From an optimization exercise on the open Yosys and OpenROAD flow, aimed at small area; shortcuts taken in it are not production practice. In this exercise RTL edits were held to simulation tests only and were not proved equivalent to the original. The series may have gaps, and a smaller design here may also do less where the tests do not look.

**design/flow/run.sh**
```bash
#!/bin/bash
# synth_recipe.tcl (not shown) runs the flow's synth.tcl, then flattens the netlist and writes it again
# the make line also repeats each setting of config.mk as NAME=value (left out here)
make -C /OpenROAD-flow-scripts/flow DESIGN_CONFIG=/design/flow/config.mk WORK_HOME=/design/flow/orfs CLKGATE_MAP_FILE= SYNTH_SCRIPT=/design/flow/synth_recipe.tcl finish
```
**design/flow/config.mk**
```make
export PLATFORM = sky130hd
export DESIGN_NAME = odu_count_gen_fifo
export DESIGN_NICKNAME = odu_count_gen_fifo
export VERILOG_FILES = /design/flow/design.v
export SDC_FILE = /design/flow/constraint.sdc
export NUM_CORES = 4
export LEC_CHECK = 0
export CAP_MARGIN = 20
export CORE_MARGIN = 2
export CORE_UTILIZATION = 40
export PLACE_DENSITY = 0.6
export SLEW_MARGIN = 20
```
**design/flow/constraint.sdc**
```tcl
create_clock -name core_clock -period 6.0 [get_ports {clk}]
set_input_delay 1.2000 -clock core_clock [delete_from_list [all_inputs] [get_ports {clk}]]
set_output_delay 1.2000 -clock core_clock [all_outputs]
set_load 0.01 [all_outputs]
```
**design/flow/design.v**
```verilog
`timescale 1ns / 1ps
module fifo_control
    #(
        parameter ADDR_WIDTH = 3
    )
    (
        input   clk,
        input   reset,
        input   r_en,
        input   w_en,
        output  empty,
        output  full,
        output  [ADDR_WIDTH - 1: 0] w_addr,
        output  [ADDR_WIDTH - 1: 0] r_addr
    );
    reg  [ADDR_WIDTH: 0] w_ptr_reg;
    reg  [ADDR_WIDTH: 0] r_ptr_reg;
    always @(posedge clk) begin
        if (reset)
            w_ptr_reg <= 0;
        else if (w_en & !full)
            w_ptr_reg <= w_ptr_reg + 1'b1;
    end
    always @(posedge clk) begin
        if (reset)
            r_ptr_reg <= 0;
        else if (r_en & !empty)
            r_ptr_reg <= r_ptr_reg + 1'b1;
    end
    assign empty  = (r_ptr_reg == w_ptr_reg);
    assign full   = (w_ptr_reg[ADDR_WIDTH-1:0] == r_ptr_reg[ADDR_WIDTH-1:0]) &
                    (w_ptr_reg[ADDR_WIDTH] ^ r_ptr_reg[ADDR_WIDTH]);
    assign w_addr = w_ptr_reg[ADDR_WIDTH-1:0];
    assign r_addr = r_ptr_reg[ADDR_WIDTH-1:0];
endmodule
`timescale 1ns / 1ps
module fifo_dual_port_ram_simple
    #(
        parameter DATA_WIDTH = 384,
        parameter ADDR_WIDTH = 3
    )
    (
        input                        clk,
        input                        w_en,
        input                        reset,
        input   [ADDR_WIDTH - 1 : 0] w_addr,
        input   [ADDR_WIDTH - 1 : 0] r_addr,
        input   [DATA_WIDTH - 1 : 0] w_data,
        output  [DATA_WIDTH  -1 : 0] r_data
    );
    reg [DATA_WIDTH - 1: 0] mem [0: 2**ADDR_WIDTH - 1];
    assign r_data = mem[r_addr];
    integer i;
    always @(posedge clk) begin
        if (reset) begin
            for (i = 0; i < 2**ADDR_WIDTH; i = i + 1)
                mem[i] <= 'd0;
        end else if (w_en)
            mem[w_addr] <= w_data;
    end
endmodule
`timescale 1ns / 1ps
module fifo_syn_depth8
    #(
        parameter DATA_WIDTH = 384,
        parameter ADDR_WIDTH = 3
    )
    (
        input   clk,
        input   reset,
        input   w_en,
        input   r_en,
        input   [DATA_WIDTH - 1: 0] w_data,
        output  empty,
        output  full,
        output  [DATA_WIDTH -1: 0] r_data
    );
    wire [ADDR_WIDTH - 1: 0] w_addr;
    wire [ADDR_WIDTH - 1: 0] r_addr;
    fifo_dual_port_ram_simple #(
        .DATA_WIDTH(DATA_WIDTH),
        .ADDR_WIDTH(ADDR_WIDTH)
        )
    fifo_dual_port_ram_instance(
        .clk     (clk),
        .reset   (reset),
        .w_en    (w_en & ~full),
        .w_addr  (w_addr),
        .r_addr  (r_addr),
        .w_data  (w_data),
        .r_data  (r_data)
        );
    fifo_control #(
        .ADDR_WIDTH(ADDR_WIDTH)
        )
    fifo_control_instance(
        .clk     (clk),
        .reset   (reset),
        .r_en    (r_en),
        .w_en    (w_en),
        .empty   (empty),
        .full    (full),
        .w_addr  (w_addr),
        .r_addr  (r_addr)
        );
endmodule
`timescale 1ns / 1ps
module osu_gen_data(
        input           clk,
        input           rst,
        input           enable,
        output [7:0]    p1_base,     
        output          p1_hdr,      
        output          p1_zero,     
        output [7:0]    p2_base,
        output          p2_hdr,
        output          p2_zero
    );
    reg [1:0] count_packet;
    reg [7:0] payload_count_byte;
    reg       osu_valid;
    reg [1:0] gen_count;             
    always @(posedge clk) begin
        if (rst) begin
            count_packet       <= 2'd0;
            payload_count_byte <= 8'hff;
            osu_valid          <= 1'b0;
            gen_count          <= 2'd0;
        end else begin
            osu_valid <= enable;
            if (enable) begin
                count_packet       <= count_packet + 2'd1;
                payload_count_byte <= payload_count_byte + ((count_packet == 2'd0) ? 8'd41 : 8'd48);
                if (gen_count != 2'd3)
                    gen_count <= gen_count + 2'd1;
            end
        end
    end
    wire [1:0] cp1 = osu_valid ? count_packet - 2'd1 : count_packet;
    assign p1_base = osu_valid ? payload_count_byte - ((count_packet == 2'd1) ? 8'd41 : 8'd48)
                               : payload_count_byte;
    assign p1_hdr  = (cp1 == 2'd1);
    assign p2_hdr  = (cp1 == 2'd2);
    assign p2_base = p1_base - (p1_hdr ? 8'd41 : 8'd48);
    assign p1_zero = osu_valid ? (gen_count <= 2'd1) : (gen_count == 2'd0);
    assign p2_zero = osu_valid ? (gen_count <= 2'd2) : (gen_count <= 2'd1);
endmodule
`timescale 1ns / 1ps
module odu_gen_data(
        input           clk,
        input           rst,
        input           enable,
        output [30:0]   word_out,
        output          valid_gen_out,
        output [1:0]    mfas_out        
        );
    localparam [3:0]
        STATE_IDLE          = 4'd0,
        STATE_OSU_WAIT      = 4'd1,
        STATE_OVERHEAR_ROW1 = 4'd2,
        STATE_PAYLOAD_ROW1  = 4'd3,
        STATE_END_ROW1      = 4'd4,
        STATE_OVERHEAR_ROW2 = 4'd5,
        STATE_PAYLOAD_ROW2  = 4'd6,
        STATE_END_ROW2      = 4'd7,
        STATE_OVERHEAR_ROW3 = 4'd8,
        STATE_PAYLOAD_ROW3  = 4'd9,
        STATE_END_ROW3      = 4'd10;
    reg [3:0]   state_reg;
    reg [6:0]   osu_count_reg;
    reg         osu_gen_enable_reg;
    reg         valid_gen_out_reg;
    reg [3:0]   odu_row_count_reg;
    reg [30:0]  word_reg;
    wire [7:0]  p1_base, p2_base;
    wire        p1_hdr, p1_zero, p2_hdr, p2_zero;
    osu_gen_data osu_gen_data_instance(
        .clk     (clk),
        .rst     (rst),
        .enable  (osu_gen_enable_reg & enable),
        .p1_base (p1_base),
        .p1_hdr  (p1_hdr),
        .p1_zero (p1_zero),
        .p2_base (p2_base),
        .p2_hdr  (p2_hdr),
        .p2_zero (p2_zero)
    );
    function [9:0] pchunk;
        input [7:0] base;
        input       hdr;
        input       zero;
        input [1:0] c;
        begin
            pchunk[9:8] = zero ? 2'd0 : ((c == 2'd2) && hdr) ? 2'd2 : 2'd1;
            pchunk[7:0] = {base[7:4] - {2'b00, c}, base[3:0]};
        end
    endfunction
    wire [9:0] p1c1 = pchunk(p1_base, p1_hdr, p1_zero, 2'd1);
    wire [9:0] p1c2 = pchunk(p1_base, p1_hdr, p1_zero, 2'd2);
    wire [9:0] p2c0 = pchunk(p2_base, p2_hdr, p2_zero, 2'd0);
    wire [9:0] p2c1 = pchunk(p2_base, p2_hdr, p2_zero, 2'd1);
    wire [9:0] p2c2 = pchunk(p2_base, p2_hdr, p2_zero, 2'd2);
    wire [9:0] hdr  = {2'd3, 4'd0, odu_row_count_reg};
    wire [9:0] stuf = {2'd3, 8'd0};
    reg [30:0] word_next;
    reg [3:0]  state_next;
    reg [6:0]  osu_count_next;
    reg        osu_gen_enable_next;
    reg        valid_next;
    reg [3:0]  row_next;
    always @* begin
        state_next          = state_reg;
        osu_count_next      = osu_count_reg;
        osu_gen_enable_next = osu_gen_enable_reg;
        valid_next          = 1'b1;
        row_next            = odu_row_count_reg;
        word_next           = word_reg;
        case (state_reg)
            STATE_IDLE: begin
                state_next          = STATE_OSU_WAIT;
                osu_gen_enable_next = 1'b1;
                osu_count_next      = 7'd0;
                valid_next          = 1'b0;
                row_next            = 4'd0;
                word_next           = {1'b1, 30'd0};
            end
            STATE_OSU_WAIT: begin
                state_next = STATE_OVERHEAR_ROW1;
                valid_next = 1'b0;
            end
            STATE_OVERHEAR_ROW1: begin
                state_next     = STATE_PAYLOAD_ROW1;
                osu_count_next = osu_count_reg + 7'd1;
                row_next       = odu_row_count_reg + 4'd1;
                word_next      = {1'b0, hdr[9:8], p1c2[9:8], p1c1[9:8], hdr[7:0], p1c2[7:0], p1c1[7:0]};
            end
            STATE_PAYLOAD_ROW1: begin
                osu_count_next = osu_count_reg + 7'd1;
                word_next      = {1'b0, p2c0[9:8], p1c2[9:8], p1c1[9:8], p2c0[7:0], p1c2[7:0], p1c1[7:0]};
                if (osu_count_reg == 7'd78) state_next = STATE_END_ROW1;
            end
            STATE_END_ROW1: begin
                osu_count_next = 7'd0;
                state_next     = STATE_OVERHEAR_ROW2;
                word_next      = {1'b0, p2c0[9:8], p1c2[9:8], stuf[9:8], p2c0[7:0], p1c2[7:0], stuf[7:0]};
            end
            STATE_OVERHEAR_ROW2: begin
                state_next     = STATE_PAYLOAD_ROW2;
                osu_count_next = osu_count_reg + 7'd1;
                row_next       = odu_row_count_reg + 4'd1;
                word_next      = {1'b0, hdr[9:8], p2c1[9:8], p2c0[9:8], hdr[7:0], p2c1[7:0], p2c0[7:0]};
            end
            STATE_PAYLOAD_ROW2: begin
                osu_count_next = osu_count_reg + 7'd1;
                word_next      = {1'b0, p2c2[9:8], p2c1[9:8], p2c0[9:8], p2c2[7:0], p2c1[7:0], p2c0[7:0]};
                if (osu_count_reg == 7'd78) begin
                    state_next          = STATE_END_ROW2;
                    osu_gen_enable_next = 1'b1;
                end
                if (osu_count_reg == 7'd77)
                    osu_gen_enable_next = 1'b0;
            end
            STATE_END_ROW2: begin
                osu_gen_enable_next = 1'b1;
                osu_count_next      = 7'd0;
                state_next          = STATE_OVERHEAR_ROW3;
                word_next           = {1'b0, p1c2[9:8], p1c1[9:8], stuf[9:8], p1c2[7:0], p1c1[7:0], stuf[7:0]};
            end
            STATE_OVERHEAR_ROW3: begin
                state_next     = STATE_PAYLOAD_ROW3;
                osu_count_next = osu_count_reg + 7'd1;
                row_next       = odu_row_count_reg + 4'd1;
                word_next      = {1'b0, hdr[9:8], p2c0[9:8], p1c2[9:8], hdr[7:0], p2c0[7:0], p1c2[7:0]};
            end
            STATE_PAYLOAD_ROW3: begin
                osu_gen_enable_next = 1'b1;
                osu_count_next      = osu_count_reg + 7'd1;
                word_next           = {1'b0, p2c1[9:8], p2c0[9:8], p1c2[9:8], p2c1[7:0], p2c0[7:0], p1c2[7:0]};
                if (osu_count_reg == 7'd78) begin
                    state_next          = STATE_END_ROW3;
                    osu_gen_enable_next = 1'b0;
                end
            end
            STATE_END_ROW3: begin
                osu_gen_enable_next = 1'b1;
                osu_count_next      = 7'd0;
                state_next          = STATE_OVERHEAR_ROW1;
                word_next           = {1'b0, p2c1[9:8], p2c0[9:8], stuf[9:8], p2c1[7:0], p2c0[7:0], stuf[7:0]};
            end
            default: begin
                state_next = STATE_IDLE;
                valid_next = valid_gen_out_reg;
            end
        endcase
    end
    always @(posedge clk) begin
        if (rst) begin
            word_reg           <= 31'd0;
            valid_gen_out_reg  <= 1'b0;
            state_reg          <= STATE_IDLE;
            osu_count_reg      <= 7'd0;
            osu_gen_enable_reg <= 1'b0;
            odu_row_count_reg  <= 4'd0;
        end else if (enable) begin
            word_reg           <= word_next;
            valid_gen_out_reg  <= valid_next;
            state_reg          <= state_next;
            osu_count_reg      <= osu_count_next;
            osu_gen_enable_reg <= osu_gen_enable_next;
            odu_row_count_reg  <= (odu_row_count_reg == 4'd12) ? 4'd0 : row_next;
        end else
            valid_gen_out_reg  <= 1'b0;
    end
    wire [3:0] row_sub_1 = odu_row_count_reg - 4'd1;
    assign mfas_out      = {row_sub_1[3], ~row_sub_1[3] & row_sub_1[2]};
    assign word_out      = word_reg;
    assign valid_gen_out = valid_gen_out_reg;
endmodule
module odu_word_decode(
        input  [30:0]  word,
        output [383:0] data,
        output         frame_start,
        output         row_start
        );
    wire       ones = word[30];
    wire [1:0] m2 = word[29:28], m1 = word[27:26], m0 = word[25:24];
    wire [7:0] b2 = word[23:16], b1 = word[15:8], b0 = word[7:0];
    function [7:0] mfas_of;
        input [1:0] r;
        case (r)
            2'd0: mfas_of = 8'h00;
            2'd1: mfas_of = 8'h40;
            2'd2: mfas_of = 8'h80;
            default: mfas_of = 8'hff;
        endcase
    endfunction
    genvar j;
    generate
        for (j = 0; j < 16; j = j + 1) begin : g_byte
            wire [7:0] v2 = b2 - j;
            wire [7:0] v1 = b1 - j;
            wire [7:0] v0 = b0 - j;
            wire [3:0] n2 = {2'b00, b2[1:0]} + 4'd1;
            wire [7:0] h2 = (j == 1 && b2[1:0] == 2'd0) ? mfas_of(b2[3:2]) : {n2, n2};
            assign data[256 + 8*j +: 8] = ones ? 8'hff :
                                          (m2 == 2'd1 || (m2 == 2'd2 && j < 9)) ? v2 :
                                          (m2 == 2'd3) ? h2 : 8'h00;
            assign data[128 + 8*j +: 8] = ones ? 8'hff :
                                          (m1 == 2'd1 || (m1 == 2'd2 && j < 9)) ? v1 : 8'h00;
            assign data[8*j +: 8]       = ones ? 8'hff :
                                          (m0 == 2'd1 || (m0 == 2'd2 && j < 9)) ? v0 :
                                          (m0 == 2'd3) ? 8'h99 : 8'h00;
        end
    endgenerate
    assign row_start   = ~ones & (m2 == 2'd3);
    assign frame_start = row_start & (b2[1:0] == 2'd0);
endmodule
`timescale 1ns / 1ps
module odu_count_reg(
        input   clk,
        input   rst,
        input   enable_chid,
        input   chid_type,
        output  enable_gen_data
    );
    reg [16:0] value_count_reg;
    assign enable_gen_data = chid_type ? (value_count_reg >= 17'd9373)
                                       : (value_count_reg >= 17'd74984);
    always @(posedge clk) begin
        if (rst)
            value_count_reg <= 17'd0;
        else if (enable_chid) begin
            if (enable_gen_data)
                value_count_reg <= value_count_reg - (chid_type ? 17'd9373 : 17'd74984);
            else
                value_count_reg <= value_count_reg + (chid_type ? 17'd7 : 17'd9);
        end
    end
endmodule
`timescale 1ns / 1ps
module odu_count_gen_fifo(
    input           clk,
    input           rst,
    input           enable_chid,
    input           type_chid,
    input           fifo_read_enable,
    output          fifo_empty,
    output [394:0]  fifo_data_out,
    output [383:0]  data_chid,
    output          data_valid_chid
    );
    wire         enable_gen_data;
    wire [30:0]  word;
    wire         valid;
    wire [1:0]   mfas;
    wire [33:0]  fifo_entry;        
    wire         empty;
    odu_count_reg odu_count_reg_instance(
        .clk             (clk),
        .rst             (rst),
        .enable_chid     (enable_chid),
        .chid_type       (type_chid),
        .enable_gen_data (enable_gen_data)
    );
    odu_gen_data odu_gen_data_instance(
        .clk           (clk),
        .rst           (rst),
        .enable        (enable_gen_data),
        .word_out      (word),
        .valid_gen_out (valid),
        .mfas_out      (mfas)
    );
    fifo_syn_depth8 #(
        .DATA_WIDTH(34),
        .ADDR_WIDTH(1)
        )
    fifo_syn_depth8_instace (
        .clk    (clk),
        .reset  (rst),
        .w_en   (valid),
        .r_en   (fifo_read_enable & ~empty),
        .w_data ({valid, mfas, word}),
        .empty  (empty),
        .full   (),
        .r_data (fifo_entry)
        );
    wire fifo_frame_start, fifo_row_start;
    odu_word_decode data_decode(
        .word        (word),
        .data        (data_chid),
        .frame_start (),
        .row_start   ()
    );
    odu_word_decode fifo_decode(
        .word        (fifo_entry[30:0]),
        .data        (fifo_data_out[393:10]),
        .frame_start (fifo_frame_start),
        .row_start   (fifo_row_start)
    );
    assign fifo_data_out[394]   = fifo_entry[33];
    assign fifo_data_out[9]     = fifo_frame_start;
    assign fifo_data_out[8]     = fifo_row_start;
    assign fifo_data_out[7:0]   = {fifo_entry[32:31], 6'd0};
    assign fifo_empty           = empty;
    assign data_valid_chid      = valid;
endmodule
```
==> run_1/power_grid.png <==
Bar = 50 microns. Pins as bars on the die edge. Tap cells in grey.
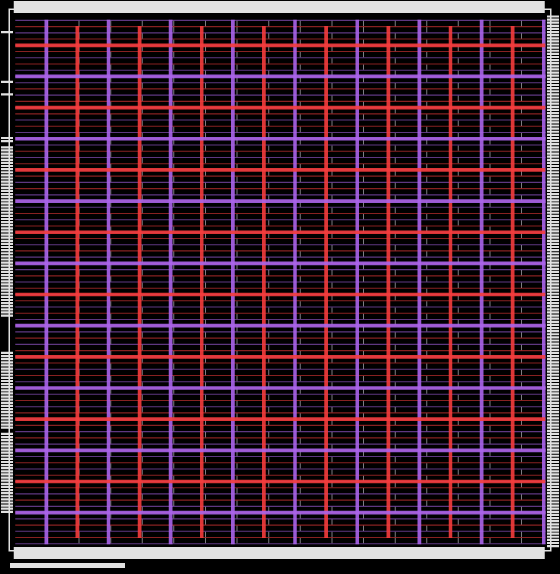
legend:
  VDD:
    colour: red
  VSS:
    colour: purple
signal pins: 786
met4 straps: 17

==> run_1/placement_by_type.png <==
Bar = 50 microns. Fill, decap, tap and diode cells in grey.
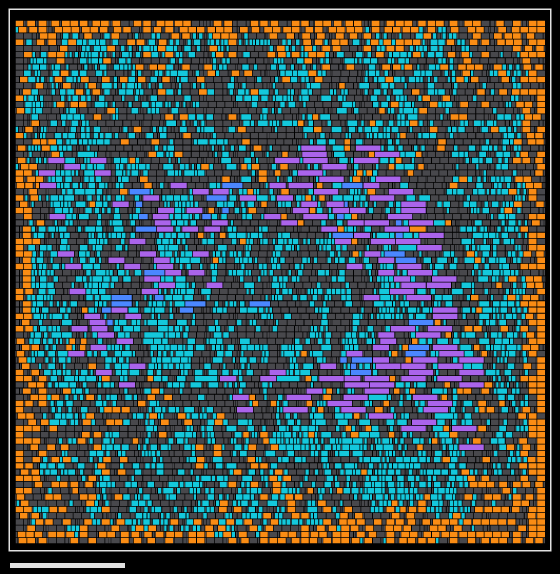
legend:
  flops:
    colour: purple
    cells: 151
  combinational and other logic:
    colour: cyan
    cells: 2536
  clock drivers and dummy loads:
    colour: blue
    cells: 32
  other buffers and delay cells:
    colour: orange
    cells: 872

==> out/results.tsv, run 1 <==
metric	value	unit
worst-path-max-fanout	17	
final-instance-count-excl-fill	4285	
hold_violations	0	
die_ar	0.05557	sq mm
hold_worst_path_end	odu_gen_data_instance.word_reg[23]	
cts_tree	built	
dr.pass1.iters	8	
design.final.nets	3717	
gp_routability_congestion	1.041	
fin_hold_ws	0.5037	ns
gr-usage-met1	52.65	%
cp_data_required_time	4.80	ns
placedInstanceArea	0.02887	sq mm
timing.fmax	168.8	MHz
dr_wl_met2	48280	microns
mapped_cells	3091	
tightestPinTransition	1.266	ns
synth-simple-area-share	17.22	%
htree_num_levels	4	
cts_made_buffers	17	
cp.buffers_inverters	3	
cts_sinks	151	
avg_cell_area_syn	6.949	sq um
wl_met3	14650	microns
status	finished clean	
regToRegSetupSlack	1.35	ns
slew_violations	0	
synth-async-reset-ratio	0	%
timing.critical_path.from_type	flop	
port_buffer_cells	779	
syn_to_final_growth	37.21	%
filler_cell_count	5034	
synth_area_leader_cell	o21ai_0	
grt-ovfl-total	0	
synth_edf_count	68	
gr-max-usage-layer	met2	
postCtsSetupBuffers	0	
synth.top_cells.by_count	590 x o21ai_0, 365 x nand2_1, 323 x xnor2_1	
most_frequent_cells_in_the_layout	778 x clkdlybuf4s50_1, 588 x o21ai_0, 365 x nand2_1	
final_design_area_no_fill	0.02947	sq mm
routed.top_layer	met5	
design.portCount	786	
critPathCaptureType	primary output	
cp_cell_sequence	buf_4 > mux2_2 > inv_2 > ha_1 > and3_1 > nand2b_1 > xnor2_1 > o21ai_0 > clkdlybuf4s50_1	
ctsHoldBuffers	0	
avgViaCountPerCell	5.928	
post_drt_wl_per_cell	26.53	microns
worst_clock_skew	0.01416	ns
cts_buffer_depth	2	
cp_slowest_cell	o21ai_0	
criticalPathCategory	flop to primary output	
==> run_1/clk_routes.png <==
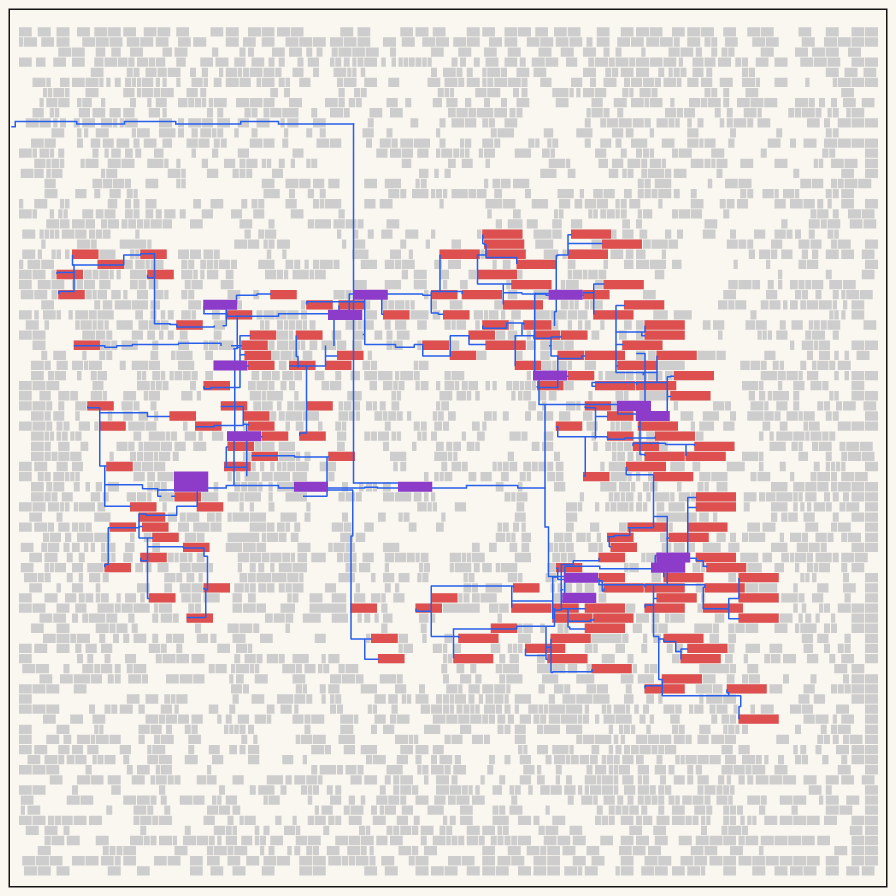
legend:
  flip-flops:
    colour: red
    count: 151
  clock wires:
    colour: blue
    length: 2170 microns
  clock drivers:
    colour: purple
    count: 17
routed clock nets: 18

## run 1: worst max-delay path by stage
stage,endpoint,slack (ns),cells after the start
2_1_floorplan,fifo_data_out[282],1.51,12
3_3_place_gp,fifo_data_out[219],0.77,7
3_5_place_dp,fifo_data_out[219],0.75,7
4_1_cts,fifo_data_out[219],0.28,7
5_1_grt,fifo_data_out[65],0.09,9
6_report,fifo_data_out[65],0.07,9
## run 1: layout make-up
class / instances / area, sq um / area share [%]
antenna: 6 / 15.01 / 0.05095
sequential: 151 / 3705 / 12.57
timing repair buffer: 872 / 8503 / 28.85
inverter: 111 / 419.2 / 1.422
clock buffer: 17 / 425.4 / 1.443
tap: 688 / 860.8 / 2.921
clock inverter: 15 / 162.7 / 0.5519
multi-input combinational: 2425 / 15380 / 52.19
==> run_1/congestion.png <==
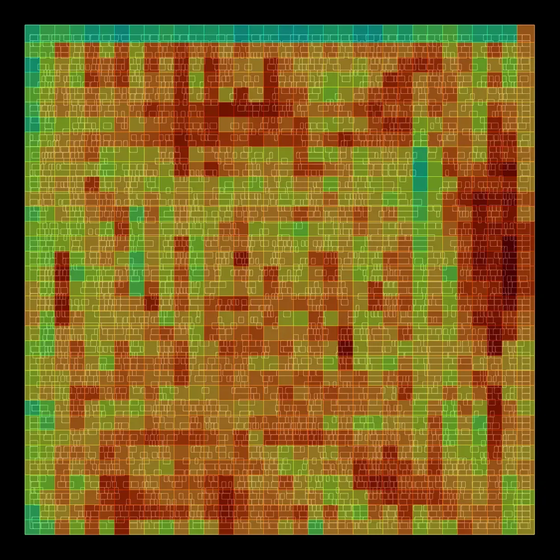

## Run 2: files that changed since run 1, shown whole
removed: design/flow/run.sh
==> design/flow/design.v <==
`timescale 1ns / 1ps
module fifo_control
    #(
        parameter ADDR_WIDTH = 3
    )
    (
        input   clk,
        input   reset,
        input   r_en,
        input   w_en,
        output  empty,
        output  full,
        output  [ADDR_WIDTH - 1: 0] w_addr,
        output  [ADDR_WIDTH - 1: 0] r_addr
    );
    reg  [ADDR_WIDTH: 0] w_ptr_reg;
    reg  [ADDR_WIDTH: 0] r_ptr_reg;
    always @(posedge clk) begin
        if (reset)
            w_ptr_reg <= 0;
        else if (w_en & !full)
            w_ptr_reg <= w_ptr_reg + 1'b1;
    end
    always @(posedge clk) begin
        if (reset)
            r_ptr_reg <= 0;
        else if (r_en & !empty)
            r_ptr_reg <= r_ptr_reg + 1'b1;
    end
    assign empty  = (r_ptr_reg == w_ptr_reg);
    assign full   = (w_ptr_reg[ADDR_WIDTH-1:0] == r_ptr_reg[ADDR_WIDTH-1:0]) &
                    (w_ptr_reg[ADDR_WIDTH] ^ r_ptr_reg[ADDR_WIDTH]);
    assign w_addr = w_ptr_reg[ADDR_WIDTH-1:0];
    assign r_addr = r_ptr_reg[ADDR_WIDTH-1:0];
endmodule
`timescale 1ns / 1ps
module fifo_dual_port_ram_simple
    #(
        parameter DATA_WIDTH = 384,
        parameter ADDR_WIDTH = 3
    )
    (
        input                        clk,
        input                        w_en,
        input                        reset,
        input   [ADDR_WIDTH - 1 : 0] w_addr,
        input   [ADDR_WIDTH - 1 : 0] r_addr,
        input   [DATA_WIDTH - 1 : 0] w_data,
        output  [DATA_WIDTH  -1 : 0] r_data
    );
    reg [DATA_WIDTH - 1: 0] mem [0: 2**ADDR_WIDTH - 1];
    assign r_data = mem[r_addr];
    integer i;
    always @(posedge clk) begin
        if (reset) begin
            for (i = 0; i < 2**ADDR_WIDTH; i = i + 1)
                mem[i] <= 'd0;
        end else if (w_en)
            mem[w_addr] <= w_data;
    end
endmodule
`timescale 1ns / 1ps
module fifo_syn_depth8
    #(
        parameter DATA_WIDTH = 384,
        parameter ADDR_WIDTH = 3
    )
    (
        input   clk,
        input   reset,
        input   w_en,
        input   r_en,
        input   [DATA_WIDTH - 1: 0] w_data,
        output  empty,
        output  full,
        output  [DATA_WIDTH -1: 0] r_data
    );
    wire [ADDR_WIDTH - 1: 0] w_addr;
    wire [ADDR_WIDTH - 1: 0] r_addr;
    fifo_dual_port_ram_simple #(
        .DATA_WIDTH(DATA_WIDTH),
        .ADDR_WIDTH(ADDR_WIDTH)
        )
    fifo_dual_port_ram_instance(
        .clk     (clk),
        .reset   (reset),
        .w_en    (w_en & ~full),
        .w_addr  (w_addr),
        .r_addr  (r_addr),
        .w_data  (w_data),
        .r_data  (r_data)
        );
    fifo_control #(
        .ADDR_WIDTH(ADDR_WIDTH)
        )
    fifo_control_instance(
        .clk     (clk),
        .reset   (reset),
        .r_en    (r_en),
        .w_en    (w_en),
        .empty   (empty),
        .full    (full),
        .w_addr  (w_addr),
        .r_addr  (r_addr)
        );
endmodule
`timescale 1ns / 1ps
module osu_gen_data(
        input           clk,
        input           rst,
        input           enable,
        output [7:0]    p1_base,     
        output          p1_hdr,      
        output          p1_zero,     
        output [7:0]    p2_base,
        output          p2_hdr,
        output          p2_zero
    );
    reg [1:0] count_packet;
    reg [7:0] payload_count_byte;
    reg       osu_valid;
    reg [1:0] gen_count;             
    always @(posedge clk) begin
        if (rst) begin
            count_packet       <= 2'd0;
            payload_count_byte <= 8'hff;
            osu_valid          <= 1'b0;
            gen_count          <= 2'd0;
        end else begin
            osu_valid <= enable;
            if (enable) begin
                count_packet       <= count_packet + 2'd1;
                payload_count_byte <= payload_count_byte + ((count_packet == 2'd0) ? 8'd41 : 8'd48);
                if (gen_count != 2'd3)
                    gen_count <= gen_count + 2'd1;
            end
        end
    end
    wire [1:0] cp1 = osu_valid ? count_packet - 2'd1 : count_packet;
    assign p1_base = osu_valid ? payload_count_byte - ((count_packet == 2'd1) ? 8'd41 : 8'd48)
                               : payload_count_byte;
    assign p1_hdr  = (cp1 == 2'd1);
    assign p2_hdr  = (cp1 == 2'd2);
    assign p2_base = p1_base - (p1_hdr ? 8'd41 : 8'd48);
    assign p1_zero = osu_valid ? (gen_count <= 2'd1) : (gen_count == 2'd0);
    assign p2_zero = osu_valid ? (gen_count <= 2'd2) : (gen_count <= 2'd1);
endmodule
`timescale 1ns / 1ps
module odu_gen_data(
        input           clk,
        input           rst,
        input           enable,
        output [29:0]   word_out,
        output          valid_gen_out,
        output [1:0]    mfas_out        
        );
    localparam [3:0]
        STATE_IDLE          = 4'd0,
        STATE_OSU_WAIT      = 4'd1,
        STATE_OVERHEAR_ROW1 = 4'd2,
        STATE_PAYLOAD_ROW1  = 4'd3,
        STATE_END_ROW1      = 4'd4,
        STATE_OVERHEAR_ROW2 = 4'd5,
        STATE_PAYLOAD_ROW2  = 4'd6,
        STATE_END_ROW2      = 4'd7,
        STATE_OVERHEAR_ROW3 = 4'd8,
        STATE_PAYLOAD_ROW3  = 4'd9,
        STATE_END_ROW3      = 4'd10;
    reg [3:0]   state_reg;
    reg [6:0]   osu_count_reg;
    reg         osu_gen_enable_reg;
    reg         valid_gen_out_reg;
    reg [3:0]   odu_row_count_reg;
    reg [29:0]  word_reg;
    wire [7:0]  p1_base, p2_base;
    wire        p1_hdr, p1_zero, p2_hdr, p2_zero;
    osu_gen_data osu_gen_data_instance(
        .clk     (clk),
        .rst     (rst),
        .enable  (osu_gen_enable_reg & enable),
        .p1_base (p1_base),
        .p1_hdr  (p1_hdr),
        .p1_zero (p1_zero),
        .p2_base (p2_base),
        .p2_hdr  (p2_hdr),
        .p2_zero (p2_zero)
    );
    function [9:0] pchunk;
        input [7:0] base;
        input       hdr;
        input       zero;
        input [1:0] c;
        begin
            pchunk[9:8] = zero ? 2'd0 : ((c == 2'd2) && hdr) ? 2'd2 : 2'd1;
            pchunk[7:0] = {base[7:4] - {2'b00, c}, base[3:0]};
        end
    endfunction
    wire [9:0] p1c1 = pchunk(p1_base, p1_hdr, p1_zero, 2'd1);
    wire [9:0] p1c2 = pchunk(p1_base, p1_hdr, p1_zero, 2'd2);
    wire [9:0] p2c0 = pchunk(p2_base, p2_hdr, p2_zero, 2'd0);
    wire [9:0] p2c1 = pchunk(p2_base, p2_hdr, p2_zero, 2'd1);
    wire [9:0] p2c2 = pchunk(p2_base, p2_hdr, p2_zero, 2'd2);
    wire [9:0] hdr  = {2'd3, 4'd0, odu_row_count_reg};
    wire [9:0] stuf = {2'd3, 8'd0};
    reg [29:0] word_next;
    reg [3:0]  state_next;
    reg [6:0]  osu_count_next;
    reg        osu_gen_enable_next;
    reg        valid_next;
    reg [3:0]  row_next;
    always @* begin
        state_next          = state_reg;
        osu_count_next      = osu_count_reg;
        osu_gen_enable_next = osu_gen_enable_reg;
        valid_next          = 1'b1;
        row_next            = odu_row_count_reg;
        word_next           = word_reg;
        case (state_reg)
            STATE_IDLE: begin
                state_next          = STATE_OSU_WAIT;
                osu_gen_enable_next = 1'b1;
                osu_count_next      = 7'd0;
                valid_next          = 1'b0;
                row_next            = 4'd0;
                word_next           = {2'd0, 2'd3, 26'd0};
            end
            STATE_OSU_WAIT: begin
                state_next = STATE_OVERHEAR_ROW1;
                valid_next = 1'b0;
            end
            STATE_OVERHEAR_ROW1: begin
                state_next     = STATE_PAYLOAD_ROW1;
                osu_count_next = osu_count_reg + 7'd1;
                row_next       = odu_row_count_reg + 4'd1;
                word_next      = {hdr[9:8], p1c2[9:8], p1c1[9:8], hdr[7:0], p1c2[7:0], p1c1[7:0]};
            end
            STATE_PAYLOAD_ROW1: begin
                osu_count_next = osu_count_reg + 7'd1;
                word_next      = {p2c0[9:8], p1c2[9:8], p1c1[9:8], p2c0[7:0], p1c2[7:0], p1c1[7:0]};
                if (osu_count_reg == 7'd78) state_next = STATE_END_ROW1;
            end
            STATE_END_ROW1: begin
                osu_count_next = 7'd0;
                state_next     = STATE_OVERHEAR_ROW2;
                word_next      = {p2c0[9:8], p1c2[9:8], stuf[9:8], p2c0[7:0], p1c2[7:0], stuf[7:0]};
            end
            STATE_OVERHEAR_ROW2: begin
                state_next     = STATE_PAYLOAD_ROW2;
                osu_count_next = osu_count_reg + 7'd1;
                row_next       = odu_row_count_reg + 4'd1;
                word_next      = {hdr[9:8], p2c1[9:8], p2c0[9:8], hdr[7:0], p2c1[7:0], p2c0[7:0]};
            end
            STATE_PAYLOAD_ROW2: begin
                osu_count_next = osu_count_reg + 7'd1;
                word_next      = {p2c2[9:8], p2c1[9:8], p2c0[9:8], p2c2[7:0], p2c1[7:0], p2c0[7:0]};
                if (osu_count_reg == 7'd78) begin
                    state_next          = STATE_END_ROW2;
                    osu_gen_enable_next = 1'b1;
                end
                if (osu_count_reg == 7'd77)
                    osu_gen_enable_next = 1'b0;
            end
            STATE_END_ROW2: begin
                osu_gen_enable_next = 1'b1;
                osu_count_next      = 7'd0;
                state_next          = STATE_OVERHEAR_ROW3;
                word_next           = {p1c2[9:8], p1c1[9:8], stuf[9:8], p1c2[7:0], p1c1[7:0], stuf[7:0]};
            end
            STATE_OVERHEAR_ROW3: begin
                state_next     = STATE_PAYLOAD_ROW3;
                osu_count_next = osu_count_reg + 7'd1;
                row_next       = odu_row_count_reg + 4'd1;
                word_next      = {hdr[9:8], p2c0[9:8], p1c2[9:8], hdr[7:0], p2c0[7:0], p1c2[7:0]};
            end
            STATE_PAYLOAD_ROW3: begin
                osu_gen_enable_next = 1'b1;
                osu_count_next      = osu_count_reg + 7'd1;
                word_next           = {p2c1[9:8], p2c0[9:8], p1c2[9:8], p2c1[7:0], p2c0[7:0], p1c2[7:0]};
                if (osu_count_reg == 7'd78) begin
                    state_next          = STATE_END_ROW3;
                    osu_gen_enable_next = 1'b0;
                end
            end
            STATE_END_ROW3: begin
                osu_gen_enable_next = 1'b1;
                osu_count_next      = 7'd0;
                state_next          = STATE_OVERHEAR_ROW1;
                word_next           = {p2c1[9:8], p2c0[9:8], stuf[9:8], p2c1[7:0], p2c0[7:0], stuf[7:0]};
            end
            default: begin
                state_next = STATE_IDLE;
                valid_next = valid_gen_out_reg;
            end
        endcase
    end
    always @(posedge clk) begin
        if (rst) begin
            word_reg           <= 30'd0;
            valid_gen_out_reg  <= 1'b0;
            state_reg          <= STATE_IDLE;
            osu_count_reg      <= 7'd0;
            osu_gen_enable_reg <= 1'b0;
            odu_row_count_reg  <= 4'd0;
        end else if (enable) begin
            word_reg           <= word_next;
            valid_gen_out_reg  <= valid_next;
            state_reg          <= state_next;
            osu_count_reg      <= osu_count_next;
            osu_gen_enable_reg <= osu_gen_enable_next;
            odu_row_count_reg  <= (odu_row_count_reg == 4'd12) ? 4'd0 : row_next;
        end else
            valid_gen_out_reg  <= 1'b0;
    end
    wire [3:0] row_sub_1 = odu_row_count_reg - 4'd1;
    assign mfas_out      = {row_sub_1[3], ~row_sub_1[3] & row_sub_1[2]};
    assign word_out      = word_reg;
    assign valid_gen_out = valid_gen_out_reg;
endmodule
module odu_word_decode #(parameter HAS_ONES = 1) (
        input  [29:0]  word,
        output [383:0] data,
        output         frame_start,
        output         row_start
        );
    wire [1:0] m2 = word[29:28], m1 = word[27:26], m0 = word[25:24];
    wire       ones = HAS_ONES ? (m1 == 2'd3) : 1'b0;
    odu_chunk_decode #(.KIND(2)) chunk2 (
        .b(word[23:16]), .ones(ones), .en_lo(m2[0] ^ m2[1]), .en_hi(m2[0] & ~m2[1]),
        .spec(m2[0] & m2[1]), .d(data[383:256]));
    odu_chunk_decode #(.KIND(0)) chunk1 (
        .b(word[15:8]), .ones(ones), .en_lo(m1[0] ^ m1[1]), .en_hi(m1[0] & ~m1[1]),
        .spec(1'b0), .d(data[255:128]));
    odu_chunk_decode #(.KIND(1)) chunk0 (
        .b(word[7:0]), .ones(ones), .en_lo(m0[0] ^ m0[1]), .en_hi(m0[0] & ~m0[1]),
        .spec(m0[0] & m0[1]), .d(data[127:0]));
    assign row_start   = ~ones & m2[0] & m2[1];
    assign frame_start = row_start & ~word[17] & ~word[16];
endmodule
module odu_chunk_decode #(parameter KIND = 0) (
        input  [7:0]   b,
        input          ones,
        input          en_lo,
        input          en_hi,
        input          spec,
        output [127:0] d
        );
    function lt;
        input [3:0] x;
        input [3:0] c;
        input integer n;
        integer i;
        begin
            lt = 1'b0;
            for (i = 0; i < n; i = i + 1)
                lt = c[i] ? (~x[i] | lt) : (~x[i] & lt);
        end
    endfunction
    function cbit;
        input [7:0] bb;
        input integer j;
        input integer p;
        reg   [3:0] n;
        reg   [7:0] mf;
        begin
            if (KIND == 1)
                cbit = (p == 0 || p == 3 || p == 4 || p == 7);
            else if (KIND == 2) begin
                n  = {bb[1] & bb[0], bb[1] ^ bb[0], ~bb[0]};
                mf = {bb[3], bb[2], {6{bb[3] & bb[2]}}};
                if (j == 1)
                    cbit = (~bb[1] & ~bb[0]) ? mf[p] : n[p % 4];
                else
                    cbit = n[p % 4];
            end else
                cbit = 1'b0;
        end
    endfunction
    wire [3:0] h   = b[7:4];
    wire [3:0] hm1 = {h[3] ^ ~(h[2] | h[1] | h[0]), h[2] ^ ~(h[1] | h[0]), h[1] ^ ~h[0], ~h[0]};
    genvar j, p;
    generate
        for (j = 0; j < 16; j = j + 1) begin : g_byte
            wire en = (j < 9) ? en_lo : en_hi;
            for (p = 0; p < 8; p = p + 1) begin : g_bit
                wire raw0, raw1, sel;
                if (p >= 4) begin : g_hi
                    assign raw0 = h[p - 4];
                    assign raw1 = hm1[p - 4];
                    assign sel  = lt(b[3:0], j, 4);
                end else begin : g_lo
                    assign raw0 = b[p] ^ ((j >> p) & 1);
                    assign raw1 = ~b[p] ^ ((j >> p) & 1);
                    assign sel  = lt(b[3:0], j, p);
                end
                wire c  = cbit(b, j, p);
                wire g0 = ones | (en & raw0) | (spec & c);
                wire g1 = ones | (en & raw1) | (spec & c);
                assign d[8*j + p] = sel ? g1 : g0;
            end
        end
    endgenerate
endmodule
`timescale 1ns / 1ps
module odu_count_reg(
        input   clk,
        input   rst,
        input   enable_chid,
        input   chid_type,
        output  enable_gen_data
    );
    reg [16:0] value_count_reg;
    assign enable_gen_data = chid_type ? (value_count_reg >= 17'd9373)
                                       : (value_count_reg >= 17'd74984);
    always @(posedge clk) begin
        if (rst)
            value_count_reg <= 17'd0;
        else if (enable_chid) begin
            if (enable_gen_data)
                value_count_reg <= value_count_reg - (chid_type ? 17'd9373 : 17'd74984);
            else
                value_count_reg <= value_count_reg + (chid_type ? 17'd7 : 17'd9);
        end
    end
endmodule
`timescale 1ns / 1ps
module odu_count_gen_fifo(
    input           clk,
    input           rst,
    input           enable_chid,
    input           type_chid,
    input           fifo_read_enable,
    output          fifo_empty,
    output [394:0]  fifo_data_out,
    output [383:0]  data_chid,
    output          data_valid_chid
    );
    wire         enable_gen_data;
    wire [29:0]  word;
    wire         valid;
    wire [1:0]   mfas;
    wire [31:0]  fifo_entry;        
    wire         empty;
    odu_count_reg odu_count_reg_instance(
        .clk             (clk),
        .rst             (rst),
        .enable_chid     (enable_chid),
        .chid_type       (type_chid),
        .enable_gen_data (enable_gen_data)
    );
    odu_gen_data odu_gen_data_instance(
        .clk           (clk),
        .rst           (rst),
        .enable        (enable_gen_data),
        .word_out      (word),
        .valid_gen_out (valid),
        .mfas_out      (mfas)
    );
    fifo_syn_depth8 #(
        .DATA_WIDTH(32),
        .ADDR_WIDTH(1)
        )
    fifo_syn_depth8_instace (
        .clk    (clk),
        .reset  (rst),
        .w_en   (valid),
        .r_en   (fifo_read_enable & ~empty),
        .w_data ({mfas, word}),
        .empty  (empty),
        .full   (),
        .r_data (fifo_entry)
        );
    wire fifo_frame_start, fifo_row_start;
    odu_word_decode data_decode(
        .word        (word),
        .data        (data_chid),
        .frame_start (),
        .row_start   ()
    );
    odu_word_decode #(.HAS_ONES(0)) fifo_decode(
        .word        (fifo_entry[29:0]),
        .data        (fifo_data_out[393:10]),
        .frame_start (fifo_frame_start),
        .row_start   (fifo_row_start)
    );
    assign fifo_data_out[394]   = |fifo_entry[29:24];
    assign fifo_data_out[9]     = fifo_frame_start;
    assign fifo_data_out[8]     = fifo_row_start;
    assign fifo_data_out[7:0]   = {fifo_entry[31:30], 6'd0};
    assign fifo_empty           = empty;
    assign data_valid_chid      = valid;
endmodule
==> design/flow/flow/run.sh <==
#!/bin/bash
# The standard flow with two changes:
#  - after the standard synthesis, the combinational cells are re-mapped for
#    area (remap.sh); the flip-flops are left exactly as synthesis made them;
#  - the port buffers use the smallest buffer cell (sky130_fd_sc_hd__buf_1).
set -euo pipefail
export BUFFER_PORTS_ARGS="-buffer_cell sky130_fd_sc_hd__buf_1"
RES=orfs/results/${FLOW_PLATFORM:-sky130hd}/odu_count_gen_fifo/base
bash standard.sh synth > log_1_standard_synth.txt 2>&1
cp $RES/1_2_yosys.v 1_2_yosys_standard.v
bash flow/remap.sh 1_2_yosys_standard.v 1_2_yosys_remap.v log_2_remap_yosys.txt
cp 1_2_yosys_remap.v $RES/1_2_yosys.v
touch $RES/1_2_yosys.v
bash standard.sh > log_3_standard_finish.txt 2>&1
==> design/flow/flow/remap.sh <==
#!/bin/bash
# remap.sh IN.v OUT.v LOG
# Re-maps the combinational cells of the standard synthesis netlist IN.v for
# area with ABC's area mapper, keeping every flip-flop instance (name, cell
# type, connections and the names of the nets its Q pin drives) unchanged.
set -euo pipefail
IN=$1; OUT=$2; LOG=$3
FLOW=${FLOW_HOME:-/OpenROAD-flow-scripts/flow}
LIB=$FLOW/platforms/sky130hd/lib/sky130_fd_sc_hd__tt_025C_1v80.lib
YOSYS=$(command -v yosys || echo /OpenROAD-flow-scripts/tools/install/yosys/bin/yosys)
SEQ=$(grep -o 'sky130_fd_sc_hd__[a-z0-9_]*' $IN | sort -u | grep -E '__(e?s?df|dl|sdl|edf)' | tr '\n' ' ')
DU=""
for c in $(grep -o 'sky130_fd_sc_hd__\(lpflow_[a-z0-9_]*\|probe[a-z_0-9]*\)' $LIB | sort -u); do DU="$DU -dont_use $c"; done
A="strash;dch,-f;amap;topo"
cat > ${OUT%.v}.ys <<EOY
read_liberty -ignore_miss_func $LIB
read_verilog $IN
hierarchy -top odu_count_gen_fifo
blackbox $SEQ
flatten
rename -hide w:_*_.*
opt_clean
stat -liberty $LIB
abc -liberty $LIB $DU -script +$A;$A;$A;$A
read_liberty -lib -overwrite $LIB
splitnets
opt_clean -purge
hilomap -singleton -hicell sky130_fd_sc_hd__conb_1 HI -locell sky130_fd_sc_hd__conb_1 LO
insbuf -buf sky130_fd_sc_hd__buf_4 A X
check -assert
stat -liberty $LIB
write_verilog -noattr -nohex -nodec $OUT
EOY
$YOSYS -s ${OUT%.v}.ys > $LOG 2>&1
==> design/flow/standard.sh <==
#!/bin/bash
# synth_recipe.tcl (not shown) runs the flow's synth.tcl, then flattens the netlist and writes it again
# the make line also repeats each setting of config.mk as NAME=value (left out here)
make -C /OpenROAD-flow-scripts/flow DESIGN_CONFIG=/design/flow/config.mk WORK_HOME=/design/flow/orfs CLKGATE_MAP_FILE= SYNTH_SCRIPT=/design/flow/synth_recipe.tcl "${@:-finish}"
==> design/flow/config.mk <==
export PLATFORM = sky130hd
export DESIGN_NAME = odu_count_gen_fifo
export DESIGN_NICKNAME = odu_count_gen_fifo
export VERILOG_FILES = /design/flow/design.v
export SDC_FILE = /design/flow/constraint.sdc
export NUM_CORES = 4
export LEC_CHECK = 0
export ABC_AREA = 1
export CAP_MARGIN = 20
export CORE_AREA = 4 4 276 276
export DIE_AREA = 0 0 280 280
export PLACE_DENSITY = 0.6
export SLEW_MARGIN = 20
==> run_2/congestion.png <==
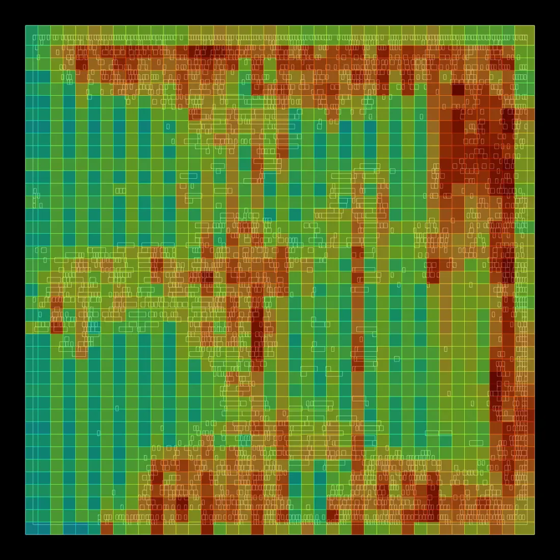
gr busiest metal: met2
routed wire length per instance: 24.18 microns
GRT Util Overall: 22.07%

==> run_2/placement_by_type.png <==
Bar = 100 microns. Fill, decap, tap and diode cells in grey.
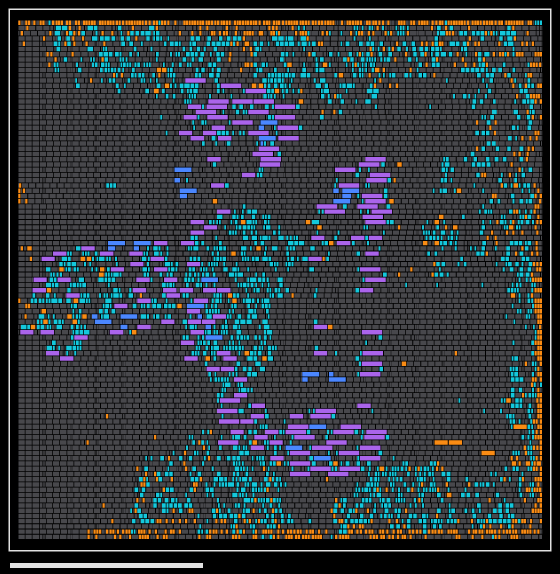
legend:
  other buffers and delay cells:
    colour: orange
    cells: 838
  flops:
    colour: purple
    cells: 146
  clock drivers and dummy loads:
    colour: blue
    cells: 32
  combinational and other logic:
    colour: cyan
    cells: 1893

==> out/results.tsv, run 2 <==
metric	value	unit	change
postCtsSetupBuffers	0		unchanged
resize_count_post_cts	0		unchanged
cts_buffer_depth	2		unchanged
gp_routability_congestion	1.019		was 1.041
status	finished clean		unchanged
dr.pass1.iters	8		unchanged
cts_tree	built		unchanged
timing.critical_path.from_type	flop		unchanged
hold_violations	0		unchanged
die_ar	0.07840	sq mm	was 0.05557 sq mm
cp_cell_sequence	clkinv_1 > nor2_1 > clkinv_1 > o21ai_0 > clkinv_1 > o21ai_0 > clkinv_1 > o22ai_1 > buf_1		was buf_4 > mux2_2 > inv_2 > ha_1 > and3_1 > nand2b_1 > xnor2_1 > o21ai_0 > clkdlybuf4s50_1
fraction_of_final_layout_cells_sized_beyond_drive_strength_1	3.747	%	was 5.402%
grt_max_degree	49		was 200
most_frequent_cells_in_the_layout	770 x buf_1, 506 x nor2_1, 408 x o22ai_1		was 778 x clkdlybuf4s50_1, 588 x o21ai_0, 365 x nand2_1
num_tap_cells	959		was 688
multi_input_cells	1585		was 2425
syn_to_final_growth	23.83	%	was 37.21%
post_dp_hpwl	75970	microns	was 89240 microns
inverters_excl_clock	308		was 111
slew_violations	0		unchanged
final-clk-cell-share	3.179	%	was 1.995%
worst-path-max-fanout	14		was 17
post-route-drc-count	0		unchanged
holdPathStages	1		was 2
hold_path_class	flop to flop		unchanged
dominant_kind_of_cell	multi-input combinational cells		unchanged
final_design_area_no_fill	0.01822	sq mm	was 0.02947 sq mm
mapped_cells	2269		was 3091
cp_data_required_time	4.80	ns	about the same
regToRegSetupSlack	1.18	ns	was 1.35 ns
hold_worst_path_end	odu_gen_data_instance.odu_row_count_reg[3]		was odu_gen_data_instance.word_reg[23]
critPathCaptureType	primary output		unchanged
htree_num_levels	4		unchanged
avgViaCountPerCell	5.256		was 5.928
signal_buffer_area_fraction	18.94	%	was 28.85%
criticalPathCategory	flop to primary output		unchanged
antennaDiodeCount	0		was 6
final-seq-area	0.003565	sq mm	was 0.003705 sq mm
design.portCount	786		unchanged
cp.buffers_inverters	5		was 3
cp_slowest_cell	o21ai_0		unchanged
fin_hold_ws	0.4610	ns	was 0.5037 ns
flops_and_latches	146		was 151
timing.fmax	172.9	MHz	was 168.8 MHz
design.final.nets	2901		was 3717
tightestPinTransition	1.126	ns	was 1.266 ns
cts_made_buffers	17		unchanged
grt-ovfl-total	0		unchanged
buffers_excl_clock	838		was 872
filler_cell_count	8440		was 5034
port_buffer_cells	779		unchanged
seq-cell-share	19.56	%	was 12.57%
multi_input_area	0.008272	sq mm	was 0.01538 sq mm
proportion_of_cell_area_occupied_by_multi_input_gates	45.39	%	was 52.19%
worst_clock_skew	0.01373	ns	was 0.01416 ns
final-instance-count-excl-fill	3868		was 4285
==> run_2/clk_routes.png <==
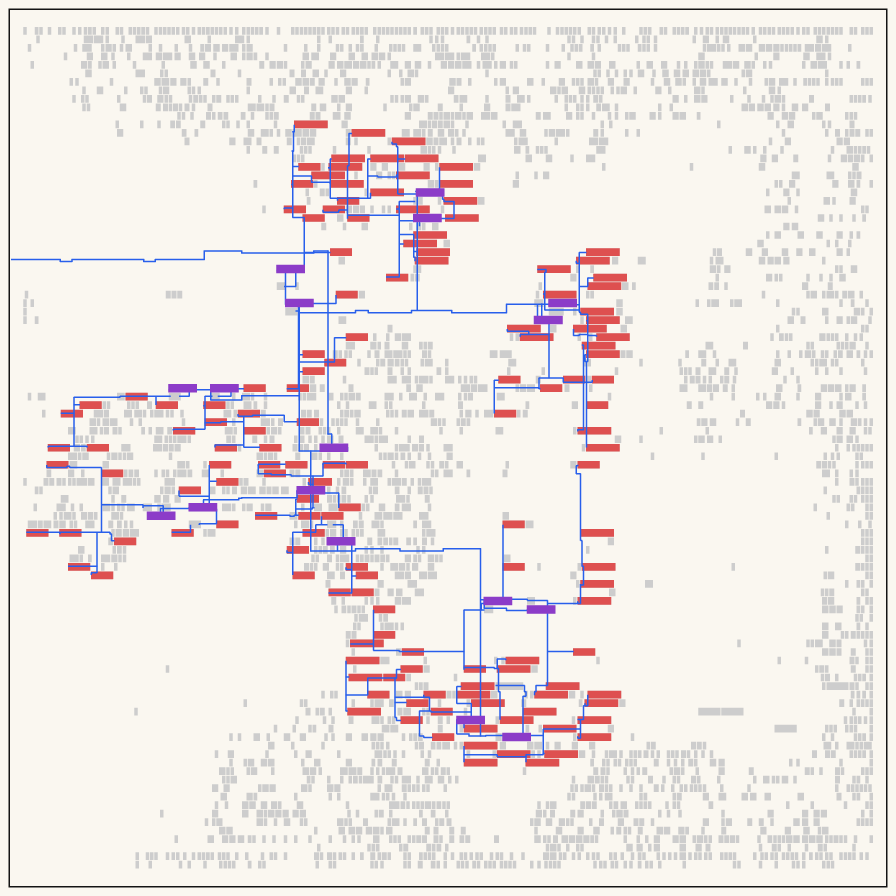
clock latency on the worst-skew pair: 0.44 ns

==> run 2: cell types whose count changed in the layout (fill, tap and decap cells not counted), sizes merged, moves of 133 or more <==
cell / previous run / this run
nor2: 182 / 509
ha: 133 / 0
clkdlybuf4s50: 778 / 0
nand2: 367 / 106
clkinv: 9 / 311
o22ai: 20 / 408
xnor2: 323 / 0
o21ai: 603 / 162
buf: 94 / 838
==> run 2: how the worst max path moves through the flow <==
stage,to,cells after the start
after floorplan,data_chid[63],7
after global placement,odu_count_reg_instance.value_count_reg[16],26
after detailed placement,odu_count_reg_instance.value_count_reg[16],26
after CTS,data_chid[318],9
after global routing,data_chid[318],9
final,data_chid[318],9
==> run 2: per-layer routing <==
metal	vias up	track usage (%)	part of all wire, %
li1	9255	-	-
met1	9769	28.51	41
met2	1138	35.38	46
met3	168	6.157	9.6
met4	0	7.836	4.3
met5	-	0	0
==> run_2/power_grid.png <==
Bar = 100 microns. Pins as bars on the die edge. Tap cells in grey.
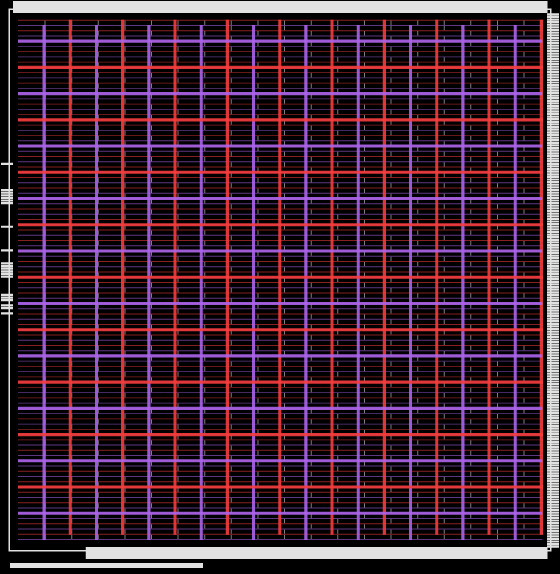

--- run 3 (diff from run 2) ---
--- a/design/flow/design.v
+++ b/design/flow/design.v
@@ -47,16 +47,21 @@
         input   [ADDR_WIDTH - 1 : 0] r_addr,
         input   [DATA_WIDTH - 1 : 0] w_data,
-        output  [DATA_WIDTH  -1 : 0] r_data
+        output  [DATA_WIDTH  -1 : 0] r_data,
+        output                       r_filled    
     );
     reg [DATA_WIDTH - 1: 0] mem [0: 2**ADDR_WIDTH - 1];
-    assign r_data = mem[r_addr];
-    integer i;
+    reg [2**ADDR_WIDTH - 1: 0] filled;
+    assign r_data   = mem[r_addr];
+    assign r_filled = filled[r_addr];
     always @(posedge clk) begin
-        if (reset) begin
-            for (i = 0; i < 2**ADDR_WIDTH; i = i + 1)
-                mem[i] <= 'd0;
-        end else if (w_en)
+        if (w_en)
             mem[w_addr] <= w_data;
     end
+    always @(posedge clk) begin
+        if (reset)
+            filled <= 'd0;
+        else if (w_en)
+            filled[w_addr] <= 1'b1;
+    end
 endmodule
 `timescale 1ns / 1ps
@@ -74,5 +79,6 @@
         output  empty,
         output  full,
-        output  [DATA_WIDTH -1: 0] r_data
+        output  [DATA_WIDTH -1: 0] r_data,
+        output  r_filled
     );
     wire [ADDR_WIDTH - 1: 0] w_addr;
@@ -89,5 +95,6 @@
         .r_addr  (r_addr),
         .w_data  (w_data),
-        .r_data  (r_data)
+        .r_data  (r_data),
+        .r_filled(r_filled)
         );
     fifo_control #(
@@ -173,4 +180,5 @@
     reg [3:0]   odu_row_count_reg;
     reg [29:0]  word_reg;
+    reg         word_set;        
     wire [7:0]  p1_base, p2_base;
     wire        p1_hdr, p1_zero, p2_hdr, p2_zero;
@@ -295,6 +303,15 @@
     end
     always @(posedge clk) begin
+        if (enable)
+            word_reg <= word_next;
+    end
+    always @(posedge clk) begin
+        if (rst)
+            word_set <= 1'b0;
+        else if (enable)
+            word_set <= 1'b1;
+    end
+    always @(posedge clk) begin
         if (rst) begin
-            word_reg           <= 30'd0;
             valid_gen_out_reg  <= 1'b0;
             state_reg          <= STATE_IDLE;
@@ -303,5 +320,4 @@
             odu_row_count_reg  <= 4'd0;
         end else if (enable) begin
-            word_reg           <= word_next;
             valid_gen_out_reg  <= valid_next;
             state_reg          <= state_next;
@@ -314,5 +330,5 @@
     wire [3:0] row_sub_1 = odu_row_count_reg - 4'd1;
     assign mfas_out      = {row_sub_1[3], ~row_sub_1[3] & row_sub_1[2]};
-    assign word_out      = word_reg;
+    assign word_out      = {word_reg[29:24] & {6{word_set}}, word_reg[23:0]};
     assign valid_gen_out = valid_gen_out_reg;
 endmodule
@@ -441,4 +457,6 @@
     wire [31:0]  fifo_entry;        
     wire         empty;
+    wire         fifo_filled;
+    wire [31:0]  fifo_word;         
     odu_count_reg odu_count_reg_instance(
         .clk             (clk),
@@ -468,6 +486,8 @@
         .empty  (empty),
         .full   (),
-        .r_data (fifo_entry)
+        .r_data (fifo_entry),
+        .r_filled(fifo_filled)
         );
+    assign fifo_word = {fifo_entry[31:24] & {8{fifo_filled}}, fifo_entry[23:0]};
     wire fifo_frame_start, fifo_row_start;
     odu_word_decode data_decode(
@@ -478,13 +498,13 @@
     );
     odu_word_decode #(.HAS_ONES(0)) fifo_decode(
-        .word        (fifo_entry[29:0]),
+        .word        (fifo_word[29:0]),
         .data        (fifo_data_out[393:10]),
         .frame_start (fifo_frame_start),
         .row_start   (fifo_row_start)
     );
-    assign fifo_data_out[394]   = |fifo_entry[29:24];
+    assign fifo_data_out[394]   = |fifo_word[29:24];
     assign fifo_data_out[9]     = fifo_frame_start;
     assign fifo_data_out[8]     = fifo_row_start;
-    assign fifo_data_out[7:0]   = {fifo_entry[31:30], 6'd0};
+    assign fifo_data_out[7:0]   = {fifo_word[31:30], 6'd0};
     assign fifo_empty           = empty;
     assign data_valid_chid      = valid;
==> run_3/power_grid.png <==
Bar = 100 microns. Pins as bars on the die edge. Tap cells in grey.
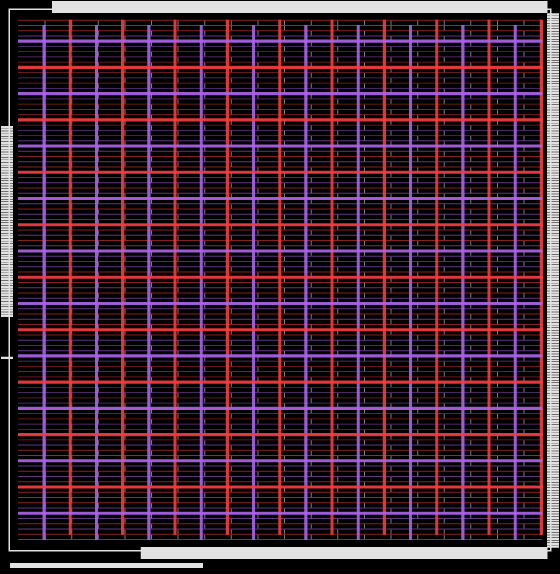
legend:
  VSS:
    colour: purple
  VDD:
    colour: red
rows: 99
met1 rails: 100
met5 straps: 19
met4 straps: 20
signal pins: 786

==> run_3/congestion.png <==
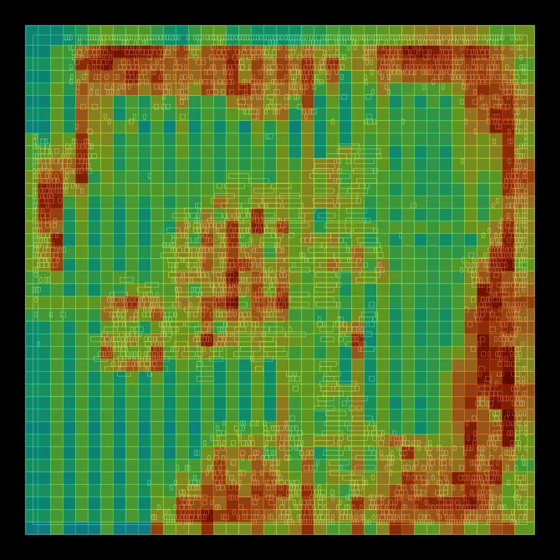
utilization after layout: 24.49%
GRT Util Overall: 20.07%

==> run_3/clk_routes.png <==
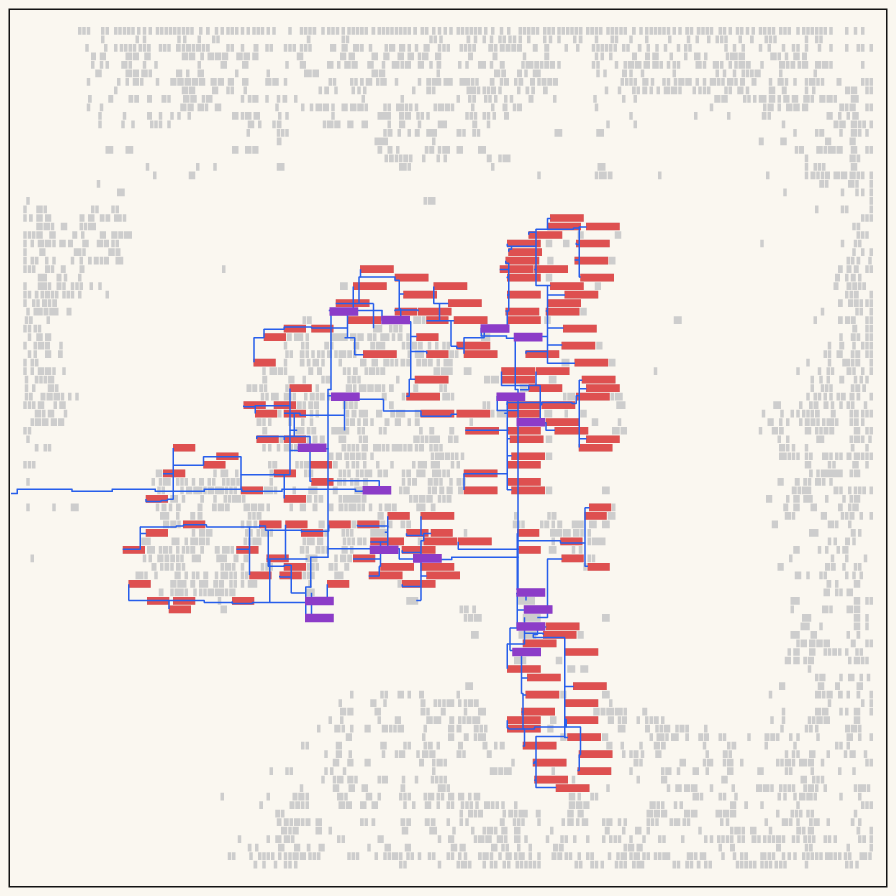
legend:
  flip-flops:
    colour: red
    count: 149
  clock wires:
    colour: blue
    length: 1980 microns
  clock drivers:
    colour: purple
    count: 17
flops lie: centre

==> out/results.tsv, run 3 <==
metric	value	unit	change
ctsHoldBuffers	0		unchanged
holdPathStages	1		unchanged
resize_count_post_cts	0		unchanged
placedInstanceArea	0.01731	sq mm	was 0.01764 sq mm
grt.met3_usage	6.049	%	was 6.157%
post_drt_wl_per_cell	22.75	microns	was 24.18 microns
avgViaCountPerCell	5.182		was 5.256
mapped_cells	2183		was 2269
grt_max_degree	67		was 49
gp_routability_congestion	1.030		was 1.019
gr-usage-met1	26.27	%	was 28.51%
post-route-drc-count	0		unchanged
most_frequent_cells_in_the_layout	776 x buf_1, 444 x nor2_1, 399 x o22ai_1		was 770 x buf_1, 506 x nor2_1, 408 x o22ai_1
gr-max-usage-layer	met2		unchanged
worstSetupEndpoint	fifo_data_out[303]		was data_chid[318]
cts_made_buffers	17		unchanged
timing.critical_path.from_type	flop		unchanged
fraction_of_final_layout_cells_sized_beyond_drive_strength_1	3.099	%	was 3.747%
dr.pass1.iters	6		was 8
design.portCount	786		unchanged
hold_path_class	flop to flop		unchanged
worst-path-max-fanout	22		was 14
cts_tree	built		unchanged
design.final.nets	2799		was 2901
critPathCaptureType	primary output		unchanged
avg_cell_area_syn	6.658	sq um	was 6.485 sq um
cp_data_required_time	4.80	ns	about the same
slew_violations	0		unchanged
status	finished clean		unchanged
cts_buffer_depth	2		unchanged
tightestPinTransition	1.106	ns	was 1.126 ns
hold_violations	0		unchanged
filler_cell_count	8392		was 8440
criticalPathCategory	flop to primary output		unchanged
post_dp_hpwl	69500	microns	was 75970 microns
hold_worst_path_end	odu_gen_data_instance.osu_count_reg[3]		was odu_gen_data_instance.odu_row_count_reg[3]
final_design_area_no_fill	0.01793	sq mm	was 0.01822 sq mm
syn_to_final_growth	23.36	%	was 23.83%
use_met2	31.88	%	was 35.38%
cts_sinks	149		was 146
die_ar	0.07840	sq mm	unchanged
run 3: routing by layer:
metal / routed length [microns] / up-vias
met5: 16 / -
met3: 8883 / 181
met4: 3026 / 2
met2: 38500 / 1162
met1: 35300 / 9225
li1: - / 8954
run 3: critical path, stage by stage (launching register included):
cell	delay, ns
dfxtp_1	0.33
clkinv_1	0.10
buf_4	0.23
o22ai_1	0.25
buf_4	0.28
clkinv_1	0.45
nor2_1	0.77
clkinv_1	0.48
o22ai_1	0.61
buf_1	0.21
run 3: area by class of cell:
class	count	area, sq um	share of cell area (%)
diodes	2	5.005	0.02792
flip-flops and latches	149	3924	21.89
inverters	304	1141	6.365
well taps	959	1200	6.693
clock inverters	15	182.7	1.019
repair buffers	822	3271	18.24
clock buffers	17	425.4	2.373
multi-input cells	1500	7780	43.39
==> run_3/wires.png <==
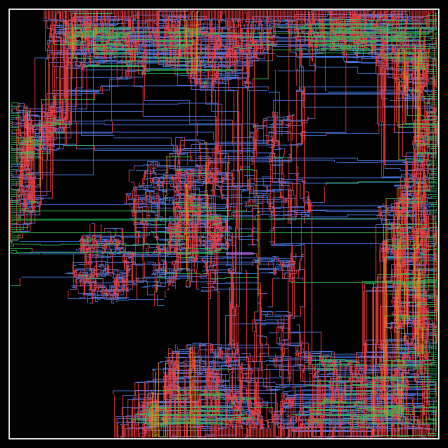

--- run 4 (diff from run 3) ---
--- a/design/flow/config.mk
+++ b/design/flow/config.mk
@@ -9,4 +9,6 @@
 export CAP_MARGIN = 20
 export CORE_AREA = 4 4 276 276
+export CTS_BUF_LIST = sky130_fd_sc_hd__clkbuf_8
+export CTS_CLUSTER_SIZE = 30
 export DIE_AREA = 0 0 280 280
 export PLACE_DENSITY = 0.6
==> run_4/wires.png <==
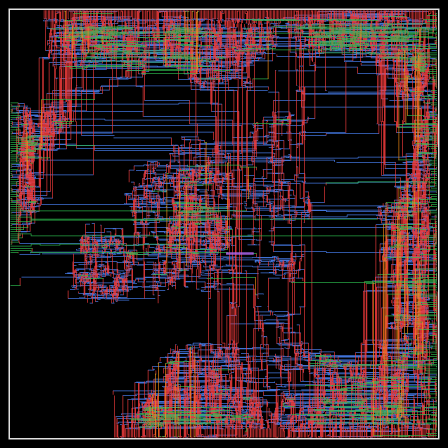
legend:
  metal 4:
    colour: orange
    wire_length: 2730 microns
  metal 2:
    colour: red
    wire_length: 38.7 mm
  metal 5:
    colour: purple
    wire_length: 16.6 microns
  metal 3:
    colour: green
    wire_length: 9090 microns
  metal 1:
    colour: blue
    wire_length: 35.3 mm

==> run_4/clk_routes.png <==
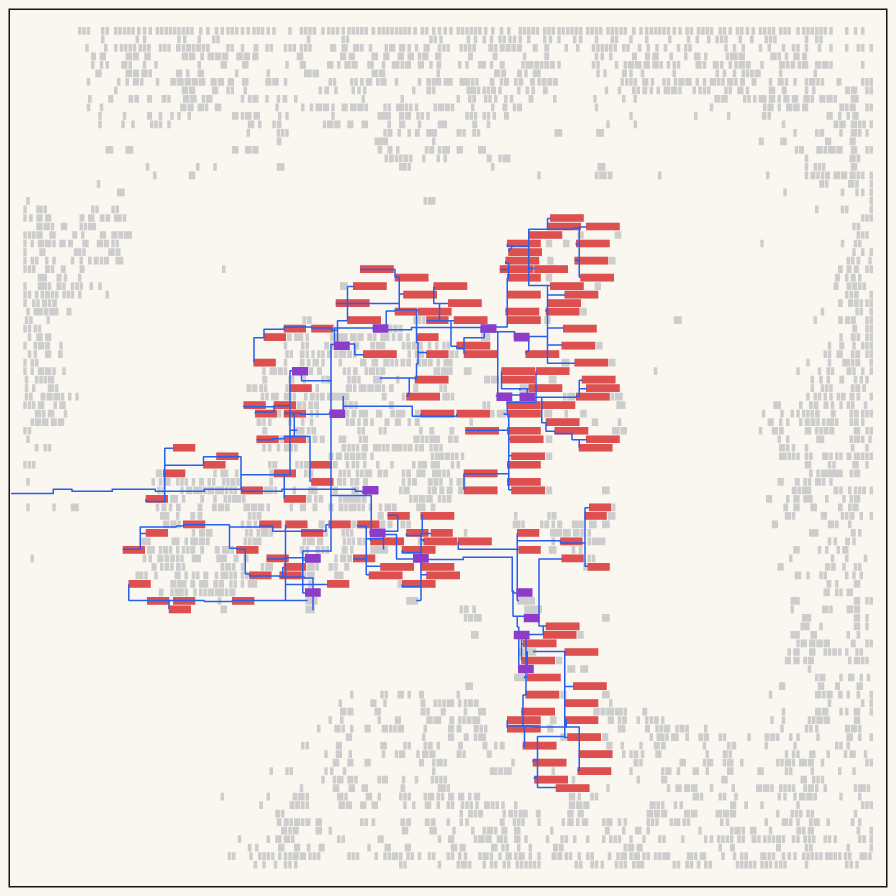
legend:
  clock wires:
    colour: blue
    length: 1950 microns
  clock drivers:
    colour: purple
    count: 17
  flip-flops:
    colour: red
    count: 149
flops lie: centre
routed clock nets: 18

==> run_4/congestion.png <==
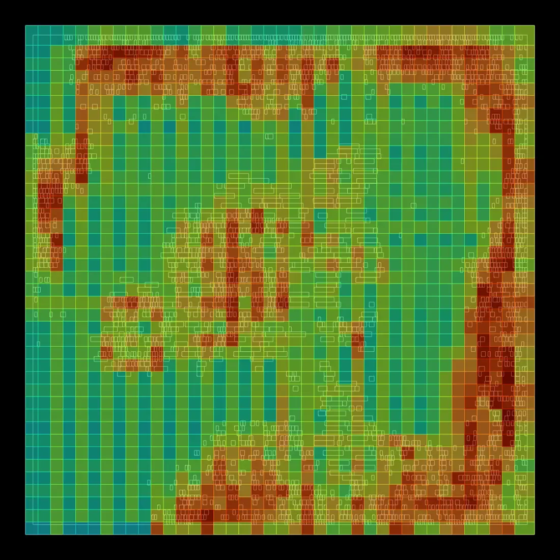
GR Util met3: 6.091%
utilization after layout: 24.23%
routed wire length per instance: 22.79 microns
met1 track utilization from global routing: 26.27%

==> out/results.tsv, run 4 <==
metric	value	unit	change
status	finished clean		unchanged
cts_buffer_depth	2		unchanged
hold_violations	0		unchanged
slew_violations	0		unchanged
holdPathStages	1		unchanged
worstSetupEndpoint	fifo_data_out[303]		unchanged
cp_data_required_time	4.80	ns	about the same
dr.pass1.iters	7		was 6
avg_cell_area_syn	6.658	sq um	unchanged
cp_cell_sequence	clkinv_1 > buf_4 > o22ai_1 > buf_4 > clkinv_1 > nor2_1 > clkinv_1 > o22ai_1 > buf_1		unchanged
placedInstanceArea	0.01731	sq mm	unchanged
critical-path-top-cell-by-count	clkinv_1		unchanged
crit_path_max_incr_delay	0.79	ns	was 0.77 ns
timing.critical_path.from_type	flop		unchanged
cts_made_buffers	17		unchanged
worst-path-max-fanout	22		unchanged
final-instance-count-excl-fill	3768		unchanged
resize_count_post_cts	0		unchanged
hold_worst_path_end	odu_gen_data_instance.osu_count_reg[3]		unchanged
cp_slowest_cell	nor2_1		unchanged
final_design_area_no_fill	0.01774	sq mm	was 0.01793 sq mm
hold_path_class	flop to flop		unchanged
postCtsSetupBuffers	0		unchanged
regToRegSetupSlack	1.16	ns	was 1.17 ns
==> run 4: per-stage QoR <==
stage / setup slack (ns) / utilization (%) / hold WS [ns]
2_1_floorplan: 0.3956 / - / 0.4408
3_3_place_gp: 0.9047 / 23.64 / 0.4533
3_5_place_dp: 0.8699 / 23.64 / 0.4552
4_1_cts: 0.8175 / 24.21 / 0.4809
5_1_grt: 0.3129 / 24.23 / 0.5125
6_report: 0.5884 / 24.23 / 0.4758
==> run 4: layout make-up <==
class	count	area, sq um
fill	8412	55470
sequential	149	3924
multi-input combinational	1500	7780
inverter	304	1141
clock buffer	17	234.0
antenna	2	5.005
timing repair buffer	822	3271
clock inverter	15	182.7
tap	959	1200
==> run 4: metal layers <==
layer | global-route usage, % | part of all wire (%) | wire [microns]
met5 | 0 | 0.019 | 16
met4 | 5.614 | 3.2 | 2731
met3 | 6.091 | 11 | 9092
met2 | 31.95 | 45 | 38740
met1 | 26.27 | 41 | 35280
==> run_4/placement_by_type.png <==
Bar = 100 microns. Fill, decap, tap and diode cells in grey.
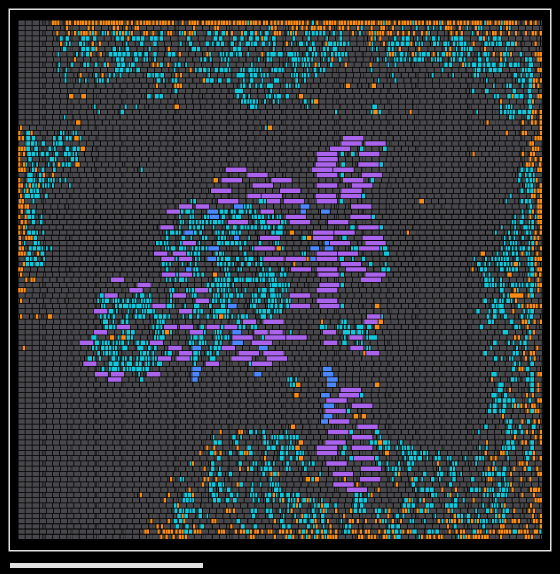

--- run 5 (changed files replaced; the others as in run 4) ---
==> design/flow/design.v <==
`timescale 1ns / 1ps
module fifo_control
    #(
        parameter ADDR_WIDTH = 3
    )
    (
        input   clk,
        input   reset,
        input   r_en,
        input   w_en,
        output  empty,
        output  full,
        output  [ADDR_WIDTH - 1: 0] w_addr,
        output  [ADDR_WIDTH - 1: 0] r_addr
    );
    reg  [ADDR_WIDTH: 0] w_ptr_reg;
    reg  [ADDR_WIDTH: 0] r_ptr_reg;
    always @(posedge clk) begin
        if (reset)
            w_ptr_reg <= 0;
        else if (w_en & !full)
            w_ptr_reg <= w_ptr_reg + 1'b1;
    end
    always @(posedge clk) begin
        if (reset)
            r_ptr_reg <= 0;
        else if (r_en & !empty)
            r_ptr_reg <= r_ptr_reg + 1'b1;
    end
    assign empty  = (r_ptr_reg == w_ptr_reg);
    assign full   = (w_ptr_reg[ADDR_WIDTH-1:0] == r_ptr_reg[ADDR_WIDTH-1:0]) &
                    (w_ptr_reg[ADDR_WIDTH] ^ r_ptr_reg[ADDR_WIDTH]);
    assign w_addr = w_ptr_reg[ADDR_WIDTH-1:0];
    assign r_addr = r_ptr_reg[ADDR_WIDTH-1:0];
endmodule
`timescale 1ns / 1ps
module fifo_dual_port_ram_simple
    #(
        parameter DATA_WIDTH = 384,
        parameter ADDR_WIDTH = 3
    )
    (
        input                        clk,
        input                        w_en,
        input                        reset,
        input   [ADDR_WIDTH - 1 : 0] w_addr,
        input   [ADDR_WIDTH - 1 : 0] r_addr,
        input   [DATA_WIDTH - 1 : 0] w_data,
        output  [DATA_WIDTH  -1 : 0] r_data,
        output                       r_filled    
    );
    reg [DATA_WIDTH - 1: 0] mem [0: 2**ADDR_WIDTH - 1];
    reg [2**ADDR_WIDTH - 1: 0] filled;
    assign r_data   = mem[r_addr];
    assign r_filled = filled[r_addr];
    always @(posedge clk) begin
        if (w_en)
            mem[w_addr] <= w_data;
    end
    always @(posedge clk) begin
        if (reset)
            filled <= 'd0;
        else if (w_en)
            filled[w_addr] <= 1'b1;
    end
endmodule
`timescale 1ns / 1ps
module fifo_syn_depth8
    #(
        parameter DATA_WIDTH = 384,
        parameter ADDR_WIDTH = 3
    )
    (
        input   clk,
        input   reset,
        input   w_en,
        input   r_en,
        input   [DATA_WIDTH - 1: 0] w_data,
        output  empty,
        output  full,
        output  [DATA_WIDTH -1: 0] r_data,
        output  r_filled
    );
    wire [ADDR_WIDTH - 1: 0] w_addr;
    wire [ADDR_WIDTH - 1: 0] r_addr;
    fifo_dual_port_ram_simple #(
        .DATA_WIDTH(DATA_WIDTH),
        .ADDR_WIDTH(ADDR_WIDTH)
        )
    fifo_dual_port_ram_instance(
        .clk     (clk),
        .reset   (reset),
        .w_en    (w_en & ~full),
        .w_addr  (w_addr),
        .r_addr  (r_addr),
        .w_data  (w_data),
        .r_data  (r_data),
        .r_filled(r_filled)
        );
    fifo_control #(
        .ADDR_WIDTH(ADDR_WIDTH)
        )
    fifo_control_instance(
        .clk     (clk),
        .reset   (reset),
        .r_en    (r_en),
        .w_en    (w_en),
        .empty   (empty),
        .full    (full),
        .w_addr  (w_addr),
        .r_addr  (r_addr)
        );
endmodule
`timescale 1ns / 1ps
module osu_gen_data(
        input           clk,
        input           rst,
        input           enable,
        output          osu_valid,
        input           step_gen,
        input           prev_valid,
        input  [1:0]    rsel,        
        output [7:0]    r_base,
        output          p1_hdr,      
        output          p1_zero,     
        output          p2_hdr,
        output          p2_zero
    );
    reg [1:0] count_packet;
    reg [7:0] payload_count_byte;
    reg       osu_valid_reg;
    reg [2:0] gen_count;             
    always @(posedge clk) begin
        if (rst) begin
            count_packet       <= 2'd0;
            payload_count_byte <= 8'hff;
            osu_valid_reg      <= 1'b0;
            gen_count          <= 3'd0;
        end else begin
            osu_valid_reg <= enable;
            if (enable) begin
                count_packet       <= count_packet + 2'd1;
                payload_count_byte <= payload_count_byte + ((count_packet == 2'd0) ? 8'd41 : 8'd48);
                if (gen_count != 3'd4)
                    gen_count <= gen_count + 3'd1;
            end
        end
    end
    assign osu_valid = osu_valid_reg;
    wire [1:0] cp_p = count_packet - {1'b0, step_gen};
    wire [2:0] g_p  = gen_count - {2'b00, step_gen};
    wire [1:0] cp1  = cp_p - {1'b0, prev_valid};
    function [7:0] stp;
        input [1:0] cp_before;
        stp = (cp_before == 2'd0) ? 8'd41 : 8'd48;
    endfunction
    wire [7:0] k = (step_gen ? stp(cp_p) : 8'd0)
                 + (prev_valid ? stp(cp1) : 8'd0)
                 + ((rsel == 2'd0) ? 8'd16 : (rsel == 2'd1) ? 8'd32 : stp(cp1 - 2'd1));
    assign r_base  = payload_count_byte - k;
    assign p1_hdr  = (cp1 == 2'd1);
    assign p2_hdr  = (cp1 == 2'd2);
    assign p1_zero = prev_valid ? (g_p <= 3'd1) : (g_p == 3'd0);
    assign p2_zero = prev_valid ? (g_p <= 3'd2) : (g_p <= 3'd1);
endmodule
`timescale 1ns / 1ps
module odu_gen_data(
        input           clk,
        input           rst,
        input           enable,
        output [13:0]   word_out,
        output          valid_gen_out,
        output [1:0]    mfas_out,       
        output [3:0]    hdr_row         
        );
    localparam [3:0]
        STATE_IDLE          = 4'd0,
        STATE_OSU_WAIT      = 4'd1,
        STATE_OVERHEAR_ROW1 = 4'd2,
        STATE_PAYLOAD_ROW1  = 4'd3,
        STATE_END_ROW1      = 4'd4,
        STATE_OVERHEAR_ROW2 = 4'd5,
        STATE_PAYLOAD_ROW2  = 4'd6,
        STATE_END_ROW2      = 4'd7,
        STATE_OVERHEAR_ROW3 = 4'd8,
        STATE_PAYLOAD_ROW3  = 4'd9,
        STATE_END_ROW3      = 4'd10,
        STATE_OVERHEAR_ROW1_FIRST = 4'd11;    
    reg [3:0]   state_reg;
    reg [6:0]   osu_count_reg;
    reg         osu_gen_enable_reg;
    reg         valid_gen_out_reg;
    reg [3:0]   odu_row_count_reg;
    reg         prev_osu_valid;      
    reg [3:0]  state_next;
    reg [6:0]  osu_count_next;
    reg        osu_gen_enable_next;
    reg        valid_next;
    reg [3:0]  row_next;
    always @* begin
        state_next          = state_reg;
        osu_count_next      = osu_count_reg;
        osu_gen_enable_next = osu_gen_enable_reg;
        valid_next          = 1'b1;
        row_next            = odu_row_count_reg;
        case (state_reg)
            STATE_IDLE: begin
                state_next          = STATE_OSU_WAIT;
                osu_gen_enable_next = 1'b1;
                osu_count_next      = 7'd0;
                valid_next          = 1'b0;
                row_next            = 4'd0;
            end
            STATE_OSU_WAIT: begin
                state_next = STATE_OVERHEAR_ROW1_FIRST;
                valid_next = 1'b0;
            end
            STATE_OVERHEAR_ROW1, STATE_OVERHEAR_ROW1_FIRST: begin
                state_next     = STATE_PAYLOAD_ROW1;
                osu_count_next = osu_count_reg + 7'd1;
                row_next       = odu_row_count_reg + 4'd1;
            end
            STATE_PAYLOAD_ROW1: begin
                osu_count_next = osu_count_reg + 7'd1;
                if (osu_count_reg == 7'd78) state_next = STATE_END_ROW1;
            end
            STATE_END_ROW1: begin
                osu_count_next = 7'd0;
                state_next     = STATE_OVERHEAR_ROW2;
            end
            STATE_OVERHEAR_ROW2: begin
                state_next     = STATE_PAYLOAD_ROW2;
                osu_count_next = osu_count_reg + 7'd1;
                row_next       = odu_row_count_reg + 4'd1;
            end
            STATE_PAYLOAD_ROW2: begin
                osu_count_next = osu_count_reg + 7'd1;
                if (osu_count_reg == 7'd78) begin
                    state_next          = STATE_END_ROW2;
                    osu_gen_enable_next = 1'b1;
                end
                if (osu_count_reg == 7'd77)
                    osu_gen_enable_next = 1'b0;
            end
            STATE_END_ROW2: begin
                osu_gen_enable_next = 1'b1;
                osu_count_next      = 7'd0;
                state_next          = STATE_OVERHEAR_ROW3;
            end
            STATE_OVERHEAR_ROW3: begin
                state_next     = STATE_PAYLOAD_ROW3;
                osu_count_next = osu_count_reg + 7'd1;
                row_next       = odu_row_count_reg + 4'd1;
            end
            STATE_PAYLOAD_ROW3: begin
                osu_gen_enable_next = 1'b1;
                osu_count_next      = osu_count_reg + 7'd1;
                if (osu_count_reg == 7'd78) begin
                    state_next          = STATE_END_ROW3;
                    osu_gen_enable_next = 1'b0;
                end
            end
            STATE_END_ROW3: begin
                osu_gen_enable_next = 1'b1;
                osu_count_next      = 7'd0;
                state_next          = STATE_OVERHEAR_ROW1;
            end
            default: begin
                state_next = STATE_IDLE;
                valid_next = valid_gen_out_reg;
            end
        endcase
    end
    wire osu_valid;
    always @(posedge clk) begin
        if (rst) begin
            valid_gen_out_reg  <= 1'b0;
            state_reg          <= STATE_IDLE;
            osu_count_reg      <= 7'd0;
            osu_gen_enable_reg <= 1'b0;
            odu_row_count_reg  <= 4'd0;
        end else if (enable) begin
            valid_gen_out_reg  <= valid_next;
            state_reg          <= state_next;
            osu_count_reg      <= osu_count_next;
            osu_gen_enable_reg <= osu_gen_enable_next;
            odu_row_count_reg  <= (odu_row_count_reg == 4'd12) ? 4'd0 : row_next;
        end else
            valid_gen_out_reg  <= 1'b0;
    end
    always @(posedge clk) begin
        if (enable)
            prev_osu_valid <= osu_valid;
    end
    wire step_gen = ~(state_reg == STATE_OSU_WAIT || state_reg == STATE_END_ROW2 ||
                      state_reg == STATE_OVERHEAR_ROW1);
    wire first    = (osu_count_reg == 7'd1);    
    wire [7:0]  r_base;
    reg  [1:0]  rsel;
    wire        p1_hdr, p1_zero, p2_hdr, p2_zero;
    osu_gen_data osu_gen_data_instance(
        .clk       (clk),
        .rst       (rst),
        .enable    (osu_gen_enable_reg & enable),
        .osu_valid (osu_valid),
        .step_gen  (step_gen),
        .prev_valid(prev_osu_valid),
        .rsel      (rsel),
        .r_base    (r_base),
        .p1_hdr    (p1_hdr),
        .p1_zero   (p1_zero),
        .p2_hdr    (p2_hdr),
        .p2_zero   (p2_zero)
    );
    function [1:0] pmode;
        input       hdr;
        input       zero;
        input [1:0] c;
        pmode = zero ? 2'd0 : ((c == 2'd2) && hdr) ? 2'd2 : 2'd1;
    endfunction
    wire [1:0] p1c1 = pmode(p1_hdr, p1_zero, 2'd1);
    wire [1:0] p1c2 = pmode(p1_hdr, p1_zero, 2'd2);
    wire [1:0] p2c0 = pmode(p2_hdr, p2_zero, 2'd0);
    wire [1:0] p2c1 = pmode(p2_hdr, p2_zero, 2'd1);
    wire [1:0] p2c2 = pmode(p2_hdr, p2_zero, 2'd2);
    localparam [1:0] SPEC = 2'd3;
    reg [5:0] modes;
    always @* begin
        modes = 6'd0;
        rsel  = 2'd0;
        case (state_reg)
            STATE_OSU_WAIT, STATE_OVERHEAR_ROW1_FIRST:           
                modes = {2'd0, 2'd3, 2'd0};
            STATE_PAYLOAD_ROW1:
                if (first) begin modes = {SPEC, p1c2, p1c1}; rsel = 2'd0; end    
                else       begin modes = {p2c0, p1c2, p1c1}; rsel = 2'd0; end    
            STATE_END_ROW1:      begin modes = {p2c0, p1c2, p1c1}; rsel = 2'd0; end
            STATE_OVERHEAR_ROW2: begin modes = {p2c0, p1c2, SPEC}; rsel = 2'd1; end    
            STATE_PAYLOAD_ROW2:
                if (first) begin modes = {SPEC, p2c1, p2c0}; rsel = 2'd2; end
                else       begin modes = {p2c2, p2c1, p2c0}; rsel = 2'd2; end
            STATE_END_ROW2:      begin modes = {p2c2, p2c1, p2c0}; rsel = 2'd2; end
            STATE_OVERHEAR_ROW3: begin modes = {p1c2, p1c1, SPEC}; rsel = 2'd0; end    
            STATE_PAYLOAD_ROW3:
                if (first) begin modes = {SPEC, p2c0, p1c2}; rsel = 2'd1; end
                else       begin modes = {p2c1, p2c0, p1c2}; rsel = 2'd1; end
            STATE_END_ROW3:      begin modes = {p2c1, p2c0, p1c2}; rsel = 2'd1; end
            STATE_OVERHEAR_ROW1: begin modes = {p2c1, p2c0, SPEC}; rsel = 2'd2; end    
            default:             modes = 6'd0;                      
        endcase
    end
    wire [3:0] row_sub_1 = odu_row_count_reg - 4'd1;
    assign mfas_out      = {row_sub_1[3], ~row_sub_1[3] & row_sub_1[2]};
    assign hdr_row       = row_sub_1;
    assign word_out      = {modes, r_base};
    assign valid_gen_out = valid_gen_out_reg;
endmodule
module odu_word_decode #(parameter HAS_ONES = 1) (
        input  [13:0]  word,
        input  [3:0]   hdr_row,       
        output [383:0] data,
        output         frame_start,
        output         row_start
        );
    wire [1:0] m2 = word[13:12], m1 = word[11:10], m0 = word[9:8];
    wire       ones = HAS_ONES ? (m1 == 2'd3) : 1'b0;
    wire [7:0] b0 = word[7:0];
    wire [7:0] b1 = (m0[0] ^ m0[1]) ? b0 - ((m0 == 2'd2) ? 8'd9 : 8'd16) : b0;
    wire [7:0] b2 = b1 - ((m1 == 2'd2) ? 8'd9 : 8'd16);
    odu_chunk_decode #(.KIND(2)) chunk2 (
        .b(b2), .row(hdr_row), .ones(ones), .en_lo(m2[0] ^ m2[1]), .en_hi(m2[0] & ~m2[1]),
        .spec(m2[0] & m2[1]), .d(data[383:256]));
    odu_chunk_decode #(.KIND(0)) chunk1 (
        .b(b1), .row(4'd0), .ones(ones), .en_lo(m1[0] ^ m1[1]), .en_hi(m1[0] & ~m1[1]),
        .spec(1'b0), .d(data[255:128]));
    odu_chunk_decode #(.KIND(1)) chunk0 (
        .b(b0), .row(4'd0), .ones(ones), .en_lo(m0[0] ^ m0[1]), .en_hi(m0[0] & ~m0[1]),
        .spec(m0[0] & m0[1]), .d(data[127:0]));
    assign row_start   = m2[0] & m2[1];
    assign frame_start = row_start & ~hdr_row[1] & ~hdr_row[0];
endmodule
module odu_chunk_decode #(parameter KIND = 0) (
        input  [7:0]   b,
        input  [3:0]   row,
        input          ones,
        input          en_lo,
        input          en_hi,
        input          spec,
        output [127:0] d
        );
    function lt;
        input [3:0] x;
        input [3:0] c;
        input integer n;
        integer i;
        begin
            lt = 1'b0;
            for (i = 0; i < n; i = i + 1)
                lt = c[i] ? (~x[i] | lt) : (~x[i] & lt);
        end
    endfunction
    function cbit;
        input [3:0] bb;
        input integer j;
        input integer p;
        reg   [3:0] n;
        reg   [7:0] mf;
        begin
            if (KIND == 1)
                cbit = (p == 0 || p == 3 || p == 4 || p == 7);
            else if (KIND == 2) begin
                n  = {bb[1] & bb[0], bb[1] ^ bb[0], ~bb[0]};
                mf = {bb[3], bb[2], {6{bb[3] & bb[2]}}};
                if (j == 1)
                    cbit = (~bb[1] & ~bb[0]) ? mf[p] : n[p % 4];
                else
                    cbit = n[p % 4];
            end else
                cbit = 1'b0;
        end
    endfunction
    wire [3:0] h   = b[7:4];
    wire [3:0] hm1 = {h[3] ^ ~(h[2] | h[1] | h[0]), h[2] ^ ~(h[1] | h[0]), h[1] ^ ~h[0], ~h[0]};
    genvar j, p;
    generate
        for (j = 0; j < 16; j = j + 1) begin : g_byte
            wire en = (j < 9) ? en_lo : en_hi;
            for (p = 0; p < 8; p = p + 1) begin : g_bit
                wire raw0, raw1, sel;
                if (p >= 4) begin : g_hi
                    assign raw0 = h[p - 4];
                    assign raw1 = hm1[p - 4];
                    assign sel  = lt(b[3:0], j, 4);
                end else begin : g_lo
                    assign raw0 = b[p] ^ ((j >> p) & 1);
                    assign raw1 = ~b[p] ^ ((j >> p) & 1);
                    assign sel  = lt(b[3:0], j, p);
                end
                wire c  = cbit(row, j, p);
                wire g0 = ones | (en & raw0) | (spec & c);
                wire g1 = ones | (en & raw1) | (spec & c);
                assign d[8*j + p] = sel ? g1 : g0;
            end
        end
    endgenerate
endmodule
`timescale 1ns / 1ps
module odu_count_reg(
        input   clk,
        input   rst,
        input   enable_chid,
        input   chid_type,
        output  enable_gen_data
    );
    reg [16:0] value_count_reg;
    assign enable_gen_data = chid_type ? (value_count_reg >= 17'd9373)
                                       : (value_count_reg >= 17'd74984);
    always @(posedge clk) begin
        if (rst)
            value_count_reg <= 17'd0;
        else if (enable_chid) begin
            if (enable_gen_data)
                value_count_reg <= value_count_reg - (chid_type ? 17'd9373 : 17'd74984);
            else
                value_count_reg <= value_count_reg + (chid_type ? 17'd7 : 17'd9);
        end
    end
endmodule
`timescale 1ns / 1ps
module odu_count_gen_fifo(
    input           clk,
    input           rst,
    input           enable_chid,
    input           type_chid,
    input           fifo_read_enable,
    output          fifo_empty,
    output [394:0]  fifo_data_out,
    output [383:0]  data_chid,
    output          data_valid_chid
    );
    wire         enable_gen_data;
    wire [13:0]  word;
    wire [3:0]   hdr_row;
    wire         valid;
    wire [1:0]   mfas;
    wire [17:0]  fifo_entry;        
    wire         empty;
    wire         fifo_filled;
    wire [17:0]  fifo_word;         
    odu_count_reg odu_count_reg_instance(
        .clk             (clk),
        .rst             (rst),
        .enable_chid     (enable_chid),
        .chid_type       (type_chid),
        .enable_gen_data (enable_gen_data)
    );
    odu_gen_data odu_gen_data_instance(
        .clk           (clk),
        .rst           (rst),
        .enable        (enable_gen_data),
        .word_out      (word),
        .valid_gen_out (valid),
        .mfas_out      (mfas),
        .hdr_row       (hdr_row)
    );
    fifo_syn_depth8 #(
        .DATA_WIDTH(18),
        .ADDR_WIDTH(1)
        )
    fifo_syn_depth8_instace (
        .clk    (clk),
        .reset  (rst),
        .w_en   (valid),
        .r_en   (fifo_read_enable & ~empty),
        .w_data ({mfas, hdr_row[1:0], word}),
        .empty  (empty),
        .full   (),
        .r_data (fifo_entry),
        .r_filled(fifo_filled)
        );
    assign fifo_word = {fifo_entry[17:16] & {2{fifo_filled}}, fifo_entry[15:14],
                        fifo_entry[13:8] & {6{fifo_filled}}, fifo_entry[7:0]};
    wire fifo_frame_start, fifo_row_start;
    odu_word_decode data_decode(
        .word        (word),
        .hdr_row     (hdr_row),
        .data        (data_chid),
        .frame_start (),
        .row_start   ()
    );
    odu_word_decode #(.HAS_ONES(0)) fifo_decode(
        .word        (fifo_word[13:0]),
        .hdr_row     (fifo_word[17:14]),
        .data        (fifo_data_out[393:10]),
        .frame_start (fifo_frame_start),
        .row_start   (fifo_row_start)
    );
    assign fifo_data_out[394]   = |fifo_word[13:8];
    assign fifo_data_out[9]     = fifo_frame_start;
    assign fifo_data_out[8]     = fifo_row_start;
    assign fifo_data_out[7:0]   = {fifo_word[17:16], 6'd0};
    assign fifo_empty           = empty;
    assign data_valid_chid      = valid;
endmodule
==> design/flow/config.mk <==
export PLATFORM = sky130hd
export DESIGN_NAME = odu_count_gen_fifo
export DESIGN_NICKNAME = odu_count_gen_fifo
export VERILOG_FILES = /design/flow/design.v
export SDC_FILE = /design/flow/constraint.sdc
export NUM_CORES = 4
export LEC_CHECK = 0
export ABC_AREA = 1
export CAP_MARGIN = 20
export CORE_AREA = 4 4 276 276
export CTS_BUF_LIST = sky130_fd_sc_hd__clkbuf_4 sky130_fd_sc_hd__clkbuf_8
export CTS_CLUSTER_DIAMETER = 100
export CTS_CLUSTER_SIZE = 30
export DIE_AREA = 0 0 280 280
export PLACE_DENSITY = 0.6
export SLEW_MARGIN = 20
==> run_5/placement_by_type.png <==
Bar = 100 microns. Fill, decap, tap and diode cells in grey.
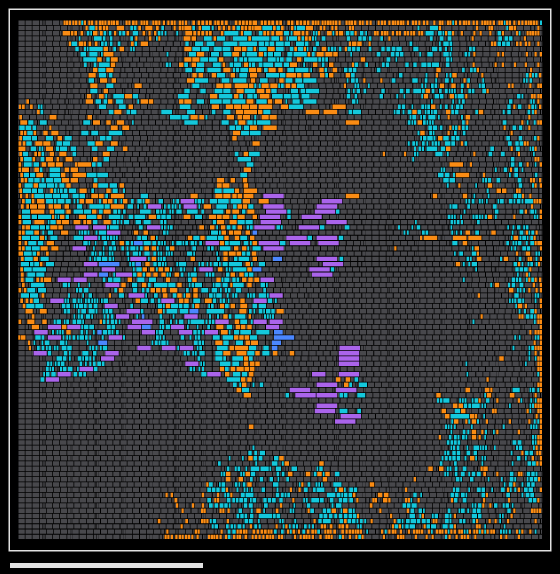
legend:
  combinational and other logic:
    colour: cyan
    cells: 1791
  other buffers and delay cells:
    colour: orange
    cells: 1183
  flops:
    colour: purple
    cells: 92
  clock drivers and dummy loads:
    colour: blue
    cells: 16

==> run_5/power_grid.png <==
Bar = 100 microns. Pins as bars on the die edge. Tap cells in grey.
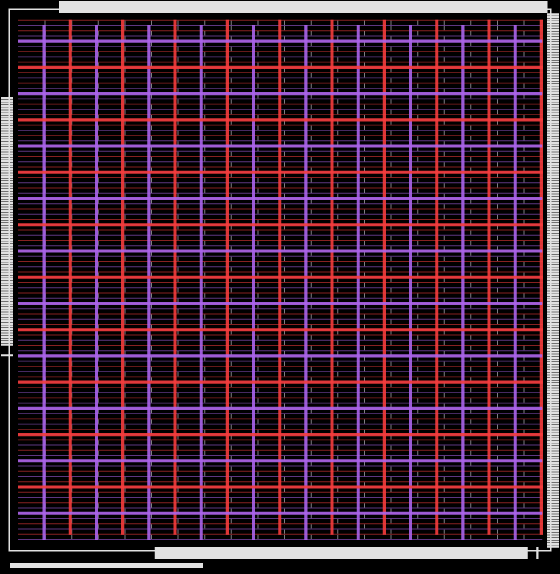
legend:
  VSS:
    colour: purple
  VDD:
    colour: red
met5 straps: 19
met1 rails: 100

==> out/results.tsv, run 5 <==
metric	value	unit	change
status	complete, but fails checks		was finished clean
violated_checks	negative setup slack		
post-route-drc-count	0		unchanged
timing.fmax	155.3	MHz	was 184.8 MHz
dr.pass1.iters	6		was 7
dp_worst_setup_slack	-0.3022	ns	was 0.8699 ns
worst_clock_skew	0.01839	ns	was 0.01934 ns
avg_cell_area_syn	6.071	sq um	was 6.658 sq um
filler_cell_count	7997		was 8412
post_dp_hpwl	73460	microns	was 69500 microns
critical-path-top-cell-by-count	nor2_4		was clkinv_1
cp_slowest_cell	dfxtp_4		was nor2_1
crit_path_max_incr_delay	0.37	ns	was 0.79 ns
port_buffer_cells	779		unchanged
fin_util	30.75	%	was 24.23%
avgViaCountPerCell	5.028		was 5.197
ctsHoldBuffers	0		unchanged
cts_sinks	92		was 149
hold_violations	0		unchanged
post_drt_wl_per_cell	22.69	microns	was 22.79 microns
final_worst_setup_slack	-0.4399	ns	was 0.5884 ns
antennaDiodeCount	0		was 2
tightestPinTransition	1.212	ns	was 1.096 ns
fraction_of_final_layout_cells_sized_beyond_drive_strength_1	35.27	%	was 3.099%
regToRegSetupSlack	0.64	ns	was 1.16 ns
critPathCaptureType	primary output		unchanged
die_ar	0.07840	sq mm	unchanged
final_design_area_no_fill	0.02251	sq mm	was 0.01774 sq mm
mapped_cells	2113		was 2183
setup_violations	162		was 0
grt-ovfl-total	0		unchanged
clkLatencyLatePin	0.39	ns	was 0.46 ns
syn_to_final_growth	75.49	%	was 22.04%
design.portCount	786		unchanged
gp_routability_congestion	1.002		was 1.030
final-seq-area	0.002225	sq mm	was 0.003924 sq mm
==> run_5/wires.png <==
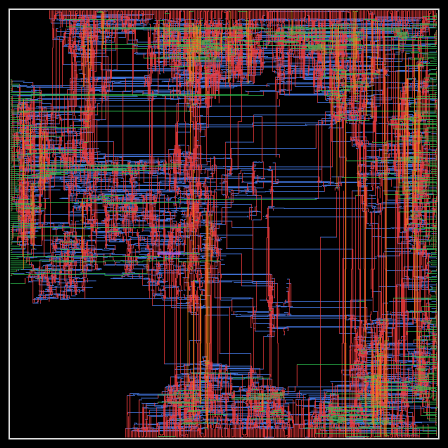
legend:
  metal 3:
    colour: green
    wire_length: 7730 microns
  metal 4:
    colour: orange
    wire_length: 4180 microns
  metal 5:
    colour: purple
    wire_length: 13.8 microns
  metal 1:
    colour: blue
    wire_length: 35.5 mm
  metal 2:
    colour: red
    wire_length: 44.3 mm

## run 5: area by class of cell
type / count / share of cell area, %
tap: 959 / 5.330
multi-input combinational: 1504 / 45.72
sequential: 92 / 9.883
clock inverter: 7 / 0.4336
inverter: 287 / 6.031
timing repair buffer: 1183 / 32.05
clock buffer: 9 / 0.5503
## run 5: per-layer routing
metal | up-vias | wire (microns) | share of wire (%) | global-route usage [%]
met5 | - | 13 | 0.014 | 0
li1 | 9385 | - | - | -
met3 | 199 | 7729 | 8.4 | 5.051
met1 | 9644 | 35480 | 39 | 25.45
met4 | 2 | 4183 | 4.6 | 7.122
met2 | 1089 | 44280 | 48 | 37.20
## run 5: timing repair
item,in CTS,in global routing
gates cloned,0,0
setup buffers,70,47
setup endpoints to repair,317,399
gates resized for setup,555,454
pin swaps,116,121
## run 5: critical path: cells and delay by family, from the launching register on
family	cells	cell delay, ns
compound gates	8	1.39
flops	1	0.37
buf+inv	11	1.04
simple gates	19	2.03
--- run 6 (diff from run 5) ---
--- a/design/flow/config.mk
+++ b/design/flow/config.mk
@@ -9,6 +9,5 @@
 export CAP_MARGIN = 20
 export CORE_AREA = 4 4 276 276
-export CTS_BUF_LIST = sky130_fd_sc_hd__clkbuf_4 sky130_fd_sc_hd__clkbuf_8
-export CTS_CLUSTER_DIAMETER = 100
+export CTS_BUF_LIST = sky130_fd_sc_hd__clkbuf_8
 export CTS_CLUSTER_SIZE = 30
 export DIE_AREA = 0 0 280 280
==> run_6/congestion.png <==
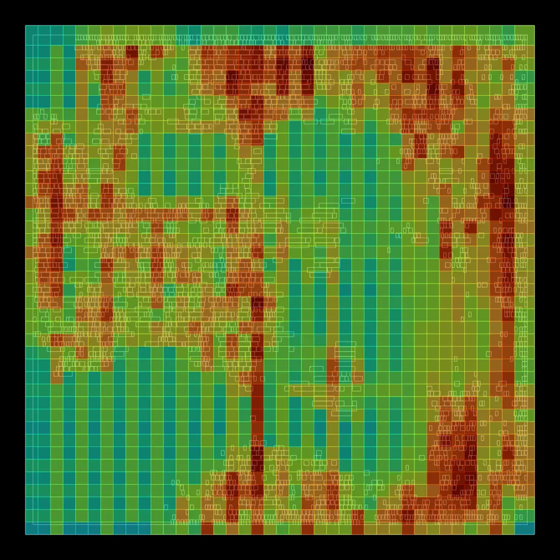
met2 routing resource usage after global routing: 37.20%
GRT Util Overall: 21.20%

==> run_6/clk_routes.png <==
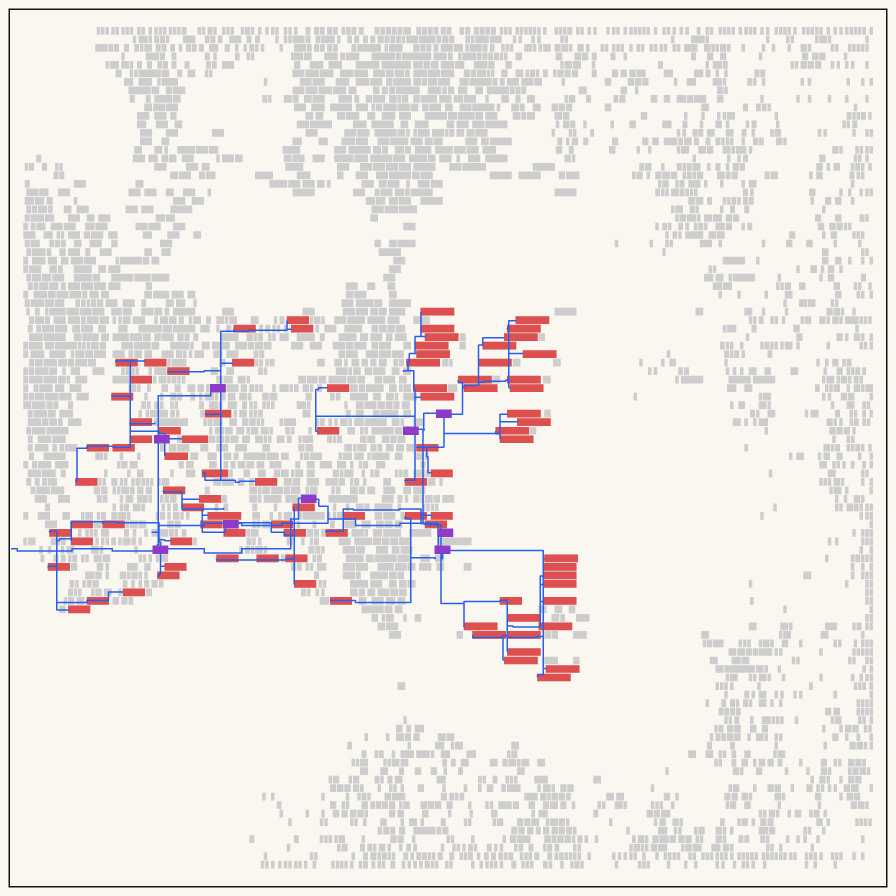
legend:
  clock wires:
    colour: blue
    length: 1430 microns
  clock drivers:
    colour: purple
    count: 9
  flip-flops:
    colour: red
    count: 92
routed clock nets: 10

==> out/results.tsv, run 6 <==
metric	value	unit	change
status	complete, but fails checks		unchanged
violated_checks	negative setup slack		unchanged
most_frequent_cells_in_the_layout	561 x buf_1, 330 x nor2_1, 294 x buf_4		unchanged
avg_cell_area_syn	6.071	sq um	unchanged
criticalPathCategory	flop to primary output		unchanged
avgViaCountPerCell	5.028		unchanged
final_design_area_no_fill	0.02251	sq mm	unchanged
mapped_cells	2113		unchanged
fin_hold_ws	0.4146	ns	unchanged
gr-usage-met1	25.45	%	unchanged
grt.met3_usage	5.051	%	unchanged
cts_buffer_depth	2		unchanged
antennaDiodeCount	0		unchanged
gr-max-usage-layer	met2		unchanged
crit_family	simple AND/OR/NAND/NOR gates		unchanged
syn_to_final_growth	75.49	%	unchanged
clkLatencyLatePin	0.39	ns	about the same
tightestPinTransition	1.212	ns	unchanged
design.portCount	786		unchanged
worst_clock_skew	0.01839	ns	unchanged
wl_met3	7729	microns	unchanged
ys_warn_count	8		unchanged
wl_met1	35480	microns	unchanged
cts_tree	built		unchanged
worst-path-max-fanout	7		unchanged
critPathCaptureType	primary output		unchanged
final_worst_setup_slack	-0.4399	ns	unchanged
resize_count_post_cts	555		unchanged
design.final.nets	3082		unchanged
setup_violations	162		unchanged
fin_util	30.75	%	unchanged
routed.top_layer	met5		unchanged
critical-path-top-cell-by-count	nor2_4		unchanged
cp.buffers_inverters	11		unchanged
placedInstanceArea	0.01833	sq mm	unchanged
dp_worst_setup_slack	-0.3022	ns	unchanged
timing.fmax	155.3	MHz	unchanged
post-route-drc-count	0		unchanged
port_buffer_cells	779		unchanged
htree_num_levels	3		unchanged
postCtsSetupBuffers	70		unchanged
final-instance-count-excl-fill	4041		unchanged
hold_violations	0		unchanged
cts_sinks	92		unchanged
filler_cell_count	7997		unchanged
gp_routability_congestion	1.002		unchanged
hold_path_class	flop to flop		unchanged
dr_wl_met2	44280	microns	unchanged
cp_slowest_cell	dfxtp_4		unchanged
[run 6: final timing paths]
| kind | startpoint | end | slack, ns | cells past startpoint |
|---|---|---|---|---|
| setup / recovery | odu_gen_data_instance.state_reg[1] | data_chid[359] | -0.44 | 38 |
| hold / removal | flop | odu_gen_data_instance.prev_osu_valid | 0.41 | 0 |
| setup reg to reg | odu_count_reg_instance.value_count_reg[4] | odu_count_reg_instance.value_count_reg[16] | 0.64 | 32 |
| hold reg to reg | flop | odu_gen_data_instance.prev_osu_valid | 0.41 | 0 |
[run 6: final cells by class]
class | instances | area [sq um] | share of cell area, %
inverter | 287 | 1358 | 6.031
multi-input combinational | 1504 | 10290 | 45.72
sequential | 92 | 2225 | 9.883
tap | 959 | 1200 | 5.330
clock inverter | 7 | 97.59 | 0.4336
timing repair buffer | 1183 | 7216 | 32.05
clock buffer | 9 | 123.9 | 0.5503
--- run 7: outline of the changes from run 6 ---
design/flow/design.v: 544 -> 543 lines; modules unchanged: 5
  osu_gen_data: edited, 51 -> 75 lines
  odu_gen_data: edited, 191 -> 166 lines
  odu_word_decode: edited, 24 -> 24 lines
  odu_count_reg: edited, 21 -> 21 lines
==> module osu_gen_data as of run 7 <==
module osu_gen_data(
        input           clk,
        input           rst,
        input           enable,
        input  [1:0]    rsel,        
        output [7:0]    r_base,      
        output          p1_hdr,      
        output          p1_zero,     
        output          p2_hdr,
        output          p2_zero
    );
    reg [1:0] count_packet;
    reg [7:0] payload_count_byte;
    reg       osu_valid;
    reg [1:0] gen_count;             
    always @(posedge clk) begin
        if (rst) begin
            count_packet       <= 2'd0;
            payload_count_byte <= 8'hff;
            osu_valid          <= 1'b0;
            gen_count          <= 2'd0;
        end else begin
            osu_valid <= enable;
            if (enable) begin
                count_packet       <= count_packet + 2'd1;
                payload_count_byte <= payload_count_byte + ((count_packet == 2'd0) ? 8'd41 : 8'd48);
                if (gen_count != 2'd3)
                    gen_count <= gen_count + 2'd1;
            end
        end
    end
    wire [1:0] cp1 = osu_valid ? count_packet - 2'd1 : count_packet;
    reg [7:0] k;
    always @*
        case ({rsel, osu_valid, count_packet})
            5'b00_0_00: k = 8'd16;
            5'b00_0_01: k = 8'd16;
            5'b00_0_10: k = 8'd16;
            5'b00_0_11: k = 8'd16;
            5'b00_1_00: k = 8'd64;
            5'b00_1_01: k = 8'd57;
            5'b00_1_10: k = 8'd64;
            5'b00_1_11: k = 8'd64;
            5'b01_0_00: k = 8'd32;
            5'b01_0_01: k = 8'd32;
            5'b01_0_10: k = 8'd32;
            5'b01_0_11: k = 8'd32;
            5'b01_1_00: k = 8'd80;
            5'b01_1_01: k = 8'd73;
            5'b01_1_10: k = 8'd80;
            5'b01_1_11: k = 8'd80;
            5'b10_0_00: k = 8'd48;
            5'b10_0_01: k = 8'd41;
            5'b10_0_10: k = 8'd48;
            5'b10_0_11: k = 8'd48;
            5'b10_1_00: k = 8'd96;
            5'b10_1_01: k = 8'd89;
            5'b10_1_10: k = 8'd89;
            5'b10_1_11: k = 8'd96;
            5'b11_0_00: k = 8'd64;
            5'b11_0_01: k = 8'd57;
            5'b11_0_10: k = 8'd64;
            5'b11_0_11: k = 8'd64;
            5'b11_1_00: k = 8'd112;
            5'b11_1_01: k = 8'd105;
            5'b11_1_10: k = 8'd105;
            5'b11_1_11: k = 8'd112;
            default: k = 8'd0;
        endcase
    assign r_base  = payload_count_byte - k;
    assign p1_hdr  = (cp1 == 2'd1);
    assign p2_hdr  = (cp1 == 2'd2);
    assign p1_zero = osu_valid ? (gen_count <= 2'd1) : (gen_count == 2'd0);
    assign p2_zero = osu_valid ? (gen_count <= 2'd2) : (gen_count <= 2'd1);
endmodule
==> module odu_count_reg as of run 7 <==
module odu_count_reg(
        input   clk,
        input   rst,
        input   enable_chid,
        input   chid_type,
        output  enable_gen_data
    );
    reg [16:0] value_count_reg;
    wire [17:0] value_sub_y = {1'b0, value_count_reg} - (chid_type ? 18'd9373 : 18'd74984);
    assign enable_gen_data = ~value_sub_y[17];
    always @(posedge clk) begin
        if (rst)
            value_count_reg <= 17'd0;
        else if (enable_chid) begin
            if (enable_gen_data)
                value_count_reg <= value_sub_y[16:0];
            else
                value_count_reg <= value_count_reg + (chid_type ? 17'd7 : 17'd9);
        end
    end
endmodule
==> run_7/power_grid.png <==
Bar = 100 microns. Pins as bars on the die edge. Tap cells in grey.
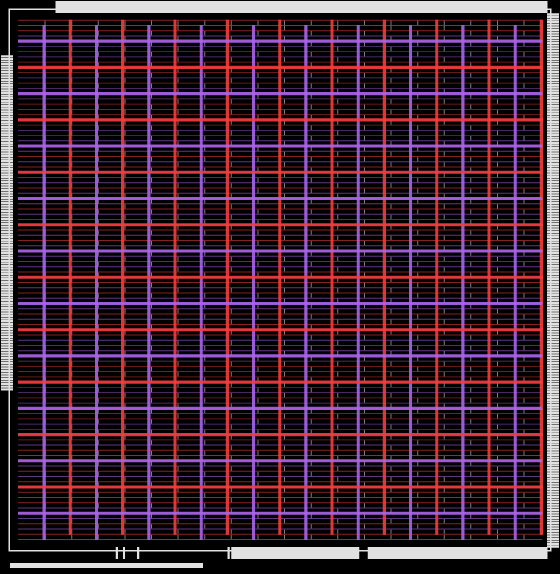
horizontal extent of the die: 280 microns
core outline area: 0.07321 sq mm
die height: 280 microns

==> run_7/clk_routes.png <==
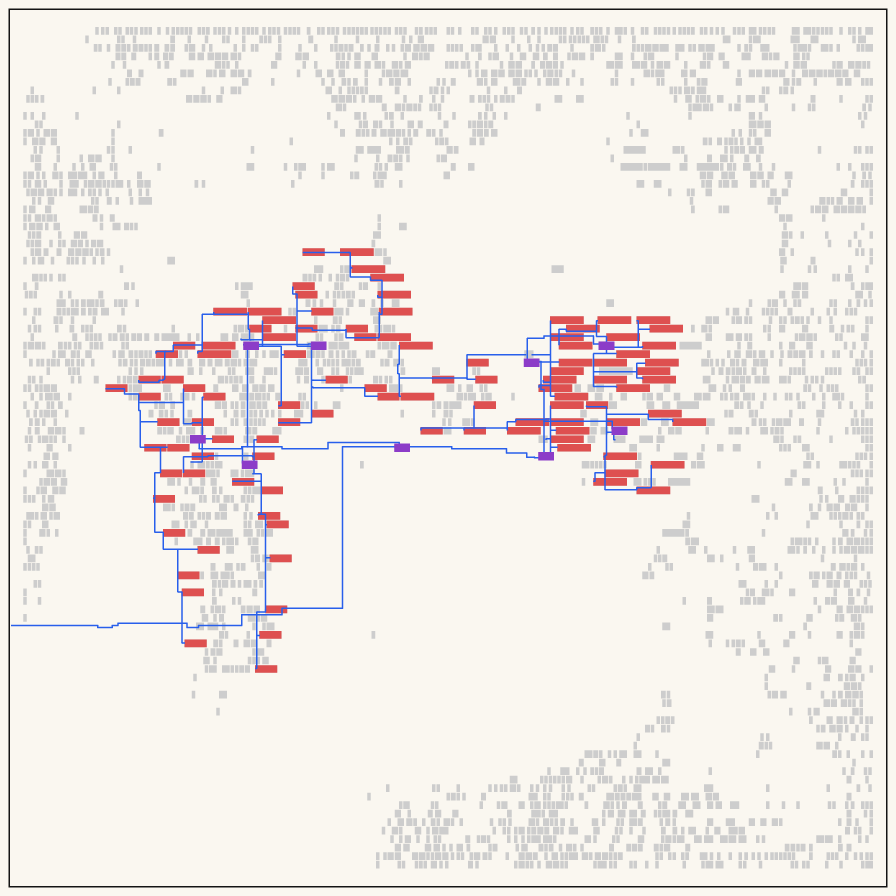
legend:
  clock drivers:
    colour: purple
    count: 9
  flip-flops:
    colour: red
    count: 104
  clock wires:
    colour: blue
    length: 1470 microns
routed clock nets: 10

==> out/results.tsv, run 7 <==
metric	value	unit	change
status	finished clean		was complete, but fails checks
seq-cell-share	15.55	%	was 9.883%
resize_count_post_cts	0		was 555
dr_wl_met2	40230	microns	was 44280 microns
postCtsSetupBuffers	0		was 70
dp_worst_setup_slack	0.6113	ns	was -0.3022 ns
worst-path-max-fanout	6		was 7
post_dp_hpwl	76750	microns	was 73460 microns
multi_input_cells	1472		was 1504
buffers_excl_clock	850		was 1183
fin_util	22.69	%	was 30.75%
filler_cell_count	8560		was 7997
cp_cell_sequence	clkinv_1 > o22ai_1 > nor2_1 > buf_4 > nor2_1 > clkinv_1 > nor2_1 > nand2_1 > o21ai_0 > clkinv_1 > nor2b_1 > nand2_1 > a21oi_1 > nor2_1 > nor2_2 > buf_4 > o22ai_1 > buf_4		
r2r-start	odu_count_reg_instance.value_count_reg[0]		was odu_count_reg_instance.value_count_reg[4]
mapped_cells	2105		was 2113
design.portCount	786		unchanged
fraction_of_final_layout_cells_sized_beyond_drive_strength_1	6.494	%	was 35.27%
timing.fmax	174.0	MHz	was 155.3 MHz
gp_routability_congestion	1.037		was 1.002
post-route-drc-count	0		unchanged
avg_cell_area_syn	6.190	sq um	was 6.071 sq um
regToRegSetupSlack	1.67	ns	was 0.64 ns
grt.met3_usage	6.557	%	was 5.051%
layout.clock_buffers	9		unchanged
crit_path_max_incr_delay	0.48	ns	was 0.37 ns
r2r_cells	20		was 32
fin_hold_ws	0.4692	ns	was 0.4146 ns
syn_to_final_growth	27.49	%	was 75.49%
cts_sinks	104		was 92
final-clk-cell-share	1.220	%	was 0.9838%
inverters_excl_clock	299		was 287
flops_and_latches	104		was 92
htree_num_levels	3		unchanged
grt-ovfl-total	0		unchanged
ctsHoldBuffers	0		unchanged
timing.critical_path.from_type	flop		unchanged
dr.pass1.iters	5		was 6
worstSetupEndpoint	fifo_data_out[57]		was data_chid[359]
clkLatencyLatePin	0.39	ns	about the same
design.final.nets	2741		was 3082
setup_violations	0		was 162
proportion_of_cell_area_occupied_by_multi_input_gates	46.19	%	was 45.72%
num_tap_cells	959		unchanged
multi_input_area	0.007672	sq mm	was 0.01029 sq mm
slew_violations	0		unchanged
==> run_7/placement_by_type.png <==
Bar = 100 microns. Fill, decap, tap and diode cells in grey.
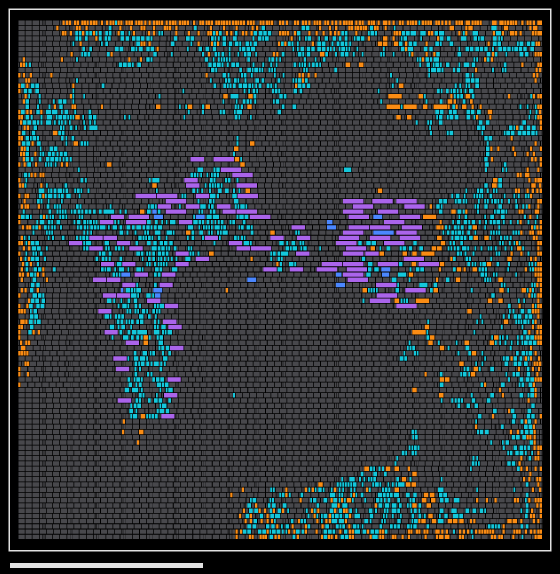
number of placement rows: 99
design area: 0.01661 sq mm

run 7: how the worst min path moves through the flow:
stage | cells past startpoint | slack, ns | endpoint | startpoint
2_1_floorplan | 1 | 0.43 | odu_gen_data_instance.osu_count_reg[6] | odu_gen_data_instance.osu_count_reg[6]
3_5_place_dp | 1 | 0.45 | odu_gen_data_instance.osu_count_reg[6] | odu_gen_data_instance.osu_count_reg[6]
5_1_grt | 1 | 0.49 | odu_gen_data_instance.osu_count_reg[6] | odu_gen_data_instance.osu_count_reg[6]
3_3_place_gp | 1 | 0.45 | odu_gen_data_instance.osu_count_reg[6] | odu_gen_data_instance.osu_count_reg[6]
6_report | 1 | 0.47 | odu_gen_data_instance.osu_count_reg[6] | odu_gen_data_instance.osu_count_reg[6]
4_1_cts | 1 | 0.47 | odu_gen_data_instance.osu_count_reg[6] | odu_gen_data_instance.osu_count_reg[6]
run 7: metrics by stage:
step	cells	TNS [ns]
after detailed placement	3683	0
final	3700	0
after floorplan	2110	0
after global routing	3700	-0.02838
after global placement	3683	0
after CTS	3699	0

==> layout pictures side by side <==
Metal layers overlaid.
picture 1
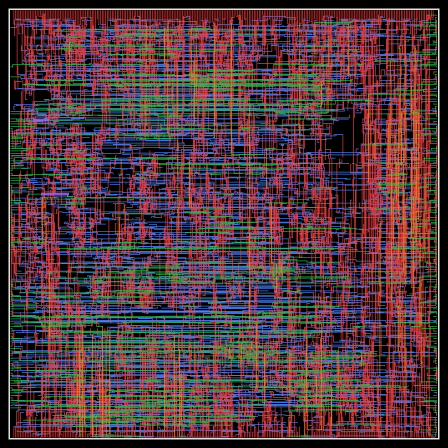
picture 2
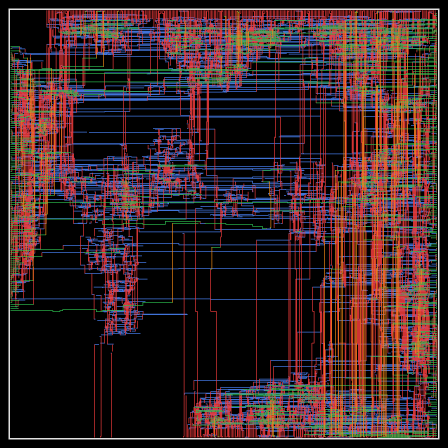
picture 3
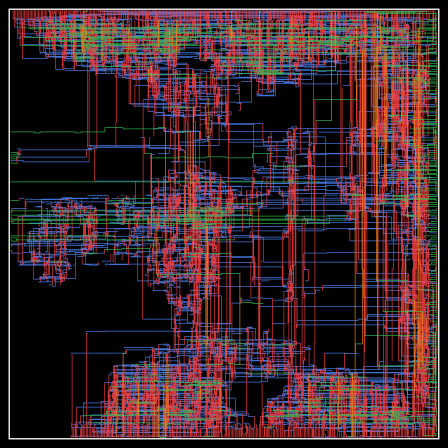
picture 3 -> run 2
picture 2 -> run 7
picture 1 -> run 1
Of these, most wire: picture 1

separate check: timing with driven ports:
The flow's constraints put no driver on any port. The routed layouts listed below were extracted and timed again, unchanged, in two steps.
Step 1 (the two cells are an assumption about what drives the block):
set clk [get_ports {clk}]
set_driving_cell -lib_cell sky130_fd_sc_hd__clkbuf_16 $clk
set_driving_cell -lib_cell sky130_fd_sc_hd__buf_2 [delete_from_list [all_inputs] $clk]
Step 2, shift: input delay + t, output delay - t, t = (earliest + latest rising clock arrival at the registers) / 2. This alone moves slack from input paths to output paths.
Three values: ideal ports, drivers, drivers and shift; two values: the first two.
run | t (ns) | setup WS [ns] | hold WS [ns] | worst setup path after step 2 | clock arrival spread, ns
run 1 | 0.491 | 0.074 / 0.014 / 0.505 | 0.504 / 0.504 / 0.504 | register to output | 0.016 / 0.016
run 2 | 0.483 | 0.218 / 0.171 / 0.590 | 0.461 / 0.461 / 0.461 | input to register | 0.014 / 0.014
run 3 | 0.464 | 0.626 / 0.584 / 0.825 | 0.470 / 0.470 / 0.470 | input to register | 0.015 / 0.015
run 4 | 0.484 | 0.588 / 0.550 / 0.849 | 0.476 / 0.476 / 0.476 | input to register | 0.023 / 0.023
run 5 | 0.418 | -0.440 / -0.476 / -0.058 | 0.415 / 0.415 / 0.415 | register to output | 0.018 / 0.019
run 6 | 0.418 | -0.440 / -0.476 / -0.058 | 0.415 / 0.415 / 0.415 | register to output | 0.018 / 0.019
run 7 | 0.429 | 0.252 / 0.209 / 0.580 | 0.469 / 0.469 / 0.469 | input to register | 0.021 / 0.021
